What follows belongs to an exercise in optimizing a design on an open flow for small area; a production flow would make more cautious choices.
Only simulation tests tie the RTL to the original design; equivalence was not proved.
The series may have gaps, and a smaller design here may also do less where the tests do not look.

File: run.sh
#!/bin/bash
# synth_recipe.tcl (not shown) runs the flow's synth.tcl, then flattens the netlist and writes it again
# the make line also repeats each setting of config.mk as NAME=value (left out here)
make -C /OpenROAD-flow-scripts/flow DESIGN_CONFIG=/design/flow/config.mk WORK_HOME=/design/flow/orfs CLKGATE_MAP_FILE= SYNTH_SCRIPT=/design/flow/synth_recipe.tcl finish
File: constraint.sdc
create_clock -name core_clock -period 12.0 [get_ports {CLOCK_50}]
set_input_delay 2.4000 -clock core_clock [delete_from_list [all_inputs] [get_ports {CLOCK_50}]]
set_output_delay 2.4000 -clock core_clock [all_outputs]
set_load 0.01 [all_outputs]
File: config.mk
export PLATFORM = sky130hd
export DESIGN_NAME = top
export DESIGN_NICKNAME = top
export VERILOG_FILES = /design/flow/design.v
export SDC_FILE = /design/flow/constraint.sdc
export NUM_CORES = 4
export LEC_CHECK = 0
export CAP_MARGIN = 20
export CORE_MARGIN = 2
export CORE_UTILIZATION = 40
export SLEW_MARGIN = 20
File: design.v
module synchroniser (
	input clk,
	input rst,
	input in_data,
	output reg sync_data
);
	reg half_sync_data;
	always @(posedge clk) begin
		if (rst) begin
			half_sync_data <= 1'b0;
			sync_data <= 1'b0;
		end else begin
			half_sync_data <= in_data;
			sync_data <= half_sync_data;
		end
	end
endmodule 
module counter #(parameter n=1)
	(input clk, rst, reset_counter, in, output reg [n-1:0] out);
	always @(posedge clk) begin
		if (rst || reset_counter) out <= 0;
		else if (in) out <= out + 1'b1;
	end
endmodule 
`default_nettype none
module timer #(
	parameter CLK_PERIOD_ns = 20,  
	parameter TIMER_PERIOD_ms = 25,  
	parameter TIMER_PERIOD_us = 25_000,  
	parameter TIMER_PERIOD_ns = 25_000_000,  
	parameter TIMER_PERIOD_TYPE = "ms"
)
(
	input wire clk,
	input wire rst,
	input wire enable,
	input wire resetn,
	input wire sync_resetn,
	input wire start,
	output wire done
);
	localparam TIMER_PERIOD = get_timer_period(TIMER_PERIOD_TYPE);
	localparam MULTIPLIER = get_multiplier(TIMER_PERIOD_TYPE);
	localparam MAX_COUNT = (TIMER_PERIOD * MULTIPLIER / CLK_PERIOD_ns);  
	localparam
	IDLE = 0,
	COUNTING_DOWN = 1,
	STOPPED = 2;
	timer_base #(
		.MAX_COUNT(MAX_COUNT)
	)
	timer_inst (
		.clk(clk),
		.rst(rst),
		.enable(enable),
		.resetn(resetn),
		.sync_resetn(sync_resetn),
		.start(start),
		.done(done)
	);
	function [31:0] get_timer_period(
		input [15:0] type_str
		);
		case (type_str)
			"ms" : get_timer_period = TIMER_PERIOD_ms;
			"us" : get_timer_period = TIMER_PERIOD_us;
			"ns" : get_timer_period = TIMER_PERIOD_ns;
		default : get_timer_period = TIMER_PERIOD_ms;
		endcase
	endfunction
	function [31:0] get_multiplier(
		input [15:0] type_str
	);	
		case (type_str)
			"ms" : get_multiplier = 1_000_000;
			"us" : get_multiplier = 1_000;
			"ns" : get_multiplier = 1;
			default : get_multiplier = 1_000_000;
		endcase
	endfunction
endmodule
module timer_base #(
	parameter MAX_COUNT = 10
)
(
	input  wire clk,
	input  wire rst,
	input  wire enable,
	input  wire resetn,
	input  wire sync_resetn,
	input  wire start,
	output reg done
);
	localparam COUNTER_BITS = $clog2(MAX_COUNT);  
	localparam
		IDLE          = 2'b00,
		COUNTING_DOWN = 2'b01,
		STOPPED       = 2'b10;
	reg [1:0] state;
	reg [COUNTER_BITS : 0 ] count;
	always @(posedge clk) begin
		if (rst) begin
			state <= IDLE;
			count <= MAX_COUNT-1'b1;
		end
		else if (!resetn) begin
			state <= IDLE;
			count <= MAX_COUNT;
		end
		else if (enable) begin
			if (!sync_resetn) begin
				state <= IDLE;
				count <= MAX_COUNT - 1'b1;
			end else begin
				case (state)
					IDLE:
						if (start)
							state <= COUNTING_DOWN;
						else
							state <= IDLE;
					COUNTING_DOWN:
						if (count == 0)
							state <= STOPPED;
						else
							state <= COUNTING_DOWN;
					STOPPED:
						if (start)
							state <= COUNTING_DOWN;
						else
							state <= IDLE;
					default:
						state <= IDLE;
				endcase
				if (state == COUNTING_DOWN)
					count <= count - 1'b1;
				else if (state == STOPPED)
					count <= MAX_COUNT - 2'd2;  
				else
					count <= MAX_COUNT - 1'b1;
			end
		end
	end
	always@(*) done = (state == STOPPED);
endmodule
module debounce #(
	parameter CLK_PERIOD_ns = 20,
	parameter DEBOUNCE_TIME_ns = 30_000_000
)
(
	input wire clk,
	input wire rst,
	input wire enable,
	input wire resetn,
	input wire sig_i,
	output wire sig_o
);
	localparam TIMER_ADJUST = DEBOUNCE_TIME_ns + CLK_PERIOD_ns;  
	localparam ZERO_OFF = 2'b00, ZERO_ON = 2'b10; 
	localparam ONE_OFF = 2'b01, ONE_ON = 2'b11;
	wire sync_i;
	synchroniser sync(.clk(clk), .rst(rst), .in_data(sig_i), .sync_data(sync_i));
	reg [1:0] state;
	reg [1:0] next_state;
	wire timer_resetn;
	wire timer_start;
	wire done;
	always @(*)
		case(state)  
			ZERO_OFF : next_state = done ? ZERO_ON : (sync_i ? ONE_ON : ZERO_OFF);
			ZERO_ON  : next_state = sync_i ? ONE_OFF : ZERO_ON;
			ONE_OFF  : next_state = done ? ONE_ON : (sync_i ? ONE_OFF : ZERO_ON);
			ONE_ON   : next_state = sync_i ? ONE_ON : ZERO_OFF;
			default  : next_state = ZERO_ON;
		endcase
	always @(posedge clk) begin
		if (rst || !resetn) begin
			state <= ZERO_ON;
		end 
		else begin
			if (enable) begin
				state <= next_state;
			end
		end
	end
	assign timer_resetn = !((state == ZERO_ON) || (state == ONE_ON));
	assign timer_start = !done && ((state == ZERO_OFF) || (state == ONE_OFF));
	assign sig_o = (state == ZERO_OFF) || (state == ONE_ON);  
	timer #(
		.CLK_PERIOD_ns(CLK_PERIOD_ns),
		.TIMER_PERIOD_TYPE("ns"),
		.TIMER_PERIOD_ns(TIMER_ADJUST)
	)
	timer_inst (
		.clk(clk),
		.rst(rst),
		.enable(enable),
		.resetn(resetn),
		.sync_resetn(timer_resetn),
		.start(timer_start),
		.done(done)
	);
endmodule 
module falling_edge_detector #(
	parameter DEBOUNCE_TIME_ns = 30_000_000,
	parameter HOLD_TIME_ns = 1_500_000_000
) 
(input clk, rst, in, output out_press, hold_indicator);
	wire deb_in;
	debounce #(.DEBOUNCE_TIME_ns(DEBOUNCE_TIME_ns))
		deb(.clk(clk), .rst(rst), .enable(1'b1), .resetn(1'b1), .sig_i(in), .sig_o(deb_in));
	reg prev_press;  
	always @(posedge clk)
		if (rst) prev_press <= 1'b0;
		else prev_press <= deb_in;
	wire done_hold;
	timer #(
		.TIMER_PERIOD_TYPE("ns"),
		.TIMER_PERIOD_ns(HOLD_TIME_ns)
	)
	timer_hold(
		.clk(clk),
		.rst(rst),
		.enable(1'b1),
		.resetn(1'b1),
		.sync_resetn(deb_in),
		.start(deb_in),
		.done(done_hold)
	);
	reg hold_sig;  
	always @(posedge clk) begin
		if (rst) hold_sig <= 1'b0;
		else begin
		if (done_hold) hold_sig <= done_hold;
		if (out_press) hold_sig <= 1'b0;
		end
	end
	assign hold_indicator = hold_sig;
	assign out_press = (prev_press && !deb_in);
endmodule 
module enable_gen #(
	parameter ENABLE_CNT = 10
)
(
	input wire clk,
	input wire rst,
	input wire reset,
	input wire mode,
	output wire enable_out
);
	localparam size = $clog2(ENABLE_CNT) + 1;  
	wire [size-1:0] num_count;
	wire out_slow = (num_count == ENABLE_CNT);
	wire reset_counter = out_slow || !(reset);
	counter #(.n(size)) count(.clk(clk), .rst(rst), .reset_counter(reset_counter), .in(1'b1), .out(num_count));
	assign enable_out = mode ? 1'b1 : out_slow;
endmodule 
`default_nettype none
module instruction_splitter (
	input  wire [31:0] insruction,
	output wire [2:0]  command_group,
	output wire [2:0]  command,
	output wire        arg_type_1,
	output wire [7:0]  arg_1,
	output wire        arg_type_2,
	output wire [7:0]  arg_2,
	output wire [7:0]  address
);
	assign command_group	= insruction [31:29];
	assign command			= insruction [28:26];
	assign arg_type_1		= insruction    [25];
	assign arg_1			= insruction [24:17];
	assign arg_type_2		= insruction    [16];
	assign arg_2			= insruction  [15:8]; 
	assign address			= insruction   [7:0];
endmodule 
`default_nettype none
module controller (
	input wire [2:0] command_group,
	input wire [2:0] command,
	output reg [3:0] alu_op,
	output reg branch_select,
	output reg write_enable,
	output reg is_atc
);
	always @(*)
		case (command_group)
			3'b000 : begin
				write_enable = 1'b0;
				branch_select = 1'b0;
				is_atc = 1'b0;
				alu_op = 4'b0000;
			end
			3'b011 : begin
				write_enable = 1'b1;
				branch_select = 1'b0;
				is_atc = 1'b0;
				case (command)
					3'b000: alu_op = 4'b0000;
					3'b001: alu_op = 4'b0001;
					3'b010: alu_op = 4'b0010;
					default: alu_op = 4'b0000;
				endcase
			end
			3'b001 : begin
				write_enable = 1'b0;
				branch_select = 1'b1;
				is_atc = 1'b0;
				case (command)
					3'b000: alu_op = 4'b0011;
					3'b010 : alu_op = 4'b0100 ;
					3'b100: alu_op = 4'b0101;
					3'b101: alu_op = 4'b0110;
					3'b110: alu_op = 4'b0111;
					3'b111: alu_op = 4'b1000;
					default: alu_op = 4'b0000;
				endcase
			end
			3'b100 : begin
				write_enable = 1'b1;
				branch_select = 1'b0;
				is_atc = 1'b0;
				case (command)
					3'b000: alu_op = 4'b1001;
					3'b001: alu_op = 4'b1010;
					3'b010: alu_op = 4'b1011;
					3'b011: alu_op = 4'b1100;
					3'b100: alu_op = 4'b1101;
					3'b101 : alu_op = 4'b1110 ;
					3'b110: alu_op = 4'b1111;
					default: alu_op = 4'b0000;
				endcase
			end
			3'b010 : begin
				write_enable = 1'b0;
				branch_select = 1'b0;
				alu_op = 4'b0000;
				is_atc = 1'b1;
			end
			default: begin
				write_enable = 1'b0;
				branch_select = 1'b0;
				is_atc = 1'b0;
				alu_op = 4'b0000;
			end
		endcase
endmodule 
`default_nettype none
module alu (
	input wire [7:0] operand_a,
	input wire [7:0] operand_b,
	input wire [3:0] alu_op,
	output reg [7:0] result,
	output reg arithmetic_overflow,
	output reg shift_overflow
);
	wire [8:0] shift_left = {operand_a, 1'b0};
	wire [8:0] shift_right = {1'b0, operand_a};
	wire [8:0] unsigned_add = operand_a + operand_b;
	wire signed [8:0] signed_add = $signed(operand_a) + $signed(operand_b);
	wire [15:0] unsigned_mul = operand_a * operand_b;
	wire signed [15:0] signed_mul = $signed(operand_a) * $signed(operand_b);	
	always @(*)
		case (alu_op)
			4'b0000 : result = operand_a; 										  	 
			4'b0001 : result = shift_left[7:0]; 								  	 
			4'b0010 : result = shift_right[8:1]; 								  	 
			4'b0011	: result = 1'd1; 												  	 
			4'b0100 	: result = operand_a == operand_b; 						  	 
			4'b0101	: result = operand_a <  operand_b; 						  	 
			4'b0110	: result = $signed(operand_a) <  $signed(operand_b); 	 
			4'b0111	: result = operand_a <=  operand_b; 					  	 
			4'b1000	: result = $signed(operand_a) <= $signed(operand_b);	 
			4'b1001 : result = unsigned_add[7:0]; 								 
			4'b1010 : result = signed_add[7:0]; 									 
			4'b1011 : result = unsigned_mul[7:0]; 								 
			4'b1100 : result = signed_mul[7:0];  									 
			4'b1101 : result = operand_a & operand_b;							 
			4'b1110  : result = operand_a | operand_b; 							 
			4'b1111 : result = operand_a ^ operand_b; 							 
			default  : result = operand_a; 											 
		endcase
	always @(*) begin
		case (alu_op)
			4'b0001 : shift_overflow = shift_left[8];
			4'b0010 : shift_overflow = shift_right[0];
			default  : shift_overflow = 1'b0;
		endcase
	end
	always @(*) begin
		case (alu_op)
			4'b1001 : arithmetic_overflow = unsigned_add > 255;
			4'b1010 : arithmetic_overflow = signed_add > 127 || signed_add < -128;
			4'b1011 : arithmetic_overflow = unsigned_mul > 255;
			4'b1100 : arithmetic_overflow = signed_mul > 127 || signed_mul < -128;
			default  : arithmetic_overflow = 1'b0;
		endcase
	end
endmodule
`default_nettype none
module register_file (
	input wire clk,
	input wire rst,
	input wire enable,
	input wire resetn,
	input wire non_signed,
	input  wire [4:0] a_addr,
	output wire [7:0] a_data_out,
	input  wire [4:0] b_addr,
	input  wire [7:0] b_data_in,
	input  wire       b_wr_enable,
	output wire [7:0] b_data_out,
	input  wire [7:0] flag_inputs,
	input  wire is_atc,
	input  wire [2:0] atc_bit,
	output wire atc_out,
	input  wire [7:0] reg_din,
	output wire [7:0] reg_gout,
	output wire [7:0] reg_dout,
	output wire [7:0] reg_flag
);
	reg [7:0] reg_arr [0:31];
	assign a_data_out = reg_arr[a_addr];
	assign b_data_out = reg_arr[b_addr];
	assign atc_out = is_atc ? reg_arr[8'd31][atc_bit] : 1'b0;
	always @(posedge clk) begin : write_block
		integer i;
		if (rst || !resetn)
			for (i = 0; i < 32; i = i + 1)
				reg_arr[i] <= 0;
		else begin
			if (enable && b_wr_enable)
				reg_arr[b_addr] <= b_data_in;
			if (enable && is_atc)
				reg_arr[8'd31][atc_bit] <= 1'b0;
			for (i = 0; i < 7; i = i + 1)
				if (flag_inputs[i])
					reg_arr[8'd31][i] <= 1'b1;
			reg_arr[8'd28] <= reg_din;
			if (reg_arr[8'd29][7])
				reg_arr[8'd29][5] <= non_signed;
			if 		(reg_arr[8'd5] != 8'b1111_1111) reg_arr[8'd5] <= reg_arr[8'd5] + 1'b1;
			else if 	(reg_arr[8'd5] == 8'b1111_1111)	reg_arr[8'd5] <= 8'b0;
		end
	end
	assign reg_gout = reg_arr[8'd29];
	assign reg_dout = reg_arr[8'd30];
	assign reg_flag = reg_arr[8'd31];
endmodule
`default_nettype none
module instruction_pointer (
	input wire clk, rst, resetn, enable, 
	input wire alu_result, branch_select, atc_out,
	input wire non_signed,
	input wire dval,
	input wire [3:0] gpi,
	input wire 		  gpi_hold,
	input wire [7:0] address,
	output reg [7:0] instruction_pointer
);
	always @(posedge clk)
		if (rst || !resetn)
			instruction_pointer <= 8'd0;
		else if (enable && alu_result && branch_select)
			instruction_pointer <= address;
		else if (enable && atc_out)
			instruction_pointer <= address;
		else if (dval && gpi_hold)
			instruction_pointer <= 8'd90;
		else if (enable)
			instruction_pointer <= instruction_pointer + 1'b1;
		else
			instruction_pointer <= instruction_pointer;
endmodule 
`default_nettype none
module cpu (
	input wire clk,
	input wire rst,
	input wire enable,
	input wire resetn,
	input  wire [31:0] instruction,
	output wire [7:0] instruction_pointer,
	input wire [7:0] din,
	input wire [3:0] gpi,
	input wire 		  gpi_hold,
	output wire [7:0] reg_dout,
	output wire [7:0] reg_gout,
	output wire [7:0] reg_flag,
	output reg  		non_signed
);
	wire [2:0] command_group;
	wire [2:0] command;
	wire       arg_type_1;
	wire [7:0] arg_1;
	wire       arg_type_2;
	wire [7:0] arg_2;
	wire [7:0] address;
	instruction_splitter split(
		.insruction(instruction),
		.command_group(command_group),
		.command(command),
		.arg_type_1(arg_type_1),
		.arg_1(arg_1),
		.arg_type_2(arg_type_2),
		.arg_2(arg_2),
		.address(address)
	);
	wire [3:0] alu_op;
	wire branch_select;
	wire write_enable;
	wire is_atc;
	wire write_reg_enable = write_enable && (arg_type_2 == 1'b1);
	wire atc_out;
	wire [7:0] a_data_out;
	wire [7:0] b_data_out;	
	wire [7:0] operand_a = (arg_type_1 == 1'b1) ? a_data_out : arg_1;
	wire [7:0] operand_b = (arg_type_2 == 1'b1) ? b_data_out : arg_2;
	wire [7:0] alu_result;
	wire shift_overflow;
	wire arithmetic_overflow;	
	reg [7:0] flag_inputs;
	always @(*)
		flag_inputs = {2'b0, (shift_overflow), (arithmetic_overflow), gpi};
	always @(posedge clk) 
		if (rst || !resetn) non_signed <= 1'b0;
		else if (gpi_hold && gpi[1])
			non_signed <= !non_signed;
	controller control(
		.command_group(command_group),
		.command(command),
		.alu_op(alu_op),
		.branch_select(branch_select),
		.write_enable(write_enable),
		.is_atc(is_atc)
	);
	alu logic_calc(
		.operand_a(operand_a),
		.operand_b(operand_b),
		.alu_op(alu_op),
		.result(alu_result),
		.shift_overflow(shift_overflow),
		.arithmetic_overflow(arithmetic_overflow)
	);
	register_file register(
		.clk(clk), .rst(rst), .enable(enable), .resetn(resetn), 
		.non_signed(non_signed),
		.a_addr(arg_1), 
		.a_data_out(a_data_out),
		.b_addr(arg_2),
		.b_data_in(alu_result),
		.b_wr_enable(write_reg_enable),
		.b_data_out(b_data_out),
		.flag_inputs(flag_inputs),
		.is_atc(is_atc),
		.atc_bit(command),
		.atc_out(atc_out),
		.reg_din(din),
		.reg_gout(reg_gout),
		.reg_dout(reg_dout),
		.reg_flag(reg_flag)
	);
	instruction_pointer instruct(
		.clk(clk), .rst(rst), .enable(enable), .resetn(resetn), 
		.alu_result(alu_result), 
		.branch_select(branch_select), 
		.atc_out(atc_out),
		.non_signed(non_signed),
		.dval(reg_gout[7]),
		.gpi(gpi),
		.gpi_hold(gpi_hold),
		.address(address),
		.instruction_pointer(instruction_pointer)
	);
endmodule 
`default_nettype none
module instruction_memory (
	input wire [7:0] 	address,
	input 				non_signed,
	output reg [31:0] instruction
);
	always @(*)
		case (address)
			0  : instruction = set(8'd29, 0);
			1  : instruction = set(8'd4, 0);
			2  : instruction = set(8'd31, 0);
			3  : instruction = set(8'd30, 0);
			4  : instruction = set(8'd28, 0);
			5  : instruction = jmp(8'd6);
			6  : instruction = set(8'd29, 128);
			7  : instruction = acc(3'b000, 1'b1, 8'd4, 8'd29);
			8  : instruction = 32'd0;  
			9  : instruction = jmp(8'd84);
			10 : instruction = set(8'd29, 0);
			11 : instruction = mov(3'b000, 1'b1, 8'd28, 8'd30);
			12 : instruction = mov(3'b000, 1'b1, 8'd2, 8'd3);
			13 : instruction = mov(3'b000, 1'b1, 8'd1, 8'd2);
			14 : instruction = mov(3'b000, 1'b1, 8'd0, 8'd1);
			15 : instruction = mov(3'b000, 1'b1, 8'd30, 8'd0);
			16 : instruction = atc(3'd5, 8'd17);
			17 : instruction = {3'b001, 3'b010, 1'b1, 8'd4, 1'b0, 8'd8, 8'd23};
			18 : instruction = {3'b001, 3'b010, 1'b1, 8'd4, 1'b0, 8'd0, 8'd21};
			19 : instruction = mov(3'b001, 1'b1, 8'd4, 8'd4);
			20 : instruction = jmp(8'd6);
			21 : instruction = set(8'd4, 8'b0000_0001);
			22 : instruction = jmp(8'd6);
			23 : instruction = acc(3'b000, 1'b0, 8'b0010_0000, 8'd31);
			24 : instruction = jmp(8'd6);
			25 : instruction = set(8'd29, 0);
			26 : instruction = atc(3'd5, 8'd27);
			27 : instruction = mov(3'b000, 1'b1,  8'd1, 8'd0);
			28 : instruction = mov(3'b000, 1'b1,  8'd2, 8'd1);
			29 : instruction = mov(3'b000, 1'b1,  8'd3, 8'd2);
			30 : instruction = mov(3'b000, 1'b1,  8'd0, 8'd30);
			31 : instruction = mov(3'b010, 1'b1, 8'd4, 8'd4);
			32 : instruction = {3'b001, 3'b010, 1'b1, 8'd4, 1'b0, 8'd0, 8'd34};
			33 : instruction = jmp(8'd6);
			34 : instruction = set(8'd30, 0);
			35 : instruction = jmp(8'd6);
			36 : instruction = set(8'd29, 0);
			37 : instruction = {3'b001, 3'b110, 1'b1, 8'd4, 1'b0, 8'd1, 8'd6};
			38 : instruction = set(8'd31, 0);
			39 : instruction = acc(3'b001, 1'b1, 8'd0, 8'd1);
			40 : instruction = jmp(8'd27);
			41 : instruction = set(8'd29, 0);
			42 : instruction = set(8'd31, 0);
			43 : instruction = {3'b001, 3'b110, 1'b1, 8'd4, 1'b0, 8'd1, 8'd46};
			44 : instruction = acc(3'b011, 1'b1, 8'd0, 8'd1);
			45 : instruction = jmp(8'd27);
			46 : instruction = set(8'd0, 0);
			47 : instruction = set(8'd30, 0);
			48 : instruction = jmp(8'd6);
			49 : instruction = set(8'd29, 0);
			50 : instruction = {3'b001, 3'b110, 1'b1, 8'd4, 1'b0, 8'd1, 8'd6};
			51 : instruction = set(8'd31, 0);
			52 : instruction = acc(3'b000, 1'b1, 8'd0, 8'd1);
			53 : instruction = jmp(8'd27);
			54 : instruction = set(8'd29, 0);
			55 : instruction = set(8'd31, 0);
			56 : instruction = {3'b001, 3'b110, 1'b1, 8'd4, 1'b0, 8'd1, 8'd59};
			57 : instruction = acc(3'b010, 1'b1, 8'd0, 8'd1);
			58 : instruction = jmp(8'd27);
			59 : instruction = set(8'd0, 0);
			60 : instruction = set(8'd30, 0);
			61 : instruction = jmp(8'd6);
			62 : instruction = set(8'd29, 0);
			63 : instruction = mov(3'b000, 1'b1, 8'd5, 8'd30);
			64 : instruction = jmp(8'd10 + 8'd2);
			65 : instruction = set(8'd29, 0);
			66 : instruction = {3'b001, 3'b110, 1'b1, 8'd4, 1'b0, 8'd1, 8'd6};
			67 : instruction = mov(3'b000, 1'b1, 8'd0, 8'd30);
			68 : instruction = mov(3'b000, 1'b1, 8'd1, 8'd0);
			69 : instruction = mov(3'b000, 1'b1, 8'd2, 8'd1);
			70 : instruction = mov(3'b000, 1'b1, 8'd3, 8'd2);
			71 : instruction = {3'b001, 3'b010, 1'b0, 8'b0000_0100, 1'b1, 8'd4, 8'd75};
			72 : instruction = {3'b001, 3'b010, 1'b0, 8'b0000_1000, 1'b1, 8'd4, 8'd77};
			73 : instruction = mov(3'b000, 1'b1, 8'd30, 8'd1);
			74 : instruction = jmp(8'd78);
			75 : instruction = mov(3'b000, 1'b1, 8'd30, 8'd2);
			76 : instruction = jmp(8'd78);
			77 : instruction = mov(3'b000, 1'b1, 8'd30, 8'd3);
			78 : instruction = mov(3'b000, 1'b1, 8'd0, 8'd30);
			79 : instruction = atc(3'd5, 8'd80);
			80 : instruction = jmp(8'd6);
			81 : instruction = set(8'd29, 0);
			82 : instruction = set(8'd31, 0);
			83 : instruction = jmp(8'd6);
			84 : instruction = 32'd0;
			85 : instruction = atc(3'd3, 8'd10);
			86 : instruction = atc(3'd2, 8'd25 );
			87 : 	if (!non_signed)		instruction = atc(3'd1, 8'd36);
					else					instruction = atc(3'd1, 8'd49);
			88 : 	if (!non_signed)		instruction = atc(3'd0, 8'd41);
					else					instruction = atc(3'd0, 8'd54);
			89 : instruction = jmp(8'd84);
			90 : instruction = 32'd0;
			91 : instruction = atc(3'd3, 8'd62);
			92 : instruction = atc(3'd2, 8'd65);
			93 : instruction = atc(3'd1, 8'd84);
			94 : instruction = atc(3'd0, 8'd81);
			95 : instruction = jmp(8'd90);
			default : instruction = jmp(8'd6);
		endcase
		function [31:0] mov;
			input [2:0] op;
			input arg1_type;
			input [7:0] arg1;
			input [7:0] reg_num;
			mov = {3'b011, op, arg1_type, arg1, 1'b1, reg_num, 8'd0};
		endfunction
		function [31:0] set;
			input [7:0] reg_num;
			input [7:0] value;
			set = {3'b011, 3'b000, 1'b0, value, 1'b1, reg_num, 8'd0};
		endfunction
		function [31:0] jmp;
			input [7:0] addr;
			jmp = {3'b001, 3'b000, 9'd0, 9'd0, addr};
		endfunction
		function [31:0] atc;
			input [2:0] atc_bit;
			input [7:0] addr;
			atc = {3'b010, atc_bit, 9'd0, 9'd0, addr};
		endfunction
		function [31:0] acc;
			input [2:0] op;
			input num_type;
			input [7:0] num;
			input [7:0] reg_num;
			acc = {3'b100, op, num_type, num, 1'b1, reg_num, 8'd0};
		endfunction
endmodule 
`default_nettype none
module soc #(
	parameter DEBOUNCE_TIME_ns = 30_000_000,  
	parameter HOLD_TIME_ns = 1_500_000_000,
	parameter ENABLE_CNT = 2**23
)
(
    input   wire        clk,
    input   wire        rst,
    input   wire        resetn,  
    input   wire        turbo_mode,
    input   wire [3:0]  gpi,
    output  wire [5:0]  gpo,
    input   wire [7:0]  din,
    output  wire [7:0]  dout,
    output  wire        dval, 
    output  wire [3:0]  debug,
    output  wire [7:0]  ip,
	 output  wire        non_signed
);
	wire [31:0] instruction;
	wire [7:0] gout;
	wire [7:0] flag;
	wire [7:0] dsync;
	genvar i_SW;
	generate
		for (i_SW=0; i_SW<8; i_SW=i_SW+1) begin:SW_loop
			synchroniser sync_SW(.clk(clk), .rst(rst), .in_data(din[i_SW]), .sync_data(dsync[i_SW]));
		end
	endgenerate
	wire deb_resetn;
	debounce #(.DEBOUNCE_TIME_ns(DEBOUNCE_TIME_ns)) 
		deb_reset(.clk(clk), .rst(rst), .enable(1'b1), .resetn(1'b1), .sig_i(resetn), .sig_o(deb_resetn));
	wire deb_turbo_mode;
	debounce #(.DEBOUNCE_TIME_ns(DEBOUNCE_TIME_ns)) 
		deb_turb(.clk(clk), .rst(rst), .enable(1'b1), .resetn(deb_resetn), .sig_i(turbo_mode), .sig_o(deb_turbo_mode));
	wire [3:0] gpi_sync;
	wire [3:0] gpi_fall;
	wire [3:0] hold_indicator;
	wire		  gpi_hold = (hold_indicator != 4'd0);
	genvar i_KEY;
	generate
		for (i_KEY=0; i_KEY<4; i_KEY=i_KEY+1) begin:KEY_loop
			synchroniser sync_KEY(.clk(clk), .rst(rst), .in_data(gpi[i_KEY]), .sync_data(gpi_sync[i_KEY]));
			falling_edge_detector #(.DEBOUNCE_TIME_ns(DEBOUNCE_TIME_ns), .HOLD_TIME_ns(HOLD_TIME_ns))
				fall(.clk(clk), .rst(rst), 
					.in(gpi_sync[i_KEY]), 
					.out_press(gpi_fall[i_KEY]), 
					.hold_indicator(hold_indicator[i_KEY])
				);
		end
	endgenerate
	wire enabler;
	enable_gen #(ENABLE_CNT) 
	enable(.clk(clk), .rst(rst), .reset(deb_resetn), .mode(deb_turbo_mode), .enable_out(enabler));	
	reg [7:0] din_reg;
	always @(posedge clk)
		if (rst || !deb_resetn)
			din_reg <= 8'd0;
		else if (gpi_fall[3] && gout[7])
			din_reg <= dsync;
	instruction_memory rom (
		.address(ip), 
		.instruction(instruction),
		.non_signed(non_signed)
	);
	cpu core (
		.clk(clk),
		.rst(rst),
		.enable(enabler),
		.resetn(deb_resetn),
		.instruction(instruction),
		.din(din_reg),
		.gpi(gpi_fall),
		.gpi_hold(gpi_hold),
		.reg_flag(flag),
		.instruction_pointer(ip),
		.reg_dout(dout),
		.reg_gout(gout),
		.non_signed(non_signed)
	);
	assign dval = gout[7];
	assign debug[3] = enabler;
	assign debug[2] = flag[3'd5];
	assign debug[1] = flag[3'd4];
	assign debug[0] = gpi_hold;
	assign gpo[5:0] = gout[5:0];
endmodule 
`default_nettype none
module SSeg
(
	input  wire	[3:0] 	bin, 
	input  wire				neg, 
	input  wire			enable, 
	output reg	[6:0] 	segs
);
	always @(*)
		if (enable) begin
			if (neg) segs = 7'b011_1111;
			else begin
				case (bin)
					4'd0	: segs = 7'b100_0000;
					4'd1	: segs = 7'b111_1001;
					4'd2	: segs = 7'b010_0100;
					4'd3	: segs = 7'b011_0000;
					4'd4	: segs = 7'b001_1001;
					4'd5	: segs = 7'b001_0010;
					4'd6	: segs = 7'b000_0010;
					4'd7	: segs = 7'b111_1000;
					4'd8	: segs = 7'b000_0000;
					4'd9	: segs = 7'b001_1000;
					4'd10	: segs = 7'b000_1000;
					4'd11	: segs = 7'b000_0011;
					4'd12	: segs = 7'b100_0110;
					4'd13	: segs = 7'b010_0001;
					4'd14	: segs = 7'b000_0110;
					4'd15	: segs = 7'b000_1110;
				endcase
			end
		end
		else segs = 7'b111_1111;
endmodule 
module snum_to_sseg
(
	input [7:0] x, 
	input neg, enable_in, 
	output reg [7:0] xo, 
	output eno, 
	output [6:0] segs
);
	wire [3:0] digit = x % 4'd10;
	wire n_sign = neg && !x;
	assign eno = !((!neg && x<10) || (neg && n_sign)) && enable_in;  
	always @(*)
		xo = x / 4'd10;
	SSeg converter(.bin(digit), .neg(n_sign), .enable(enable_in), .segs(segs));
endmodule 
module disp_decimal (
	input signed [7:0] value,
	input enable,
	input non_signed,
	output [6:0] disp_dec0,
	output [6:0] disp_dec1,
	output [6:0] disp_dec2,
	output [6:0] disp_dec3
);
	wire [7:0] x_val = non_signed ? value : $signed(value);
	wire neg = x_val[7] && !non_signed;
	wire [7:0] x0 = neg ? -x_val : x_val;
	wire [7:0] x1, x2, x3;  
	wire en1, en2, en3;  
	snum_to_sseg digit0 (
		.x(x0),
		.neg(neg), .enable_in(enable),
		.xo(x1),
		.eno(en1),
		.segs(disp_dec0)
	);
	snum_to_sseg digit1 (
		.x(x1),
		.neg(neg), .enable_in(en1),
		.xo(x2),
		.eno(en2),
		.segs(disp_dec1)
	);
	snum_to_sseg digit2 (
		.x(x2),
		.neg(neg), .enable_in(en2),
		.xo(x3),
		.eno(en3),
		.segs(disp_dec2)
	);
	snum_to_sseg digit3 (
		.x(x3),
		.neg(neg), .enable_in(en3),
		.xo(),
		.eno(),
		.segs(disp_dec3)
	);
endmodule 
module disp_hex
(
	input wire [7:0] instruct_pointer,
	output wire [6:0] disp_hex0,
	output wire [6:0] disp_hex1
);
	SSeg hex_dig0(.bin(instruct_pointer[3:0]), .neg(1'b0), .enable(1'b1), .segs(disp_hex0));
	SSeg hex_dig1(.bin(instruct_pointer[7:4]), .neg(1'b0), .enable(1'b1), .segs(disp_hex1));
endmodule 
`default_nettype none
module top (
	input	wire		CLOCK_50,
	input	wire		rst,
    input 	wire [9:0] 	SW,         
    input 	wire [3:0] 	KEY,        
    output 	wire [9:0] 	LEDR,      
    output 	wire [6:0] 	HEX0,      
    output 	wire [6:0] 	HEX1,
    output 	wire [6:0] 	HEX2,
    output 	wire [6:0] 	HEX3,
    output 	wire [6:0] 	HEX4,
    output 	wire [6:0] 	HEX5
);
	wire [7:0] soc_d_out;
	wire 		  soc_d_val;
	wire [7:0] soc_ip;
	wire 		  non_signed;
	soc #(
		.DEBOUNCE_TIME_ns(1280),
		.HOLD_TIME_ns(20480),
		.ENABLE_CNT(32)
	) system_on_chip (
		.clk(CLOCK_50), 
		.rst(rst),
		.resetn(~SW[9]), 
		.turbo_mode(SW[8]), 
		.gpi(~KEY[3:0]), 
		.gpo(LEDR[5:0]), 
		.din(SW[7:0]), 
		.debug(LEDR[9:6]),
		.dout(soc_d_out),
		.dval(soc_d_val),
		.ip(soc_ip),
		.non_signed(non_signed)
	);
	disp_decimal dec (
		.value(soc_d_out),
		.enable(soc_d_val),
		.non_signed(non_signed),
		.disp_dec0(HEX0),
		.disp_dec1(HEX1),
		.disp_dec2(HEX2),
		.disp_dec3(HEX3)
	);
	disp_hex hex (
		.instruct_pointer(soc_ip),
		.disp_hex0(HEX4),
		.disp_hex1(HEX5)
	);
endmodule 
Run 1, where the registers sit:
Scale bar: 100 microns. Other sequential cells in the stronger gray, the rest of the logic in the fainter gray.
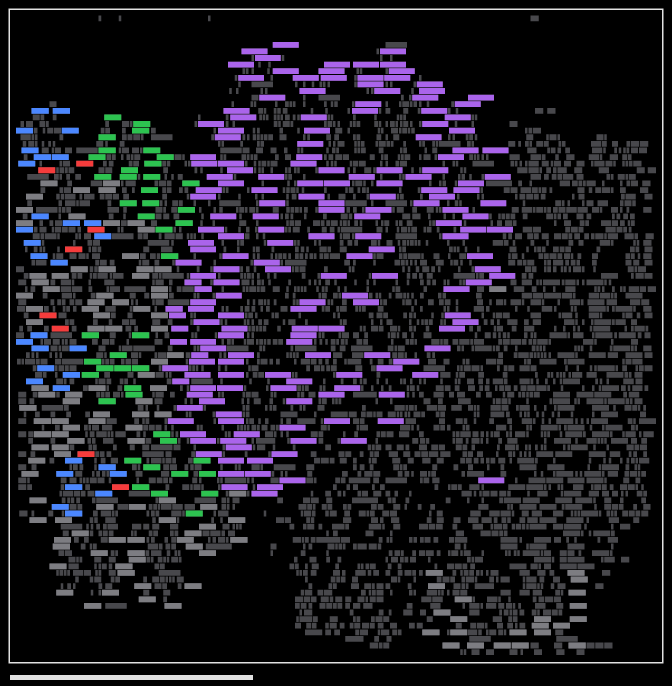
purple -> `system_on_chip.core.register.reg_arr`  # sequential cells 186
red -> `system_on_chip.KEY_loop.fall.deb.timer_inst.timer_inst.state`  # sequential cells 8
green -> `system_on_chip.KEY_loop.fall.timer_hold.timer_inst.count`  # sequential cells 44
blue -> `system_on_chip.KEY_loop.fall.deb.timer_inst.timer_inst.count`  # sequential cells 32
not colored = 121

Run 1, PDN straps and rails:
Pins as bars on the die edge. Tap cells in gray.
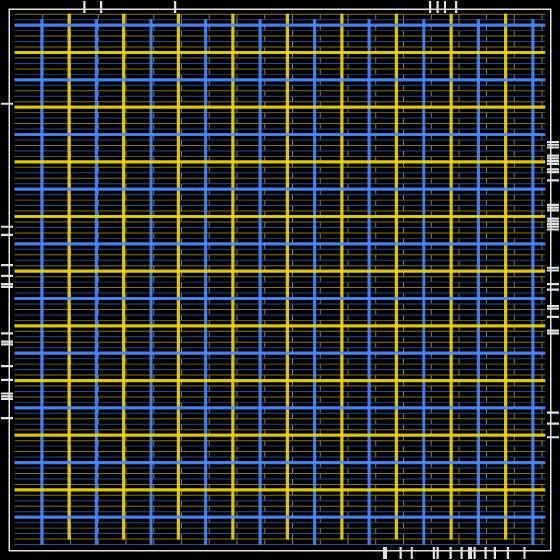
yellow -> VDD
blue -> VSS
rows = 97
met5 straps = 19

Run 1, clock tree after CTS:
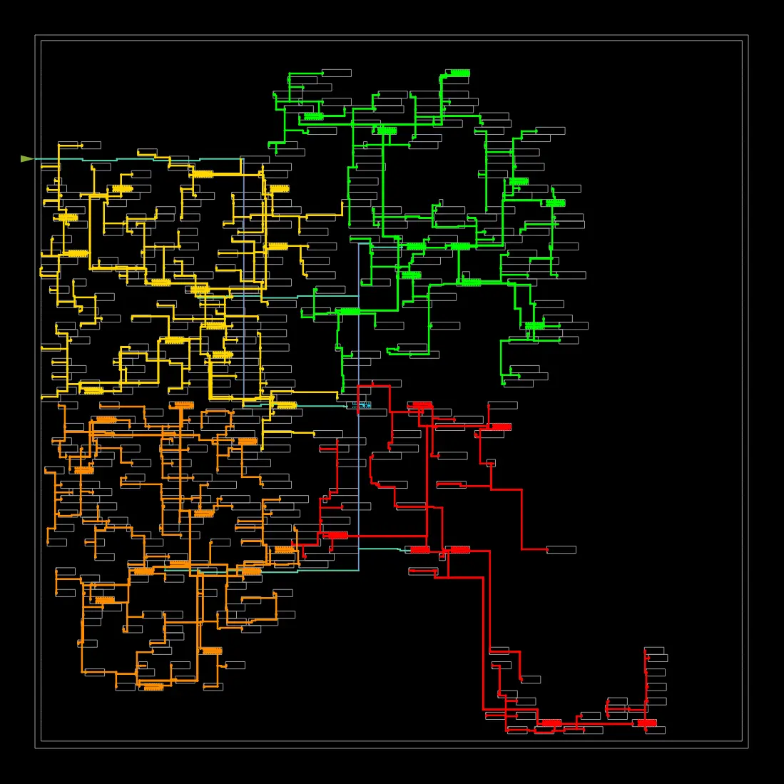
Num CTS Buffers: 44
clk root buf: clkbuf_16

Run 1, cell classes on the final placement:
Scale bar: 100 microns. Fill, decap, tap and diode cells in gray.
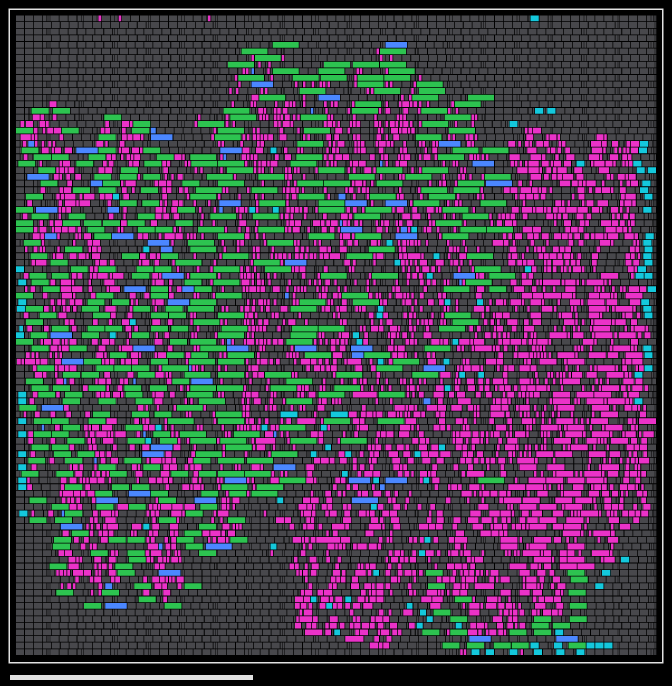
green -> flops  # cells 391, share of their area 32%
cyan -> other buffers and delay cells  # cells 116, share of their area 3.5%
magenta -> all other logic  # cells 2862, share of their area 60%
blue -> clock drivers and dummy loads  # cells 79, share of their area 4.8%

==> run 1: layer usage <==
metal	part of all wire, %	vias up	track usage [%]
li1	-	11600	-
met1	44	11300	30.1
met2	45	885	35.7
met3	7.0	192	2.76
met4	3.9	2	8.47
met5	0.025	-	0
==> run 1: through the flow <==
step	worst slack [ns]	util [%]	cells	area, sq um
after detailed placement	1.48	42.6	4309	29700
after global placement	1.70	42.6	4309	29700
after floorplan	2.90	-	3465	28400
after CTS	1.15	44.6	4388	31100
final	1.18	44.6	4388	31100
after global routing	0.232	44.6	4388	31100
==> run 1: worst min-delay path by stage <==
| stage | end | depth (start not counted) | start |
|---|---|---|---|
| 2_1_floorplan | flip-flop | 1 | flip-flop |
| 3_3_place_gp | flip-flop | 1 | flip-flop |
| 3_5_place_dp | flip-flop | 1 | system_on_chip.KEY_loop[3].sync_KEY.sync_data |
| 4_1_cts | system_on_chip.KEY_loop[2].fall.hold_sig | 1 | system_on_chip.KEY_loop[2].fall.prev_press |
| 5_1_grt | system_on_chip.KEY_loop[1].fall.hold_sig | 1 | system_on_chip.KEY_loop[1].fall.prev_press |
| 6_report | flip-flop | 1 | system_on_chip.KEY_loop[1].sync_KEY.sync_data |
==> run 1: cells in the mapped netlist, types with 45 or more instances <==
cell type  instances  area (sq um)
clkbuf_1         121           454
nand2_1          565          2120
nor2b_1           65           407
a21oi_1          130           651
nor2_1           293          1100
nand3_1          132           661
a311oi_1          45           394
o21ai_0          125           626
inv_1            324          1220
edfxtp_1         178          5350
and3_1            52           325
buf_2             46           230
dfxtp_1          213          4260
fa_1              87          1740
xnor2_1           68           596
nor3_1            59           295
ha_1             163          2040
==> run 1: layout make-up <==
type	count	area, sq um	share of cell area [%]
clock inverter	16	170	0.547
sequential	391	9610	30.9
multi-input combinational	2534	16600	53.4
tap	940	1180	3.78
timing repair buffer	116	1040	3.36
inverter	328	1230	3.96
clock buffer	63	1250	4.04
==> run 1: worst max-delay path: stages (launching register included) <==
cell and delay [ns]:
edfxtp_1 0.55, inv_1 0.25, ha_1 0.30, nor3b_2 0.54, a21oi_1 0.16, xnor2_1 0.37, inv_1 0.17, ha_1 0.43
nand2_1 0.07, a2bb2oi_1 0.62, a211oi_1 0.13, nor2b_1 0.58, xnor2_1 0.26, ha_1 0.29, a31oi_2 0.41, xnor2_1 0.31
nand2_1 0.13, a21boi_2 0.48, xor2_1 0.34, ha_1 0.36, mux2_2 0.25, o221ai_1 0.11, o21ai_1 0.18, clkdlybuf4s50_1 0.56
==> run 1: cell usage in the layout (no fill, tap or decap), drive strengths merged, types with 69 or more instances in the layout <==
cell / n
a21oi: 131
ha: 163
edfxtp: 178
nor2: 293
xnor2: 69
nand3: 134
nand2: 566
inv: 329
conb: 96
dfxtp: 213
fa: 87
o21ai: 133
==> run 1: kinds of logic after synthesis <==
| logic type | Yosys count | synth area share, % |
|---|---|---|
| AND/OR/NAND/NOR | 1422 | 24.2 |
| flip-flops | 391 | 34.3 |
| AO/OA/AOI/OAI | 612 | 14.9 |
| other | 2 | 0.0268 |
| adder cells (fa/ha/maj) | 250 | 13.5 |
| buffers and inverters | 540 | 7.96 |
| multiplexers | 46 | 1.75 |
| XOR/XNOR | 108 | 3.40 |
==> results.txt, run 1 <==
drt first pass iters 8; Hold Crit Class reg2reg; First DRT Iteration DRCs 2008; max reg flops 186; crit path capture HEX0[3]; I/O pins 68; CTS tree yes; Critical Path Start system_on_chip.core.register.reg_arr[30][0]; postcts setup bufs 0; FP Rows 97; Seq/Total Area, Yosys 34.3%; Clock Path Buffers 3; synthesis-stage register bit count 391; net count reported at finish 3681; top flop regs system_on_chip.core.register.reg_arr x186, system_on_chip.KEY_loop.fall.timer_hold.timer_inst.count x44, system_on_chip.KEY_loop.fall.deb.timer_inst.timer_inst.count x32; Post-synth ARST share 0%; Rel. slew slack 13.3%; Synth Instances 3371; CP required 9.60 ns; Via density 5.47; status timing/DRC/antenna clean; CORE AREA 69700 sq um; # diodes 0; Mean Syn Cell Area 8.31 sq um; first-pass GRT wire length 127000 microns; CTS Hold Bufs 0; wire length per cell 18.1 microns; Tmin final 10.82 ns; Fin. Hold Viols 0; gpl congestion 0.954; Reg clk slew, reported paths 0.06 ns; share of layout cells above drive strength 1 5.60%; CTS resizes 0; P&R area growth vs syn 10.9%; reg2reg end system_on_chip.core.register.reg_arr[31][4]; worst clock skew 0.0272 ns; Clock Latency Late Sink 0.59 ns; Worst Path Max Fanout 12; Max Cap Viol 0; die width 269 microns; actual slew at the worst max-slew pin 1.29 ns; Worst Path Arrival 8.42 ns; mapped cell area 28000 sq um; initial antenna violation count 2; final setup TNS 0 ns; Worst R2R Path Depth 35; period utilisation layout 90.2%; YS warnings 18
Run 1, full-chip view from the flow's report step:
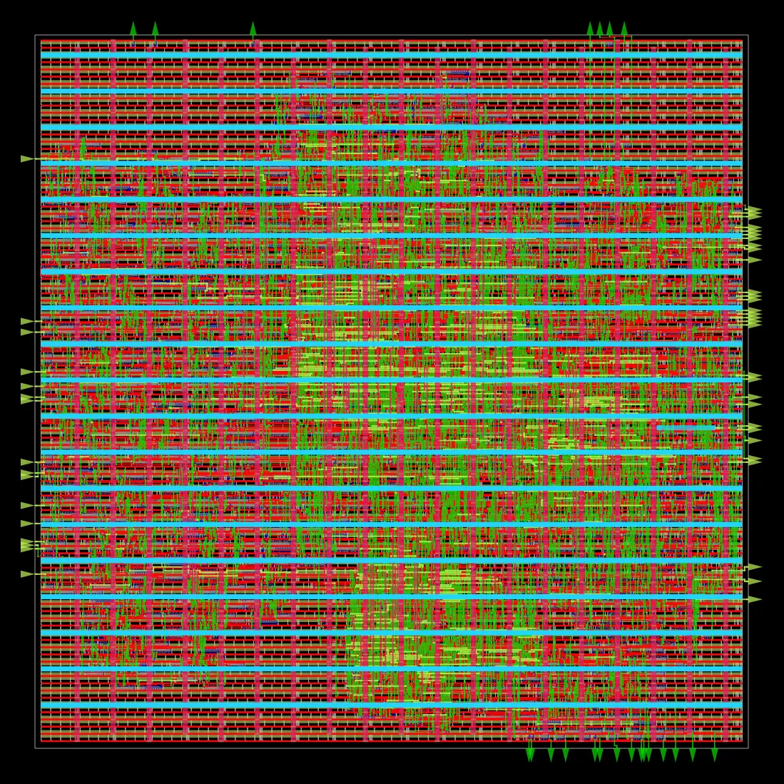

## Run 2: files that changed since run 1, shown whole
==> design.v <==
`default_nettype none
module debounce (
	input  wire clk,
	input  wire rst,
	input  wire in,
	output reg  v
);
	reg [6:0] c;
	always @(posedge clk)
		if (rst) begin
			v <= 1'b0;
			c <= 7'd0;
		end else if (c == 7'd0) begin
			if (in != v) c <= 7'd1;
		end else if (c == 7'd67) begin
			v <= ~v;
			c <= 7'd0;
		end else if (in == v)
			c <= 7'd0;
		else
			c <= c + 7'd1;
endmodule
module keyhold (
	input  wire clk,
	input  wire rst,
	input  wire v,
	output wire press,
	output wire hold
);
	reg [10:0] h;
	always @(posedge clk)
		if (rst || !v) h <= 11'd0;
		else if (h != 11'd1026) h <= h + 11'd1;
	assign press = (h != 11'd0) && !v;
	assign hold  = (h == 11'd1026);
endmodule
`default_nettype none
module sseg7 (input wire [3:0] d, output reg [6:0] s);
	always @(*)
		case (d)
			4'd0 : s = 7'b100_0000;
			4'd1 : s = 7'b111_1001;
			4'd2 : s = 7'b010_0100;
			4'd3 : s = 7'b011_0000;
			4'd4 : s = 7'b001_1001;
			4'd5 : s = 7'b001_0010;
			4'd6 : s = 7'b000_0010;
			4'd7 : s = 7'b111_1000;
			4'd8 : s = 7'b000_0000;
			4'd9 : s = 7'b001_1000;
			4'd10: s = 7'b000_1000;
			4'd11: s = 7'b000_0011;
			4'd12: s = 7'b100_0110;
			4'd13: s = 7'b010_0001;
			4'd14: s = 7'b000_0110;
			default: s = 7'b000_1110;
		endcase
endmodule
module disp_decimal (
	input  wire [7:0] value,
	input  wire       enable,
	input  wire       non_signed,
	output wire [6:0] disp_dec0,
	output wire [6:0] disp_dec1,
	output wire [6:0] disp_dec2,
	output wire [6:0] disp_dec3
);
	wire       neg = value[7] && !non_signed;
	wire [7:0] mag = neg ? -value : value;
	wire [3:0] u = mag % 8'd10;
	wire [3:0] t = (mag / 8'd10) % 8'd10;
	wire [3:0] hd = mag / 8'd100;
	wire ge10  = mag >= 8'd10;
	wire ge100 = mag >= 8'd100;
	wire [6:0] su, st, sh;
	sseg7 e0 (.d(u),  .s(su));
	sseg7 e1 (.d(t),  .s(st));
	sseg7 e2 (.d(hd), .s(sh));
	localparam [6:0] BLANK = 7'b111_1111, MINUS = 7'b011_1111;
	assign disp_dec0 = !enable ? BLANK : su;
	assign disp_dec1 = !enable ? BLANK : neg ? (ge10 ? st : MINUS) : (ge10 ? st : BLANK);
	assign disp_dec2 = !enable ? BLANK : neg ? (ge100 ? sh : ge10 ? MINUS : BLANK) : (ge100 ? sh : BLANK);
	assign disp_dec3 = (enable && neg && ge100) ? MINUS : BLANK;
endmodule
`default_nettype none
module top (
	input	wire		CLOCK_50,
	input	wire		rst,
	input 	wire [9:0] 	SW,
	input 	wire [3:0] 	KEY,
	output 	wire [9:0] 	LEDR,
	output 	wire [6:0] 	HEX0,
	output 	wire [6:0] 	HEX1,
	output 	wire [6:0] 	HEX2,
	output 	wire [6:0] 	HEX3,
	output 	wire [6:0] 	HEX4,
	output 	wire [6:0] 	HEX5
);
	wire clk = CLOCK_50;
	reg [7:0] sw_s1, sw_s2;
	always @(posedge clk) begin
		sw_s1 <= SW[7:0];
		sw_s2 <= sw_s1;
	end
	reg [3:0] k1, k2, k3, k4;
	always @(posedge clk)
		if (rst) begin
			k1 <= 4'd0; k2 <= 4'd0; k3 <= 4'd0; k4 <= 4'd0;
		end else begin
			k1 <= ~KEY; k2 <= k1; k3 <= k2; k4 <= k3;
		end
	reg r9a, r9b, t8a, t8b;
	always @(posedge clk)
		if (rst) begin
			r9a <= 1'b0; r9b <= 1'b0; t8a <= 1'b0; t8b <= 1'b0;
		end else begin
			r9a <= ~SW[9]; r9b <= r9a; t8a <= SW[8]; t8b <= t8a;
		end
	wire dresetn;           
	wire turbo;
	debounce deb_r (.clk(clk), .rst(rst), .in(r9b), .v(dresetn));
	wire crst = rst || !dresetn;
	debounce deb_t (.clk(clk), .rst(crst), .in(t8b), .v(turbo));
	wire [3:0] kv, fall, hold;
	genvar i;
	generate
		for (i = 0; i < 4; i = i + 1) begin : key
			debounce deb (.clk(clk), .rst(rst), .in(k4[i]), .v(kv[i]));
			keyhold  kh  (.clk(clk), .rst(rst), .v(kv[i]), .press(fall[i]), .hold(hold[i]));
		end
	endgenerate
	wire hold_any = |hold;
	reg [5:0] ecnt;
	wire eslow = (ecnt == 6'd32);
	always @(posedge clk)
		if (crst || eslow) ecnt <= 6'd0;
		else ecnt <= ecnt + 6'd1;
	wire en = turbo || eslow;
	reg [6:0] ip;
	reg [7:0] r0, r1, r2, r3, dout, rnd, dinp, dreg;
	reg [3:0] size;        
	reg [5:0] flag;        
	reg       gout7, gout5, g7, ns;
	wire [8:0]  sum  = r0 + r1;
	wire        uadd_ovf = sum[8];
	wire        sadd_ovf = (r0[7] == r1[7]) && (sum[7] != r0[7]);
	wire [15:0] prod = r0 * r1;
	wire        umul_ovf = |prod[15:8];
	wire [7:0]  shi  = prod[15:8] - (r0[7] ? r1 : 8'd0) - (r1[7] ? r0 : 8'd0);
	wire        smul_ovf = (shi != {8{prod[7]}});
	wire aovf = (ip == 7'd39 && sadd_ovf) || (ip == 7'd52 && uadd_ovf) ||
	            (ip == 7'd44 && smul_ovf) || (ip == 7'd57 && umul_ovf);
	wire sovf = (ip == 7'd31) && size[0];
	wire sz_le1 = (size[3:1] == 3'd0);
	wire sz_0   = (size == 4'd0);
	reg       jt;           
	reg [6:0] tgt;
	reg       atc;          
	reg [2:0] abit;
	always @(*) begin
		jt = 1'b0; tgt = 7'd6; atc = 1'b0; abit = 3'd0;
		case (ip)
			7'd5 : begin jt = 1'b1; tgt = 7'd6; end
			7'd9 : begin jt = 1'b1; tgt = 7'd84; end
			7'd16: begin atc = 1'b1; abit = 3'd5; jt = flag[5]; tgt = 7'd17; end
			7'd17: begin jt = size[3]; tgt = 7'd23; end
			7'd18: begin jt = sz_0; tgt = 7'd21; end
			7'd20, 7'd22, 7'd24, 7'd33, 7'd35, 7'd61, 7'd80, 7'd83:
			       begin jt = 1'b1; tgt = 7'd6; end
			7'd26: begin atc = 1'b1; abit = 3'd5; jt = flag[5]; tgt = 7'd27; end
			7'd32: begin jt = sz_0; tgt = 7'd34; end
			7'd37, 7'd50, 7'd66: begin jt = sz_le1; tgt = 7'd6; end
			7'd40, 7'd45, 7'd53, 7'd58: begin jt = 1'b1; tgt = 7'd27; end
			7'd43: begin jt = sz_le1; tgt = 7'd46; end
			7'd48: begin jt = 1'b1; tgt = 7'd6; end
			7'd56: begin jt = sz_le1; tgt = 7'd59; end
			7'd64: begin jt = 1'b1; tgt = 7'd12; end
			7'd71: begin jt = size[2]; tgt = 7'd75; end
			7'd72: begin jt = size[3]; tgt = 7'd77; end
			7'd74, 7'd76: begin jt = 1'b1; tgt = 7'd78; end
			7'd79: begin atc = 1'b1; abit = 3'd5; jt = flag[5]; tgt = 7'd80; end
			7'd85: begin atc = 1'b1; abit = 3'd3; jt = flag[3]; tgt = 7'd10; end
			7'd86: begin atc = 1'b1; abit = 3'd2; jt = flag[2]; tgt = 7'd25; end
			7'd87: begin atc = 1'b1; abit = 3'd1; jt = flag[1]; tgt = ns ? 7'd49 : 7'd36; end
			7'd88: begin atc = 1'b1; abit = 3'd0; jt = flag[0]; tgt = ns ? 7'd54 : 7'd41; end
			7'd89: begin jt = 1'b1; tgt = 7'd84; end
			7'd91: begin atc = 1'b1; abit = 3'd3; jt = flag[3]; tgt = 7'd62; end
			7'd92: begin atc = 1'b1; abit = 3'd2; jt = flag[2]; tgt = 7'd65; end
			7'd93: begin atc = 1'b1; abit = 3'd1; jt = flag[1]; tgt = 7'd84; end
			7'd94: begin atc = 1'b1; abit = 3'd0; jt = flag[0]; tgt = 7'd81; end
			7'd95: begin jt = 1'b1; tgt = 7'd90; end
			default: ;
		endcase
	end
	always @(posedge clk)
		if (crst) ip <= 7'd0;
		else if (en && jt) ip <= tgt;
		else if (gout7 && hold_any) ip <= 7'd90;
		else if (en) ip <= ip + 7'd1;
	always @(posedge clk)
		if (crst) begin
			r0 <= 8'd0; r1 <= 8'd0; r2 <= 8'd0; r3 <= 8'd0;
			dout <= 8'd0; size <= 4'd0;
		end else if (en)
			case (ip)
				7'd1 : size <= 4'd0;
				7'd3, 7'd34, 7'd47, 7'd60: dout <= 8'd0;
				7'd11: dout <= dinp;
				7'd12: r3 <= r2;
				7'd13: r2 <= r1;
				7'd14: r1 <= r0;
				7'd15: r0 <= dout;
				7'd19: size <= {size[2:0], 1'b0};
				7'd21: size <= 4'd1;
				7'd27, 7'd68: r0 <= r1;
				7'd28, 7'd69: r1 <= r2;
				7'd29, 7'd70: r2 <= r3;
				7'd30, 7'd67, 7'd78: dout <= r0;
				7'd31: size <= {1'b0, size[3:1]};
				7'd39, 7'd52: r1 <= sum[7:0];
				7'd44, 7'd57: r1 <= prod[7:0];
				7'd46, 7'd59: r0 <= 8'd0;
				7'd63: dout <= rnd;
				7'd73: r1 <= dout;
				7'd75: r2 <= dout;
				7'd77: r3 <= dout;
				default: ;
			endcase
	reg [5:0] flag_n;
	always @(*) begin
		flag_n = flag;
		if (en) begin
			case (ip)
				7'd2, 7'd38, 7'd42, 7'd51, 7'd55, 7'd82: flag_n = 6'd0;
				7'd23: flag_n[5] = ~flag[5];
				default: ;
			endcase
			if (atc) flag_n[abit] = 1'b0;
		end
		flag_n = flag_n | {sovf, aovf, fall};
	end
	always @(posedge clk)
		if (crst) flag <= 6'd0;
		else flag <= flag_n;
	wire gclr = en && (ip == 7'd0 || ip == 7'd10 || ip == 7'd25 || ip == 7'd36 ||
	                   ip == 7'd41 || ip == 7'd49 || ip == 7'd54 || ip == 7'd62 ||
	                   ip == 7'd65 || ip == 7'd81);
	wire gset = en && (ip == 7'd6);
	always @(posedge clk)
		if (crst) begin
			gout7 <= 1'b0; gout5 <= 1'b0; g7 <= 1'b0;
		end else begin
			if (gclr || gset) begin
				gout7 <= gset; g7 <= 1'b0; gout5 <= 1'b0;
			end
			if (en && ip == 7'd7) g7 <= 1'b1;
			if (gout7) gout5 <= ns;
		end
	always @(posedge clk)
		if (crst) begin
			rnd <= 8'd0; dinp <= 8'd0; dreg <= 8'd0; ns <= 1'b0;
		end else begin
			rnd  <= rnd + 8'd1;
			dinp <= dreg;
			if (fall[3] && gout7) dreg <= sw_s2;
			if (hold_any && fall[1]) ns <= ~ns;
		end
	assign LEDR[5:0] = {gout5, 1'b0, size & {4{g7}}};
	assign LEDR[6] = hold_any;
	assign LEDR[7] = flag[4];
	assign LEDR[8] = flag[5];
	assign LEDR[9] = en;
	disp_decimal dec (
		.value(dout), .enable(gout7), .non_signed(ns),
		.disp_dec0(HEX0), .disp_dec1(HEX1), .disp_dec2(HEX2), .disp_dec3(HEX3)
	);
	sseg7 hx0 (.d(ip[3:0]), .s(HEX4));
	sseg7 hx1 (.d({1'b0, ip[6:4]}), .s(HEX5));
endmodule
Run 2, full-chip view from the flow's report step:
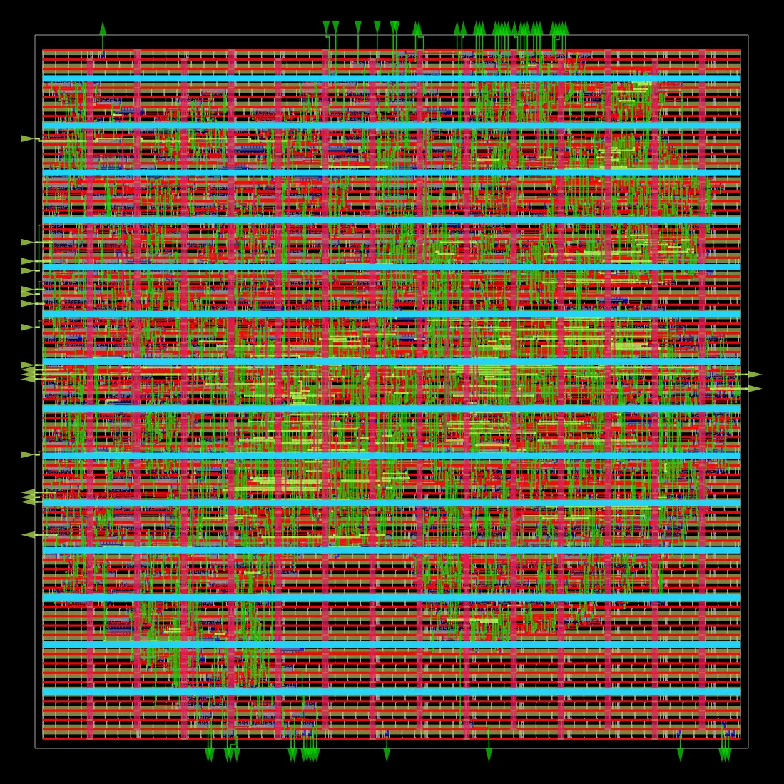
die width: 206 microns
final WL: 41000 microns
Die Ht: 206 microns
Layout Utilization: 45.1%
FP Rows: 73

Run 2, PDN straps and rails:
Pins as bars on the die edge. Tap cells in gray.
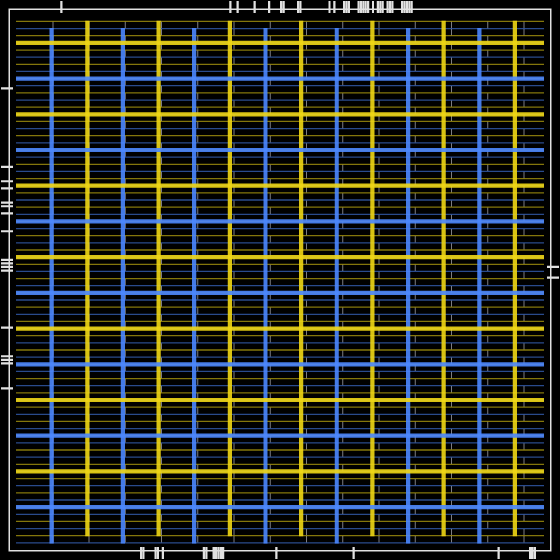
blue -> VSS
yellow -> VDD
tap cells = 525
signal pins = 68

Run 2, clock tree after CTS:
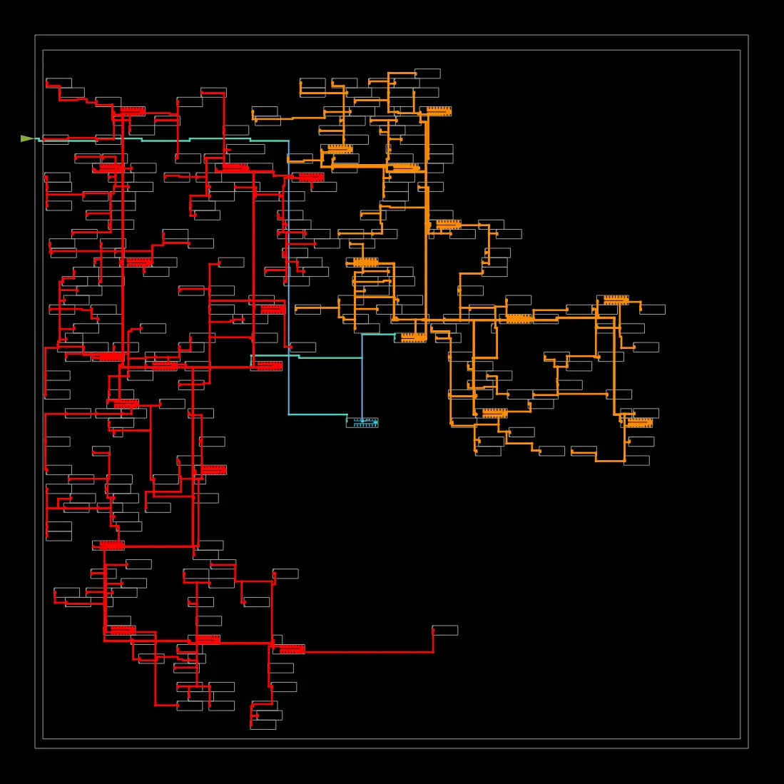
CTS Sinks: 233
sequential cell count: 233
Num CTS Buffers: 26
CTS H-tree lvls: 1

==> results.txt, run 2 <==
CTS tree yes; final setup fails 0; share of layout cells above drive strength 1 5.56%; net count reported at finish 2174; Worst R2R Path Depth 27; vias in the first global route 13200; synthesis-stage register bit count 233; Seq/Total Area, Yosys 28.7%; clk root buf clkbuf_16; Rel. slew slack 30.8%; reg2reg end flag[4]; wire length per cell 16.1 microns; GRT Total Usage 19.2%; Hold Crit Class reg2reg; postcts setup bufs 0; max-slew violations 0; period utilisation layout 81.2%; gpl congestion 0.944; PortBufs 59; DR vias 14000; Reg clk slew, reported paths 0.06 ns; Synth Flop Type dfxtp_1; top post-synthesis cells by area dfxtp_1 29%, ha_1 9.0%, nor2_1 6.2%; Mean Syn Cell Area 8.16 sq um; RSZ-0062 raised after global routing false; drt first pass iters 7; largest register by flop count key.kh.h; worst clock skew 0.0260 ns; initial core utilization 40.7%; drt drc 0; post-synth top area cell dfxtp_1; status timing/DRC/antenna clean; Via density 5.53; Max Freq 103 MHz; initial antenna violation count 0; FF+latch area 4660 sq um; Fin. Hold Viols 0; hold depth 0; most common library cells after synthesis 267 x nor2_1, 233 x dfxtp_1, 147 x inv_1; Die Area 42300 sq um; actual slew at the worst max-slew pin 1.04 ns; Reg-to-Reg Start r0[1]; worst hold start sw_s1[7]; most frequent cells in the layout 265 x nor2_1, 233 x dfxtp_1, 147 x inv_1; Post-DP HPWL 29700 microns; Clock Latency Late Sink 0.55 ns; max reg flops 44; Critical Path Start Type flip-flop; Tmin final 9.74 ns; EDFF count, synth 0; R2R Setup Slk 5.05 ns; synth unique cells 102; top-count cell post-synth nor2_1; footprint of the multi-input gates 10500 sq um; Worst Path Max Fanout 13; Post-synth ARST share 0%; Worst Path Arrival 7.34 ns; # fillers 3961; mapped cell area 16300 sq um; endpoint class of the critical path primary output; final setup TNS 0 ns; CP required 9.60 ns; first-pass GRT wire length 67400 microns; P&R area growth vs syn 10.7%; YS warnings 4; First DRT Iteration DRCs 1008; I/O pins 68; CTS resizes 0; top flop regs key.kh.h x44, key.deb.c x28; top cell type's share of synthesized area 28.7%; largest net degree at the start of global routing 70; most common cell after layout, fill and taps aside nor2_1; Hold EP sw_s2[7]; CTS Hold Bufs 0; # diodes 0; Clock Path Buffers 3; Synth Instances 1994; GRT Residual Overflow 0; Routed Antenna Nets 0; critical path type reg2out; CORE AREA 39900 sq um; Max Cap Viol 0
[run 2: logic make-up after synthesis]
kind of cell | after synthesis | share of synthesized area, %
buffers and inverters | 261 | 6.84
DFF | 233 | 28.7
other | 2 | 0.0462
and+or+nand+nor | 757 | 23.1
AOI/OAI and AO/OA | 423 | 18.0
muxes | 37 | 2.30
xor gates and xnor gates | 119 | 6.59
adders and majority gates | 162 | 14.5
[run 2: metrics by stage]
stage	setup slack, ns	std cells	hold WS [ns]	cell area, sq um
floorplan	4.37	2000	0.310	16300
global placement	3.07	2493	0.314	17100
detailed placement	2.86	2494	0.314	17100
CTS	2.29	2540	0.327	18000
global route	1.67	2540	0.334	18000
finish	2.26	2540	0.326	18000
[run 2: layout make-up]
| type | count | area share, % |
|---|---|---|
| Sequential cell | 233 | 25.9 |
| Clock buffer | 34 | 4.06 |
| Clock inverter | 12 | 0.750 |
| Timing Repair Buffer | 76 | 3.99 |
| Tap cell | 525 | 3.65 |
| Inverter | 154 | 3.22 |
| Multi-Input combinational cell | 1506 | 58.4 |
[run 2: worst max path at each step]
stage                     depth (start not counted)  endpoint    start
after floorplan                                  25   HEX1[3]  dout[0]
after global placement                           24   HEX1[0]  dout[0]
after detailed placement                         24   HEX1[0]  dout[0]
after CTS                                        24   HEX1[0]  dout[0]
after global routing                             24   HEX1[0]  dout[0]
final                                            24   HEX1[0]  dout[0]
[run 2: routing by layer]
metal	GRT usage, %	up-vias	part of all wire (%)
li1	-	6940	-
met1	26.6	6648	46
met2	31.2	375	46
met3	2.60	72	5.5
met4	5.60	0	2.4
met5	0	-	0
[run 2: worst max-delay path, cell delays in order, from the launching register on]
cell and delay, ns:
dfxtp_1 0.64, inv_1 0.30, ha_1 0.33, nor4b_4 0.16
a22o_1 0.26, or2_4 0.34, ha_1 0.47, nor2_1 0.12
a32oi_4 0.32, nand2_2 0.15, inv_2 0.14, o211ai_1 0.19
o21ai_0 0.27, and4_1 0.46, nand2_1 0.12, o21ai_0 0.14
and3_1 0.17, a21oi_1 0.04, ha_1 0.22, nand2_1 0.06
o32ai_1 0.10, a211oi_2 0.64, mux2_2 0.41, a22oi_1 0.18
clkdlybuf4s50_1 0.56
Run 2, cell classes on the final placement:
Scale bar: 50 microns. Fill, decap, tap and diode cells in gray.
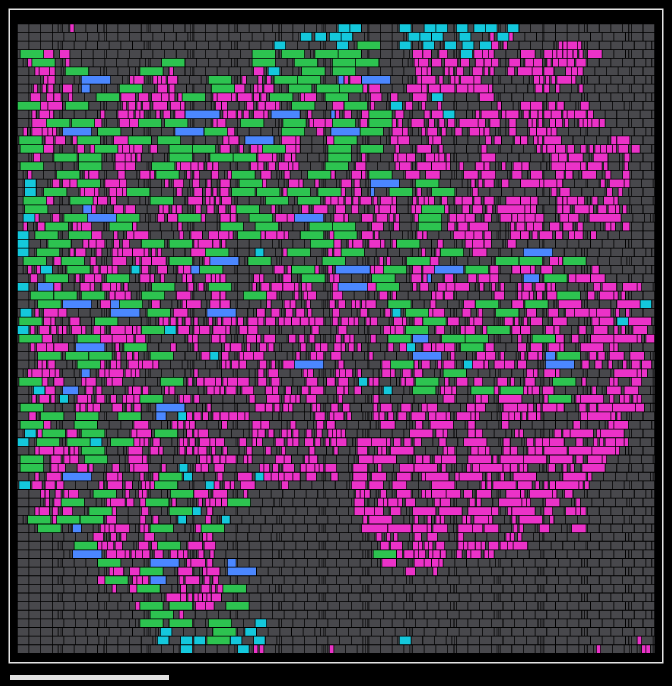

==> run 2 -> run 3 <==
--- a/design.v
+++ b/design.v
@@ -5,56 +5,45 @@
 	input  wire in,
 	output reg  v
 );
-	reg [6:0] c;
-	always @(posedge clk)
-		if (rst) begin
-			v <= 1'b0;
-			c <= 7'd0;
-		end else if (c == 7'd0) begin
-			if (in != v) c <= 7'd1;
-		end else if (c == 7'd67) begin
-			v <= ~v;
-			c <= 7'd0;
-		end else if (in == v)
-			c <= 7'd0;
-		else
-			c <= c + 7'd1;
+	reg  [6:0] c;
+	wire       done = c[5] & c[4] & c[3] & c[1];    
+	wire       run  = !rst && (in != v) && !done;
+	always @(posedge clk) begin
+		c <= run ? {c[5:0], ~(c[6] ^ c[0])} : 7'd0;
+		v <= !rst && (v ^ done);
+	end
 endmodule
 module keyhold (
 	input  wire clk,
 	input  wire rst,
 	input  wire v,
 	output wire press,
-	output wire hold
-);
-	reg [10:0] h;
-	always @(posedge clk)
-		if (rst || !v) h <= 11'd0;
-		else if (h != 11'd1026) h <= h + 11'd1;
-	assign press = (h != 11'd0) && !v;
-	assign hold  = (h == 11'd1026);
+	output reg  hold
+);
+	reg  [10:0] h;
+	reg         prev;
+	wire        on  = !rst && v;
+	wire        hit = h[10] & h[8] & h[6] & h[5] & h[3] & h[2] & h[1] & h[0];  
+	always @(posedge clk) begin
+		h    <= on ? {h[9:0], ~(h[10] ^ h[8])} : 11'd0;
+		prev <= on;
+		hold <= on && (hold || hit);
+	end
+	assign press = prev && !v;
 endmodule
 `default_nettype none
-module sseg7 (input wire [3:0] d, output reg [6:0] s);
-	always @(*)
-		case (d)
-			4'd0 : s = 7'b100_0000;
-			4'd1 : s = 7'b111_1001;
-			4'd2 : s = 7'b010_0100;
-			4'd3 : s = 7'b011_0000;
-			4'd4 : s = 7'b001_1001;
-			4'd5 : s = 7'b001_0010;
-			4'd6 : s = 7'b000_0010;
-			4'd7 : s = 7'b111_1000;
-			4'd8 : s = 7'b000_0000;
-			4'd9 : s = 7'b001_1000;
-			4'd10: s = 7'b000_1000;
-			4'd11: s = 7'b000_0011;
-			4'd12: s = 7'b100_0110;
-			4'd13: s = 7'b010_0001;
-			4'd14: s = 7'b000_0110;
-			default: s = 7'b000_1110;
-		endcase
+module sseg7 (input wire [3:0] d, output wire [6:0] s);
+	wire [15:0] oh = 16'd1 << d;
+	assign s[0] = |(oh & 16'h2812);
+	assign s[1] = |(oh & 16'hd860);
+	assign s[2] = |(oh & 16'hd004);
+	assign s[3] = |(oh & 16'h8692);
+	assign s[4] = |(oh & 16'h02ba);
+	assign s[5] = |(oh & 16'h208e);
+	assign s[6] = |(oh & 16'h1083);
+endmodule
+module add3(input wire [3:0] i, output wire [3:0] o);
+  assign o = (i >= 4'd5) ? i + 4'd3 : i;
 endmodule
 module disp_decimal (
 	input  wire [7:0] value,
@@ -67,19 +56,27 @@
 );
 	wire       neg = value[7] && !non_signed;
 	wire [7:0] mag = neg ? -value : value;
-	wire [3:0] u = mag % 8'd10;
-	wire [3:0] t = (mag / 8'd10) % 8'd10;
-	wire [3:0] hd = mag / 8'd100;
-	wire ge10  = mag >= 8'd10;
-	wire ge100 = mag >= 8'd100;
+	wire [3:0] a1,a2,a3,a4,a5,a6,a7;
+	add3 m1(.i({1'b0,mag[7:5]}), .o(a1));
+	add3 m2(.i({a1[2:0],mag[4]}), .o(a2));
+	add3 m3(.i({a2[2:0],mag[3]}), .o(a3));
+	add3 m4(.i({a3[2:0],mag[2]}), .o(a4));
+	add3 m5(.i({a4[2:0],mag[1]}), .o(a5));
+	add3 m6(.i({1'b0,a1[3],a2[3],a3[3]}), .o(a6));
+	add3 m7(.i({a6[2:0],a4[3]}), .o(a7));
+	wire [3:0] u = {a5[2:0], mag[0]};
+	wire [3:0] t = {a7[2:0], a5[3]};
+	wire [1:0] hd = {a6[3], a7[3]};
+	wire ge10  = |hd || |t;
+	wire ge100 = |hd;
 	wire [6:0] su, st, sh;
 	sseg7 e0 (.d(u),  .s(su));
 	sseg7 e1 (.d(t),  .s(st));
-	sseg7 e2 (.d(hd), .s(sh));
+	assign sh = hd[1] ? 7'b010_0100 : 7'b111_1001;
 	localparam [6:0] BLANK = 7'b111_1111, MINUS = 7'b011_1111;
 	assign disp_dec0 = !enable ? BLANK : su;
-	assign disp_dec1 = !enable ? BLANK : neg ? (ge10 ? st : MINUS) : (ge10 ? st : BLANK);
-	assign disp_dec2 = !enable ? BLANK : neg ? (ge100 ? sh : ge10 ? MINUS : BLANK) : (ge100 ? sh : BLANK);
+	assign disp_dec1 = !enable ? BLANK : (ge10 ? st : neg ? MINUS : BLANK);
+	assign disp_dec2 = !enable ? BLANK : ge100 ? sh : (neg && ge10) ? MINUS : BLANK;
 	assign disp_dec3 = (enable && neg && ge100) ? MINUS : BLANK;
 endmodule
 `default_nettype none
@@ -131,10 +128,10 @@
 	endgenerate
 	wire hold_any = |hold;
 	reg [5:0] ecnt;
-	wire eslow = (ecnt == 6'd32);
+	wire eslow = ecnt[3] & ecnt[2] & ecnt[1];
 	always @(posedge clk)
 		if (crst || eslow) ecnt <= 6'd0;
-		else ecnt <= ecnt + 6'd1;
+		else ecnt <= {ecnt[4:0], ~(ecnt[5] ^ ecnt[0])};
 	wire en = turbo || eslow;
 	reg [6:0] ip;
 	reg [7:0] r0, r1, r2, r3, dout, rnd, dinp, dreg;
Run 3, cell classes on the final placement:
Scale bar: 50 microns. Fill, decap, tap and diode cells in gray.
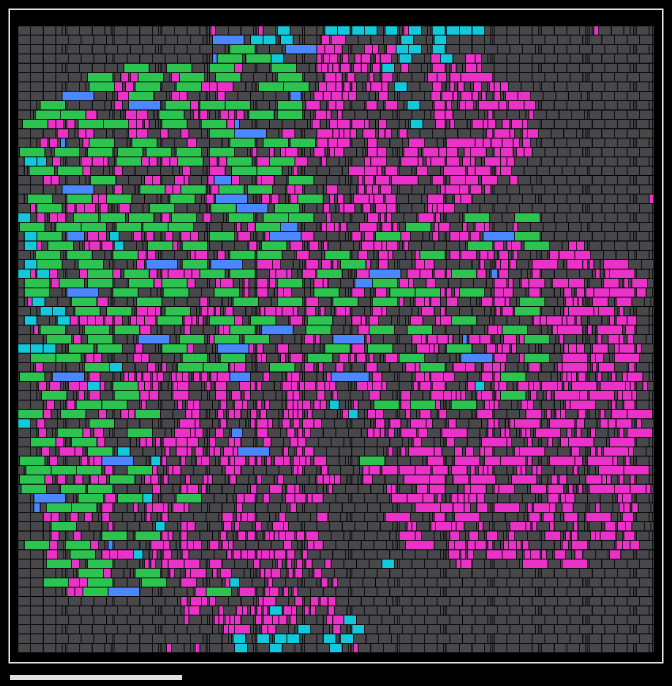
magenta -> all other logic  # cells 1281, share of their area 60%
green -> flops  # cells 227, share of their area 31%
blue -> clock drivers and dummy loads  # cells 39, share of their area 5.1%
cyan -> other buffers and delay cells  # cells 70, share of their area 4.6%

Run 3, where the registers sit:
Scale bar: 50 microns. Other sequential cells in the stronger gray, the rest of the logic in the fainter gray.
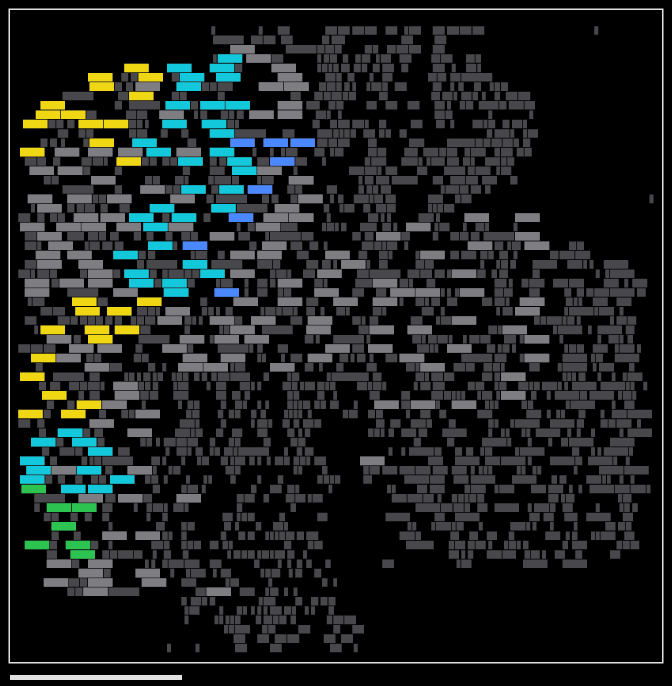
cyan -> `key.kh.h`  # sequential cells 44
blue -> `dreg`  # sequential cells 8
yellow -> `key.deb.c`  # sequential cells 28
green -> `deb_t.c`  # sequential cells 7, where bottom left
not colored = 140

Run 3, clock tree after CTS:
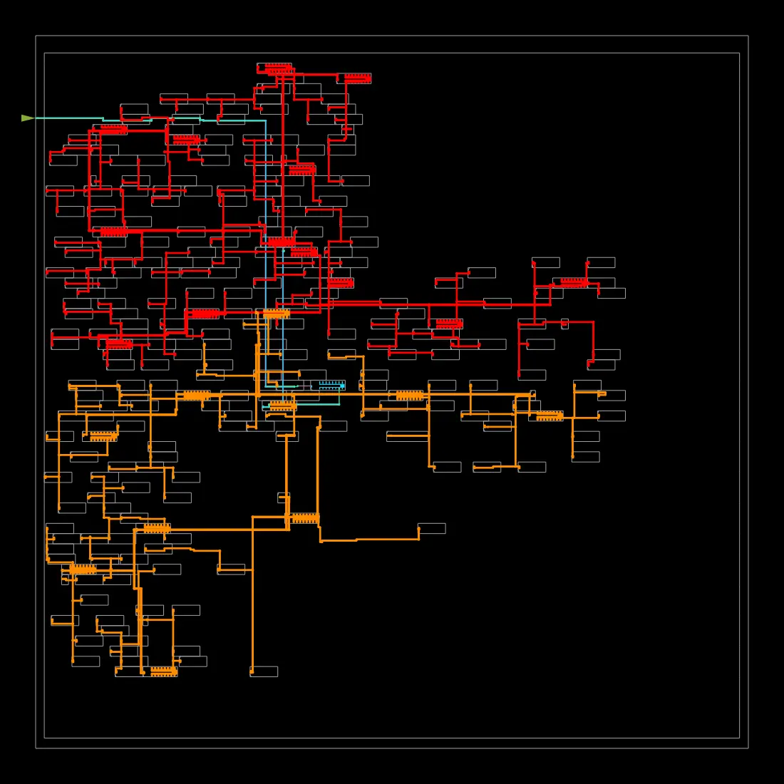
sequential cell count: 227
CTS Sinks: 227

==> results.txt, run 3 <==
wire length per cell 16.7 microns; DR WL met2 15300 microns; DR vias 11300; YS warnings 3; met3 wire len 2320 microns; PortBufs 59; R2R Setup Slk 4.24 ns; CTS resizes 0; CORE AREA 33700 sq um; max reg flops 44; FP Rows 67; net count reported at finish 1738; final setup TNS 0 ns; die width 190 microns; wire length on met1 16000 microns; # diodes 0; largest register by flop count key.kh.h; Num CTS Buffers 24; most common cell after layout, fill and taps aside dfxtp_1; Fin. Hold Viols 0; gpl congestion 0.931; first-pass GRT wire length 56500 microns; drt drc 0; Worst Path Max Fanout 15; First DRT Iteration DRCs 971; largest net degree at the start of global routing 77; post-route setup slack 0.892 ns; Hold Crit Class reg2reg; initial core utilization 40.9%; clk root buf clkbuf_16; Critical Path Start Type flip-flop; Worst Path Arrival 8.71 ns; top-count cell post-synth dfxtp_1; post-synth top area cell dfxtp_1; Clock Path Buffers 3; cell family with most CP delay simple AND/OR/NAND/NOR gates; final setup fails 0; CTS tree yes; status timing/DRC/antenna clean; GRT Total Usage 19.0%; initial antenna violation count 0; design area 15300 sq um; Max Cap Viol 0; EDFF count, synth 0; actual slew at the worst max-slew pin 1.02 ns; CTS H-tree lvls 1; mapped cell area 13800 sq um; Post-DP HPWL 24700 microns; DP Worst Slack 1.49 ns; Post-synth ARST share 0%; I/O pins 68; CP max stage cell o221ai_1; most frequent cells in the layout 227 x dfxtp_1, 153 x nor2_1, 136 x and2_1; highest routed layer met4; Rel. slew slack 31.7%; Max Freq 90.0 MHz; Via density 5.49; period utilisation layout 92.6%; drt first pass iters 6; Clock Latency Late Sink 0.52 ns; postcts setup bufs 0; Die Ht 190 microns; most common library cells after synthesis 227 x dfxtp_1, 154 x nor2_1, 136 x and2_1; Synth Flop Type dfxtp_1; CTS Hold Bufs 0; placed cell area 14600 sq um; share of layout cells above drive strength 1 5.32%; Tmin final 11.11 ns; Synth Instances 1608; Seq/Total Area, Yosys 33.0%
-- run 3: changes by cell type in the layout (fill, tap and decap cells not counted), moves of 31 or more --
| cell | previous run | this run |
|---|---|---|
| ha_1 | 117 | 74 |
| nor2_1 | 265 | 153 |
| xnor2_1 | 64 | 30 |
| inv_1 | 147 | 98 |
| nand3_1 | 61 | 30 |
| and2_1 | 67 | 136 |
-- run 3: logic make-up after synthesis --
family,after synthesis,synth area share [%]
mux,32,2.48
buf+inv,207,6.29
other cells,2,0.0545
simple gates,602,22.8
flops,227,33.0
xor+xnor,61,4.03
compound gates,358,18.2
fa+ha+maj,119,13.2
-- run 3: worst paths after layout --
kind	to	from	cells after the start
setup reg to reg	flag[4]	r0[2]	29
setup / recovery	HEX1[3]	dout[0]	27
hold reg to reg	sw_s2[2]	sw_s1[2]	0
hold / removal	sw_s2[2]	sw_s1[2]	0
-- run 3: per-stage QoR --
stage	std cells	util (%)	hold slack [ns]
final	2065	45.4	0.327
after global routing	2065	45.4	0.335
after CTS	2065	45.4	0.328
after detailed placement	2026	43.2	0.315
after global placement	2026	43.2	0.313
after floorplan	1614	-	0.310
-- run 3: worst reg2reg max path: cells and delay by family, from the launching register on --
family	cells	cell delay [ns]
adders and majority gates	8	3.06
AOI/OAI and AO/OA	9	2.02
and+or+nand+nor	5	1.11
DFF	1	0.67
xor gates and xnor gates	2	0.47
buffers and inverters	5	0.28
-- run 3: area by class of cell --
class,count,area [sq um]
timing repair buffer,70,673
fill,3317,18400
inverter,101,379
multi-input combinational,1180,8410
clock buffer,33,674
clock inverter,6,73.8
tap,448,561
sequential,227,4540
-- run 3: routing by layer --
layer / GRT usage [%] / up-vias
li1: - / 5589
met3: 3.12 / 73
met4: 5.34 / 0
met2: 30.5 / 358
met1: 26.4 / 5325
met5: 0 / -
Run 3, hierarchy map of the flops:
Scale bar: 50 microns. Other sequential cells in the stronger gray, the rest of the logic in the fainter gray.
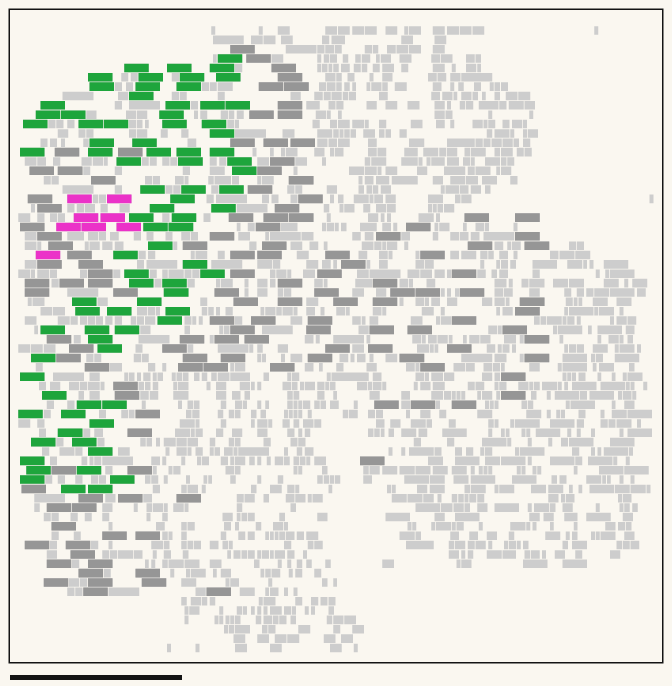

==> run 3 -> run 4 <==
==> flow/run.sh (new file) <==
#!/bin/bash
# Own layout flow: the standard synthesis, then the combinational logic of
# its netlist re-mapped by ABC for area (registers untouched: same cells, same
# names), then the standard layout from floorplan to finish.
set -euo pipefail
WORK=$(pwd)
R=$WORK/orfs/results/$FLOW_PLATFORM/top/base
YOSYS=$FLOW_HOME/../tools/install/yosys/bin/yosys

bash standard.sh synth > $WORK/flow_synth.log 2>&1
cp $R/1_2_yosys.v $WORK/std_synth.v
RESYN_IN=$WORK/std_synth.v RESYN_OUT=$WORK/resynth.v \
RESYN_LIB=$FLOW_HOME/platforms/$FLOW_PLATFORM/lib/sky130_fd_sc_hd__tt_025C_1v80.lib \
RESYN_SCRIPT=$WORK/flow/abc.script \
	$YOSYS -c $WORK/flow/resynth.tcl > $WORK/flow_resynth.log 2>&1
cp $WORK/resynth.v $R/1_2_yosys.v
rm -f $R/1_synth.odb $R/1_synth.sdc
bash standard.sh > $WORK/flow_layout.log 2>&1
==> flow/abc.script (new file) <==
strash
ifraig
dc2
dch -f
map -a
strash
dch -f
amap
==> flow/resynth.tcl (new file) <==
set lib $::env(RESYN_LIB)
yosys read_liberty -ignore_miss_func -ignore_miss_dir $lib
yosys read_verilog $::env(RESYN_IN)
yosys hierarchy -top top
# keep the registers as they are; dissolve every other cell into logic
yosys setattr -mod -set keep_hierarchy 1 sky130_fd_sc_hd__df*
yosys flatten
yosys opt -purge
yosys abc -liberty $lib -script $::env(RESYN_SCRIPT) -dont_use *probe* -dont_use *lpflow* -dont_use *clkbuf* -dont_use *clkinv* -dont_use *dly*
yosys opt_clean -purge
yosys hilomap -singleton -hicell sky130_fd_sc_hd__conb_1 HI -locell sky130_fd_sc_hd__conb_1 LO
yosys insbuf -buf sky130_fd_sc_hd__buf_4 A X
yosys splitnets
yosys opt_clean -purge
yosys rename -enumerate
yosys select top
yosys tee -o $::env(RESYN_OUT).stat stat -liberty $lib
yosys write_verilog -noattr -noexpr -nohex -nodec -selected $::env(RESYN_OUT)
==> standard.sh (new file) <==
#!/bin/bash
# synth_recipe.tcl (not shown) runs the flow's synth.tcl, then flattens the netlist and writes it again
# the make line also repeats each setting of config.mk as NAME=value (left out here)
make -C /OpenROAD-flow-scripts/flow DESIGN_CONFIG=/design/flow/config.mk WORK_HOME=/design/flow/orfs CLKGATE_MAP_FILE= SYNTH_SCRIPT=/design/flow/synth_recipe.tcl "${@:-finish}"
removed: run.sh
Run 4, hierarchy map of the flops:
Scale bar: 50 microns. Other sequential cells in the stronger gray, the rest of the logic in the fainter gray.
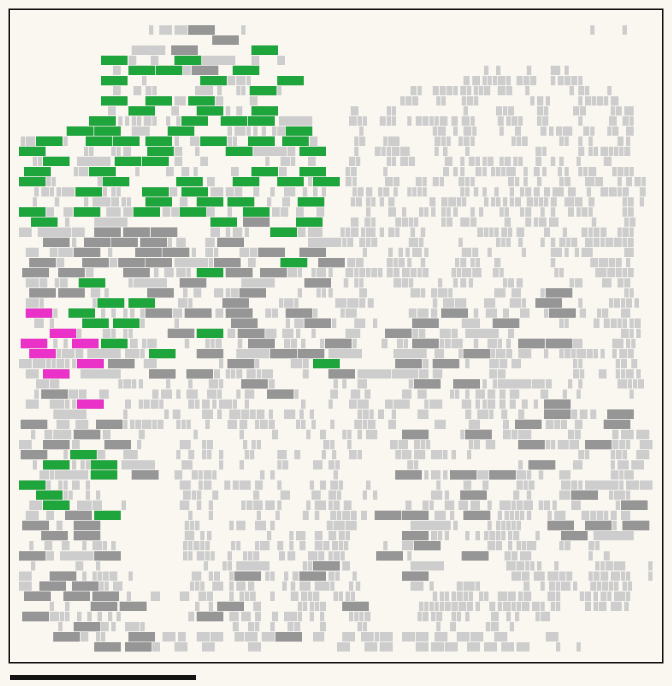
magenta -> `deb_r`  # sequential cells 8, where left middle
green -> `key`  # sequential cells 84

Run 4, clock tree after CTS:
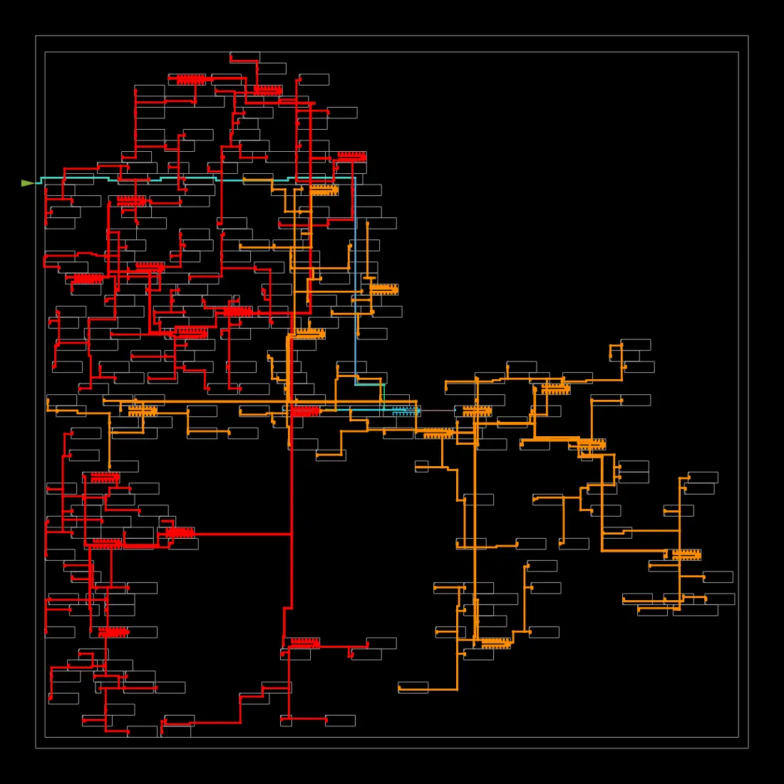
Num CTS Buffers: 25

==> results.txt, run 4 <==
wire length per cell 16.7 microns; Mean Syn Cell Area 6.96 sq um; Critical Path Start dout[7]; GRT Total Usage 23.3%; net count reported at finish 1795; placed cell count 2136; P&R area growth vs syn 16.8%; vias in the first global route 11300; final WL 36500 microns; largest net degree at the start of global routing 65; first-pass GRT wire length 58500 microns; max-slew violations 0; YS warnings 3; status timing/DRC/antenna clean; Worst Path Max Fanout 8; GRT Residual Overflow 0; Clock Path Buffers 3; Clock Latency Late Sink 0.53 ns; CORE AREA 28800 sq um; initial antenna violation count 0; Via density 5.55; mapped cell area 11700 sq um; endpoint class of the critical path primary output; most frequent CP cell nor2_1; CTS Hold Bufs 0; Rel. slew slack 29.6%; Max Cap Viol 0; Worst Path Arrival 6.49 ns; share of layout cells above drive strength 1 3.06%; gpl congestion 0.972; CP required 9.60 ns; actual slew at the worst max-slew pin 1.05 ns; worst-path cell chain inv_1 > nor2_1 > inv_1 > nor2_1 > nor2_1 > a21oi_1 > inv_1 > nor2_1 > inv_1 > a221oi_1 > nor2_1 > o21ai_0 > nand2_1 > a22oi_1 > o21ai_0 > nor2_1 > nor4_1 > a2111oi_0 > nand2_1 > o21ai_0 > o21bai_1 > clkdlybuf4s50_1; drt first pass iters 6; Tmin final 8.89 ns; Hold Crit Class reg2reg; Post-DP HPWL 27600 microns; CTS resizes 0; max reg flops 44; most common cell after layout, fill and taps aside nor2_1; largest register by flop count key.kh.h; drt drc 0; Critical Path Start Type flip-flop; CP peak stage delay 0.66 ns; First DRT Iteration DRCs 981; final setup TNS 0 ns; Hold EP sw_s2[0]; reg2reg end flag[4]; clk root buf clkbuf_16; period utilisation layout 74.1%; Worst R2R Path Depth 41; worst hold start sw_s1[0]; PortBufs 59; R2R Setup Slk 4.87 ns; Max Freq 112 MHz; DR vias 12100; # diodes 0; Routed Antenna Nets 0; CTS Sinks 227; CTS H-tree lvls 1; top flop regs key.kh.h x44, key.deb.c x28; critical path type reg2out; Reg-to-Reg Start r1[3]; hold depth 0; Reg clk slew, reported paths 0.06 ns; I/O pins 68; # fillers 2931; die width 175 microns; RSZ-0062 raised after global routing false; worst clock skew 0.0126 ns; postcts setup bufs 0; final setup fails 0; Synth Instances 1688; initial core utilization 40.8%; CTS tree yes; most frequent cells in the layout 442 x nor2_1, 227 x dfxtp_1, 190 x inv_1; Fin. Hold Viols 0; CP max stage cell a2111oi_0
Run 4, full-chip view from the flow's report step:
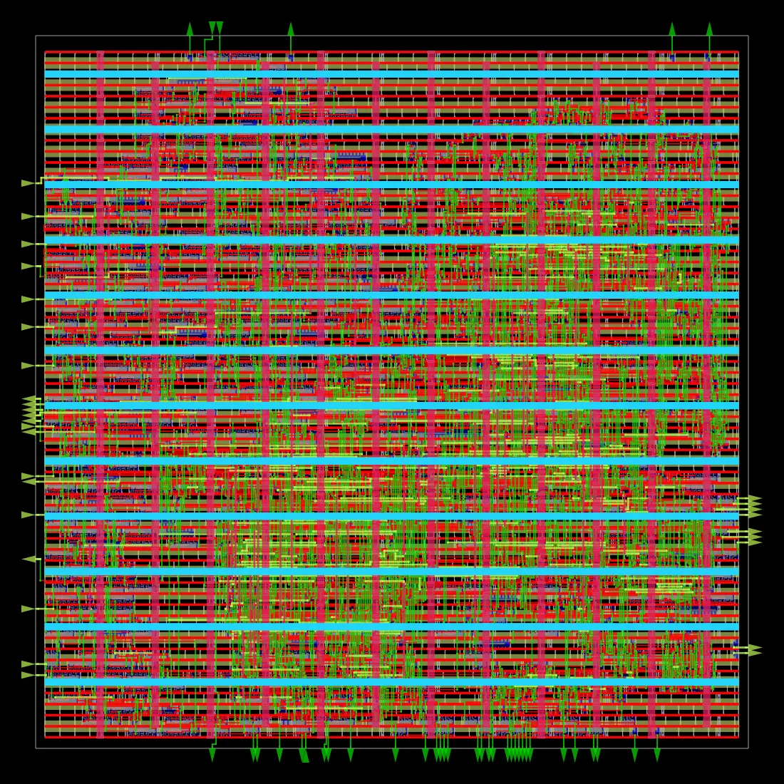
Die Ht: 175 microns
FP Rows: 62
Die Area: 30800 sq um
Non-Filler Instances: 2181

## run 4: cell count changes in the layout (fill, tap and decap cells not counted), moves of 28 or more
cell and delta:
xor2_1 -28, inv_1 +92, and2_1 -136, o21ai_0 +78, nor2_1 +289, xnor2_1 -30, ha_1 -74, fa_1 -44
nor2b_1 +42, a21oi_1 +38
## run 4: worst max path at each step
stage	endpoint	slack (ns)
after detailed placement	HEX0[0]	3.79
after floorplan	HEX1[1]	5.24
final	HEX0[0]	3.11
after global routing	HEX0[0]	2.51
after global placement	HEX0[0]	4.04
after CTS	HEX0[0]	3.18
## run 4: worst max-delay path, delay by kind of cell (launching register included)
| kind | cells | cell delay, ns |
|---|---|---|
| compound gates | 8 | 2.81 |
| buf+inv | 5 | 1.01 |
| flops | 1 | 0.46 |
| simple gates | 9 | 1.67 |
## run 4: area by class of cell
type	count	area (sq um)	area share [%]
multi-input combinational	1263	6420	46.8
timing repair buffer	71	681	4.96
tap	384	480	3.50
inverter	191	717	5.23
clock inverter	11	166	1.21
clock buffer	34	709	5.17
sequential	227	4540	33.1
## run 4: metrics by stage
stage / hold WS [ns] / area [sq um] / utilization (%) / setup slack [ns]
floorplan: 0.310 / 11800 / - / 5.24
global placement: 0.312 / 12800 / 44.6 / 4.04
detailed placement: 0.312 / 12800 / 44.6 / 3.79
CTS: 0.324 / 13700 / 47.7 / 3.18
global route: 0.329 / 13700 / 47.7 / 2.51
finish: 0.324 / 13700 / 47.7 / 3.11
## run 4: layer usage
| metal | routed length (microns) | vias to the layer above | GRT usage, % |
|---|---|---|---|
| met4 | 1200 | 0 | 8.06 |
| met5 | 0 | - | 0 |
| met2 | 16300 | 472 | 38.2 |
| met1 | 16200 | 5487 | 30.9 |
| li1 | - | 6059 | - |
| met3 | 2760 | 95 | 4.07 |
Run 4, cell classes on the final placement:
Scale bar: 50 microns. Fill, decap, tap and diode cells in gray.
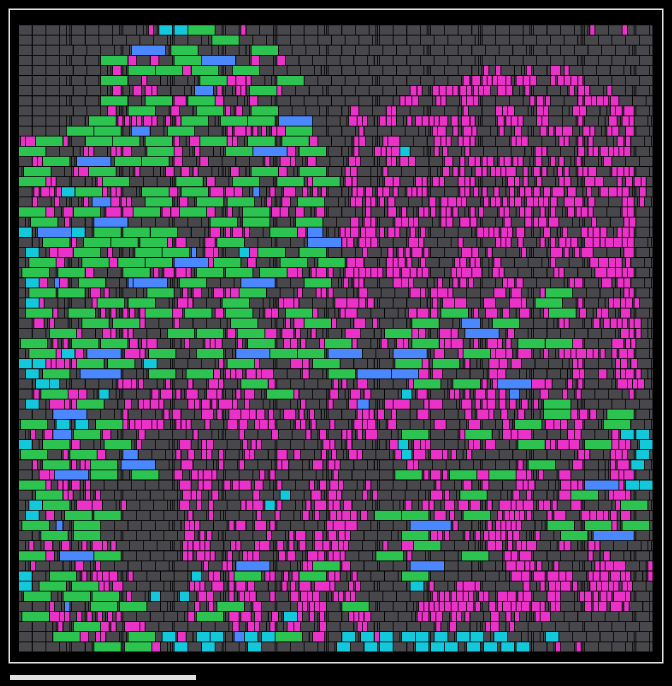

==> run 4 -> run 5 <==
--- a/design.v
+++ b/design.v
@@ -3,11 +3,13 @@
 	input  wire clk,
 	input  wire rst,
 	input  wire in,
-	output reg  v
+	output reg  v,
+	output wire rel         
 );
 	reg  [6:0] c;
 	wire       done = c[5] & c[4] & c[3] & c[1];    
 	wire       run  = !rst && (in != v) && !done;
+	assign rel = run && v;
 	always @(posedge clk) begin
 		c <= run ? {c[5:0], ~(c[6] ^ c[0])} : 7'd0;
 		v <= !rst && (v ^ done);
@@ -94,11 +96,6 @@
 	output 	wire [6:0] 	HEX5
 );
 	wire clk = CLOCK_50;
-	reg [7:0] sw_s1, sw_s2;
-	always @(posedge clk) begin
-		sw_s1 <= SW[7:0];
-		sw_s2 <= sw_s1;
-	end
 	reg [3:0] k1, k2, k3, k4;
 	always @(posedge clk)
 		if (rst) begin
@@ -115,14 +112,14 @@
 		end
 	wire dresetn;           
 	wire turbo;
-	debounce deb_r (.clk(clk), .rst(rst), .in(r9b), .v(dresetn));
+	debounce deb_r (.clk(clk), .rst(rst), .in(r9b), .v(dresetn), .rel());
 	wire crst = rst || !dresetn;
-	debounce deb_t (.clk(clk), .rst(crst), .in(t8b), .v(turbo));
-	wire [3:0] kv, fall, hold;
+	debounce deb_t (.clk(clk), .rst(crst), .in(t8b), .v(turbo), .rel());
+	wire [3:0] kv, fall, hold, krel;
 	genvar i;
 	generate
 		for (i = 0; i < 4; i = i + 1) begin : key
-			debounce deb (.clk(clk), .rst(rst), .in(k4[i]), .v(kv[i]));
+			debounce deb (.clk(clk), .rst(rst), .in(k4[i]), .v(kv[i]), .rel(krel[i]));
 			keyhold  kh  (.clk(clk), .rst(rst), .v(kv[i]), .press(fall[i]), .hold(hold[i]));
 		end
 	endgenerate
@@ -134,17 +131,46 @@
 		else ecnt <= {ecnt[4:0], ~(ecnt[5] ^ ecnt[0])};
 	wire en = turbo || eslow;
 	reg [6:0] ip;
-	reg [7:0] r0, r1, r2, r3, dout, rnd, dinp, dreg;
+	reg [7:0] r0, r1, r2, r3, dout, rnd, dinp, swz;
+	reg       dld;
 	reg [3:0] size;        
 	reg [5:0] flag;        
 	reg       gout7, gout5, g7, ns;
+	always @(posedge clk)
+		if (krel[3]) swz <= SW[7:0];
 	wire [8:0]  sum  = r0 + r1;
 	wire        uadd_ovf = sum[8];
 	wire        sadd_ovf = (r0[7] == r1[7]) && (sum[7] != r0[7]);
-	wire [15:0] prod = r0 * r1;
-	wire        umul_ovf = |prod[15:8];
-	wire [7:0]  shi  = prod[15:8] - (r0[7] ? r1 : 8'd0) - (r1[7] ? r0 : 8'd0);
-	wire        smul_ovf = (shi != {8{prod[7]}});
+	reg  [7:0] mh, ml;
+	reg  [3:0] mst;
+	reg        muo;
+	wire       mwr = en && (ip == 7'd14 || ip == 7'd15 || ip == 7'd27 || ip == 7'd28 ||
+	                        ip == 7'd39 || ip == 7'd44 || ip == 7'd46 || ip == 7'd52 ||
+	                        ip == 7'd57 || ip == 7'd59 || ip == 7'd68 || ip == 7'd69 ||
+	                        ip == 7'd73);
+	wire       mshift = !mst[3];
+	wire       mcor   = mst[3] && !mst[1];        
+	wire       mbit   = r1[mst[2:0]];
+	wire       selA   = mshift ? mbit : (mst[0] ? r1[7] : 1'b0);
+	wire       selB   = !mshift && !mst[0] && r0[7];
+	wire [7:0] maddend = {8{!mshift}} ^ ({8{selA}} & r0 | {8{selB}} & r1);
+	wire [8:0] madd   = {1'b0, mh} + {1'b0, maddend} + {8'd0, !mshift};
+	always @(posedge clk)
+		if (crst || mwr) begin
+			mst <= 4'd0;
+			mh  <= 8'd0;
+		end else if (mshift) begin
+			mst <= mst + 4'd1;
+			mh  <= madd[8:1];
+			ml  <= {madd[0], ml[7:1]};
+		end else if (mcor) begin
+			mst <= mst + 4'd1;
+			mh  <= madd[7:0];
+			if (!mst[0]) muo <= (mh != 8'd0);
+		end
+	wire [7:0] prod_lo  = ml;
+	wire       umul_ovf = muo;
+	wire       smul_ovf = (mh != {8{ml[7]}});
 	wire aovf = (ip == 7'd39 && sadd_ovf) || (ip == 7'd52 && uadd_ovf) ||
 	            (ip == 7'd44 && smul_ovf) || (ip == 7'd57 && umul_ovf);
 	wire sovf = (ip == 7'd31) && size[0];
@@ -215,7 +241,7 @@
 				7'd30, 7'd67, 7'd78: dout <= r0;
 				7'd31: size <= {1'b0, size[3:1]};
 				7'd39, 7'd52: r1 <= sum[7:0];
-				7'd44, 7'd57: r1 <= prod[7:0];
+				7'd44, 7'd57: r1 <= prod_lo;
 				7'd46, 7'd59: r0 <= 8'd0;
 				7'd63: dout <= rnd;
 				7'd73: r1 <= dout;
@@ -255,11 +281,11 @@
 		end
 	always @(posedge clk)
 		if (crst) begin
-			rnd <= 8'd0; dinp <= 8'd0; dreg <= 8'd0; ns <= 1'b0;
+			rnd <= 8'd0; dinp <= 8'd0; dld <= 1'b0; ns <= 1'b0;
 		end else begin
 			rnd  <= rnd + 8'd1;
-			dinp <= dreg;
-			if (fall[3] && gout7) dreg <= sw_s2;
+			dld  <= fall[3] && gout7;
+			if (dld) dinp <= swz;
 			if (hold_any && fall[1]) ns <= ~ns;
 		end
 	assign LEDR[5:0] = {gout5, 1'b0, size & {4{g7}}};
==> flow/abc.script (replaced) <==
strash
&get -n
&deepsyn -T 60
&put
dch -f
amap
==> flow/resynth.tcl (replaced) <==
set lib $::env(RESYN_LIB)
yosys read_liberty -ignore_miss_func -ignore_miss_dir $lib
yosys read_verilog $::env(RESYN_IN)
yosys hierarchy -top top
# keep the registers as they are; dissolve every other cell into logic
yosys setattr -mod -set keep_hierarchy 1 sky130_fd_sc_hd__df* sky130_fd_sc_hd__edf* sky130_fd_sc_hd__sdf* sky130_fd_sc_hd__sedf* sky130_fd_sc_hd__dl*
yosys flatten
yosys opt -purge
yosys abc -liberty $lib -script $::env(RESYN_SCRIPT) -dont_use *probe* -dont_use *lpflow* -dont_use *clkbuf* -dont_use *clkinv* -dont_use *dly*
yosys opt_clean -purge
yosys hilomap -hicell sky130_fd_sc_hd__conb_1 HI -locell sky130_fd_sc_hd__conb_1 LO
yosys insbuf -buf sky130_fd_sc_hd__buf_1 A X
yosys splitnets
yosys opt_clean -purge
yosys rename -enumerate
yosys select top
yosys tee -o $::env(RESYN_OUT).stat stat -liberty $lib
yosys write_verilog -noattr -noexpr -nohex -nodec -selected $::env(RESYN_OUT)
Run 5, cell classes on the final placement:
Scale bar: 50 microns. Fill, decap, tap and diode cells in gray.
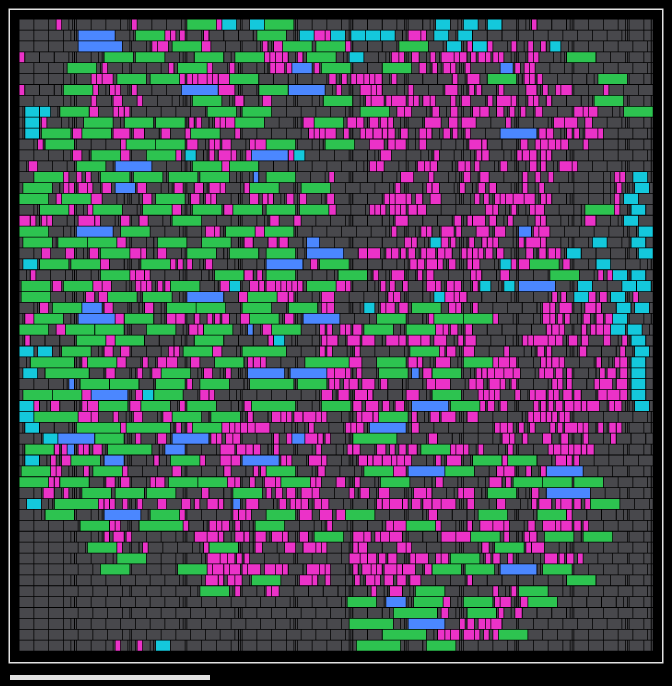
green -> flops  # cells 233, share of their area 42%
blue -> clock drivers and dummy loads  # cells 44, share of their area 7.4%
cyan -> other buffers and delay cells  # cells 72, share of their area 5.9%
magenta -> all other logic  # cells 1029, share of their area 45%

Run 5, PDN straps and rails:
Pins as bars on the die edge. Tap cells in gray.
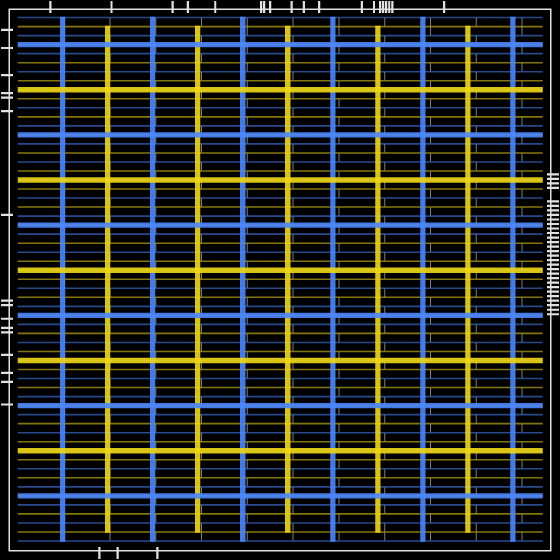
blue -> VSS
yellow -> VDD
met5 straps = 11
met1 rails = 59

==> results.txt, run 5 <==
Clock Path Buffers 3; Routed Antenna Nets 0; Max Cap Viol 0; Tmin final 8.06 ns; clk root buf clkbuf_16; CP required 9.60 ns; wire length per cell 17.0 microns; CORE AREA 25000 sq um; initial antenna violation count 0; Worst Path Arrival 5.66 ns; most common cell after layout, fill and taps aside nor2_1; most frequent cells in the layout 262 x nor2_1, 216 x dfxtp_1, 181 x inv_1; vias in the first global route 8730; Critical Path Start Type flip-flop; FF+latch area 4830 sq um; # diodes 0; # fillers 2500; DP Worst Slack 4.56 ns; drt first pass iters 8; final WL 29100 microns; Max Freq 124 MHz; first-pass GRT wire length 46700 microns; worst clock skew 0.0213 ns; max reg flops 44; gpl congestion 0.966; P&R area growth vs syn 18.9%; I/O pins 68; CTS H-tree lvls 1; status timing/DRC/antenna clean; drt drc 0; mapped cell area 10100 sq um; Mean Syn Cell Area 7.91 sq um; RSZ-0062 raised after global routing false; post-route setup slack 3.94 ns; endpoint class of the critical path primary output; CTS Hold Bufs 0; Post-DP HPWL 21500 microns; Hold Crit Class reg2reg; Die Ht 163 microns
Run 5, hierarchy map of the flops:
Scale bar: 50 microns. Other sequential cells in the stronger gray, the rest of the logic in the fainter gray.
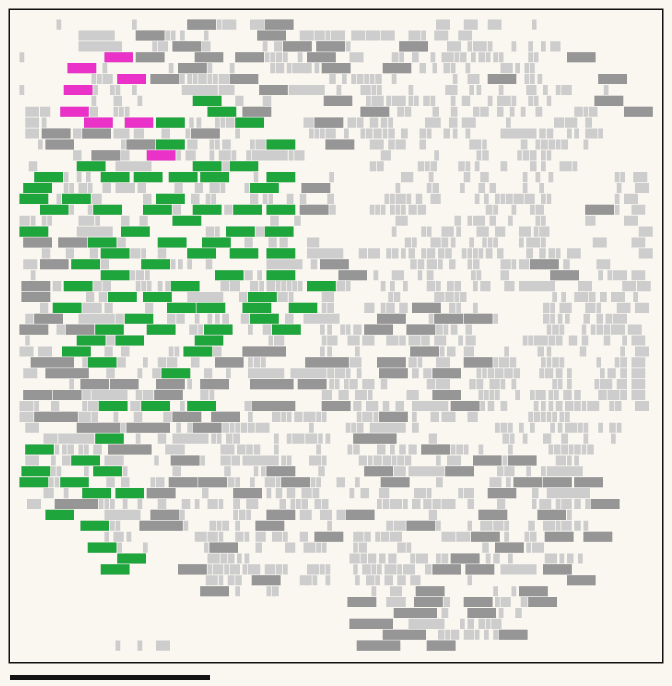
Layout Utilization: 48.0%
Non-Filler Instances: 1708
Die Area: 26500 sq um

run 5: worst max-delay path, stage by stage, from the launching register on:
cell	delay [ns]
dfxtp_1	0.34
inv_1	0.20
nor2_1	0.10
inv_1	0.16
nor2_1	0.07
a21oi_1	0.21
a21oi_1	0.11
a31oi_1	0.14
o21ai_0	0.23
inv_1	0.23
nor2_1	0.07
a21oi_1	0.22
inv_1	0.09
nor3_1	0.25
nor2_1	0.13
inv_1	0.15
o22ai_1	0.11
nor2_1	0.11
a21oi_1	0.06
a221oi_1	0.58
inv_1	0.24
nor2_1	0.17
or2_0	0.20
nand2_1	0.10
nand3_1	0.11
a21boi_0	0.18
clkdlybuf4s50_1	0.55
run 5: area by class of cell:
type                            count  area share [%]
Timing Repair Buffer               72            5.74
Sequential cell                   233            40.3
Clock inverter                      9           0.918
Tap cell                          330            3.44
Clock buffer                       35            6.21
Inverter                          181            5.67
Multi-Input combinational cell    848            37.7
run 5: stage by stage:
stage	hold WS (ns)	utilization, %
global placement	0.417	44.6
CTS	0.434	48.0
global route	0.448	48.0
floorplan	0.413	-
finish	0.430	48.0
detailed placement	0.421	44.6
run 5: routing by layer:
metal | vias to the layer above | global-route usage [%] | share of wire [%]
met5 | - | 0 | 0
met4 | 0 | 7.28 | 3.2
met3 | 77 | 3.06 | 7.1
met2 | 384 | 34.4 | 43
met1 | 4302 | 30.6 | 46
li1 | 4637 | - | -
run 5: worst paths after layout:
kind | startpoint | endpoint | slack [ns]
setup / recovery | ns | HEX0[0] | 3.94
hold / removal | r9a | r9b | 0.43
setup reg to reg | ip[1] | mh[7] | 6.80
hold reg to reg | r9a | r9b | 0.43

## Gallery

Where the registers sit.
Scale bar: 50 microns. Other sequential cells in the stronger gray, the rest of the logic in the fainter gray.
Plate I
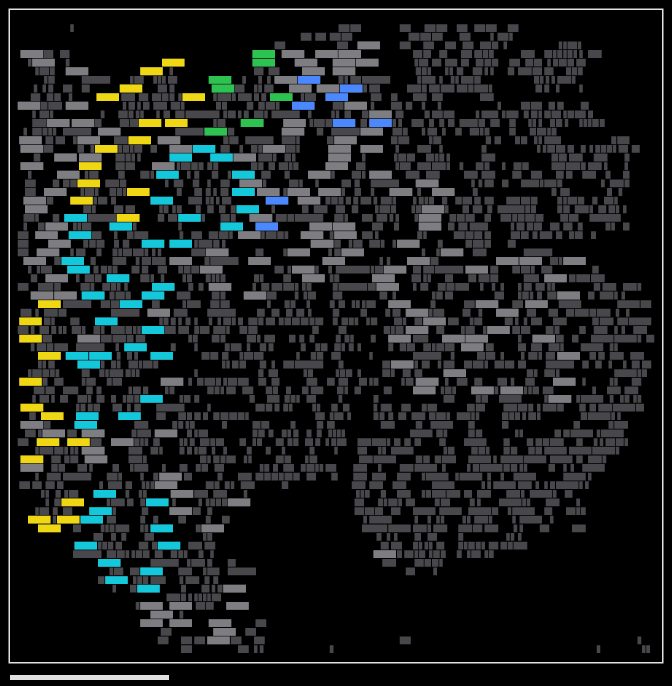
Plate II
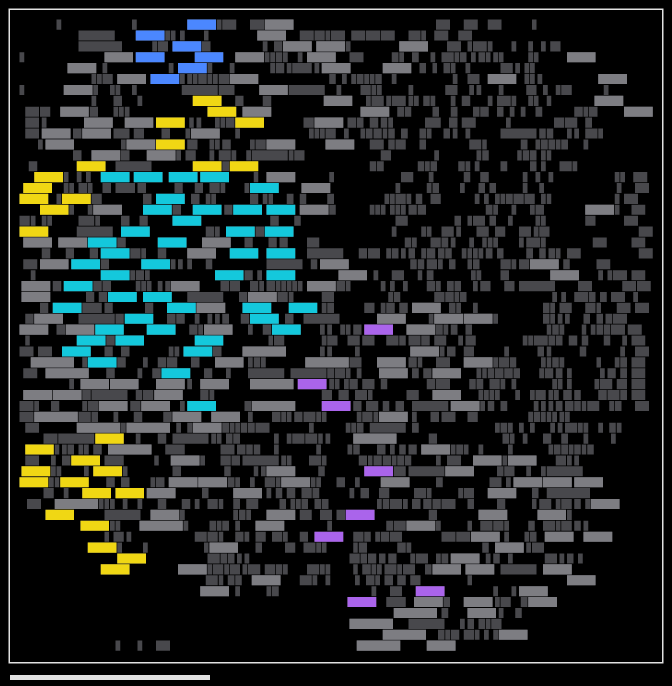
Plate III
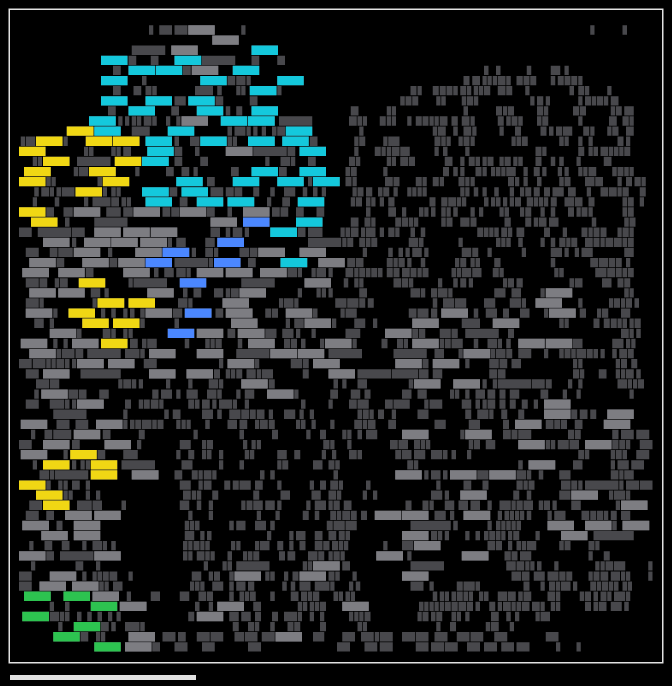
Run 4 is Plate III.
Run 5 is Plate II.
Run 2 is Plate I.
Of these, fewest cells: Plate II

[re-timing with driven ports]
In the flow no input, the clock included, has a driving cell. The finished layouts below were timed again as built, in two steps. Step 1, drivers: a clkbuf_16 drives CLOCK_50 and a buf_2 each remaining input, both assumed. Step 2 times the ports against the registers' clock, not the clock port: input delays grow and output delays shrink by t, the midpoint of the rising clock arrivals with the driver on. Slacks: no drivers / after step 1 / after step 2; pairs: no drivers / after step 1.
run	t, ns	setup WS [ns]	hold WS [ns]	worst setup path after step 2	cell pins on the clock port's net
run 1	0.629	1.176 / 1.119 / 1.345	0.434 / 0.434 / 0.434	register to register	1
run 2	0.590	2.259 / 2.208 / 2.798	0.326 / 0.326 / 0.326	register to output	1
run 3	0.559	0.892 / 0.846 / 1.405	0.327 / 0.327 / 0.327	register to output	1
run 4	0.573	3.109 / 3.062 / 3.636	0.324 / 0.324 / 0.324	register to output	1
run 5	0.560	3.942 / 3.895 / 4.456	0.430 / 0.430 / 0.430	register to output	1
After both steps every run listed still meets setup and hold.
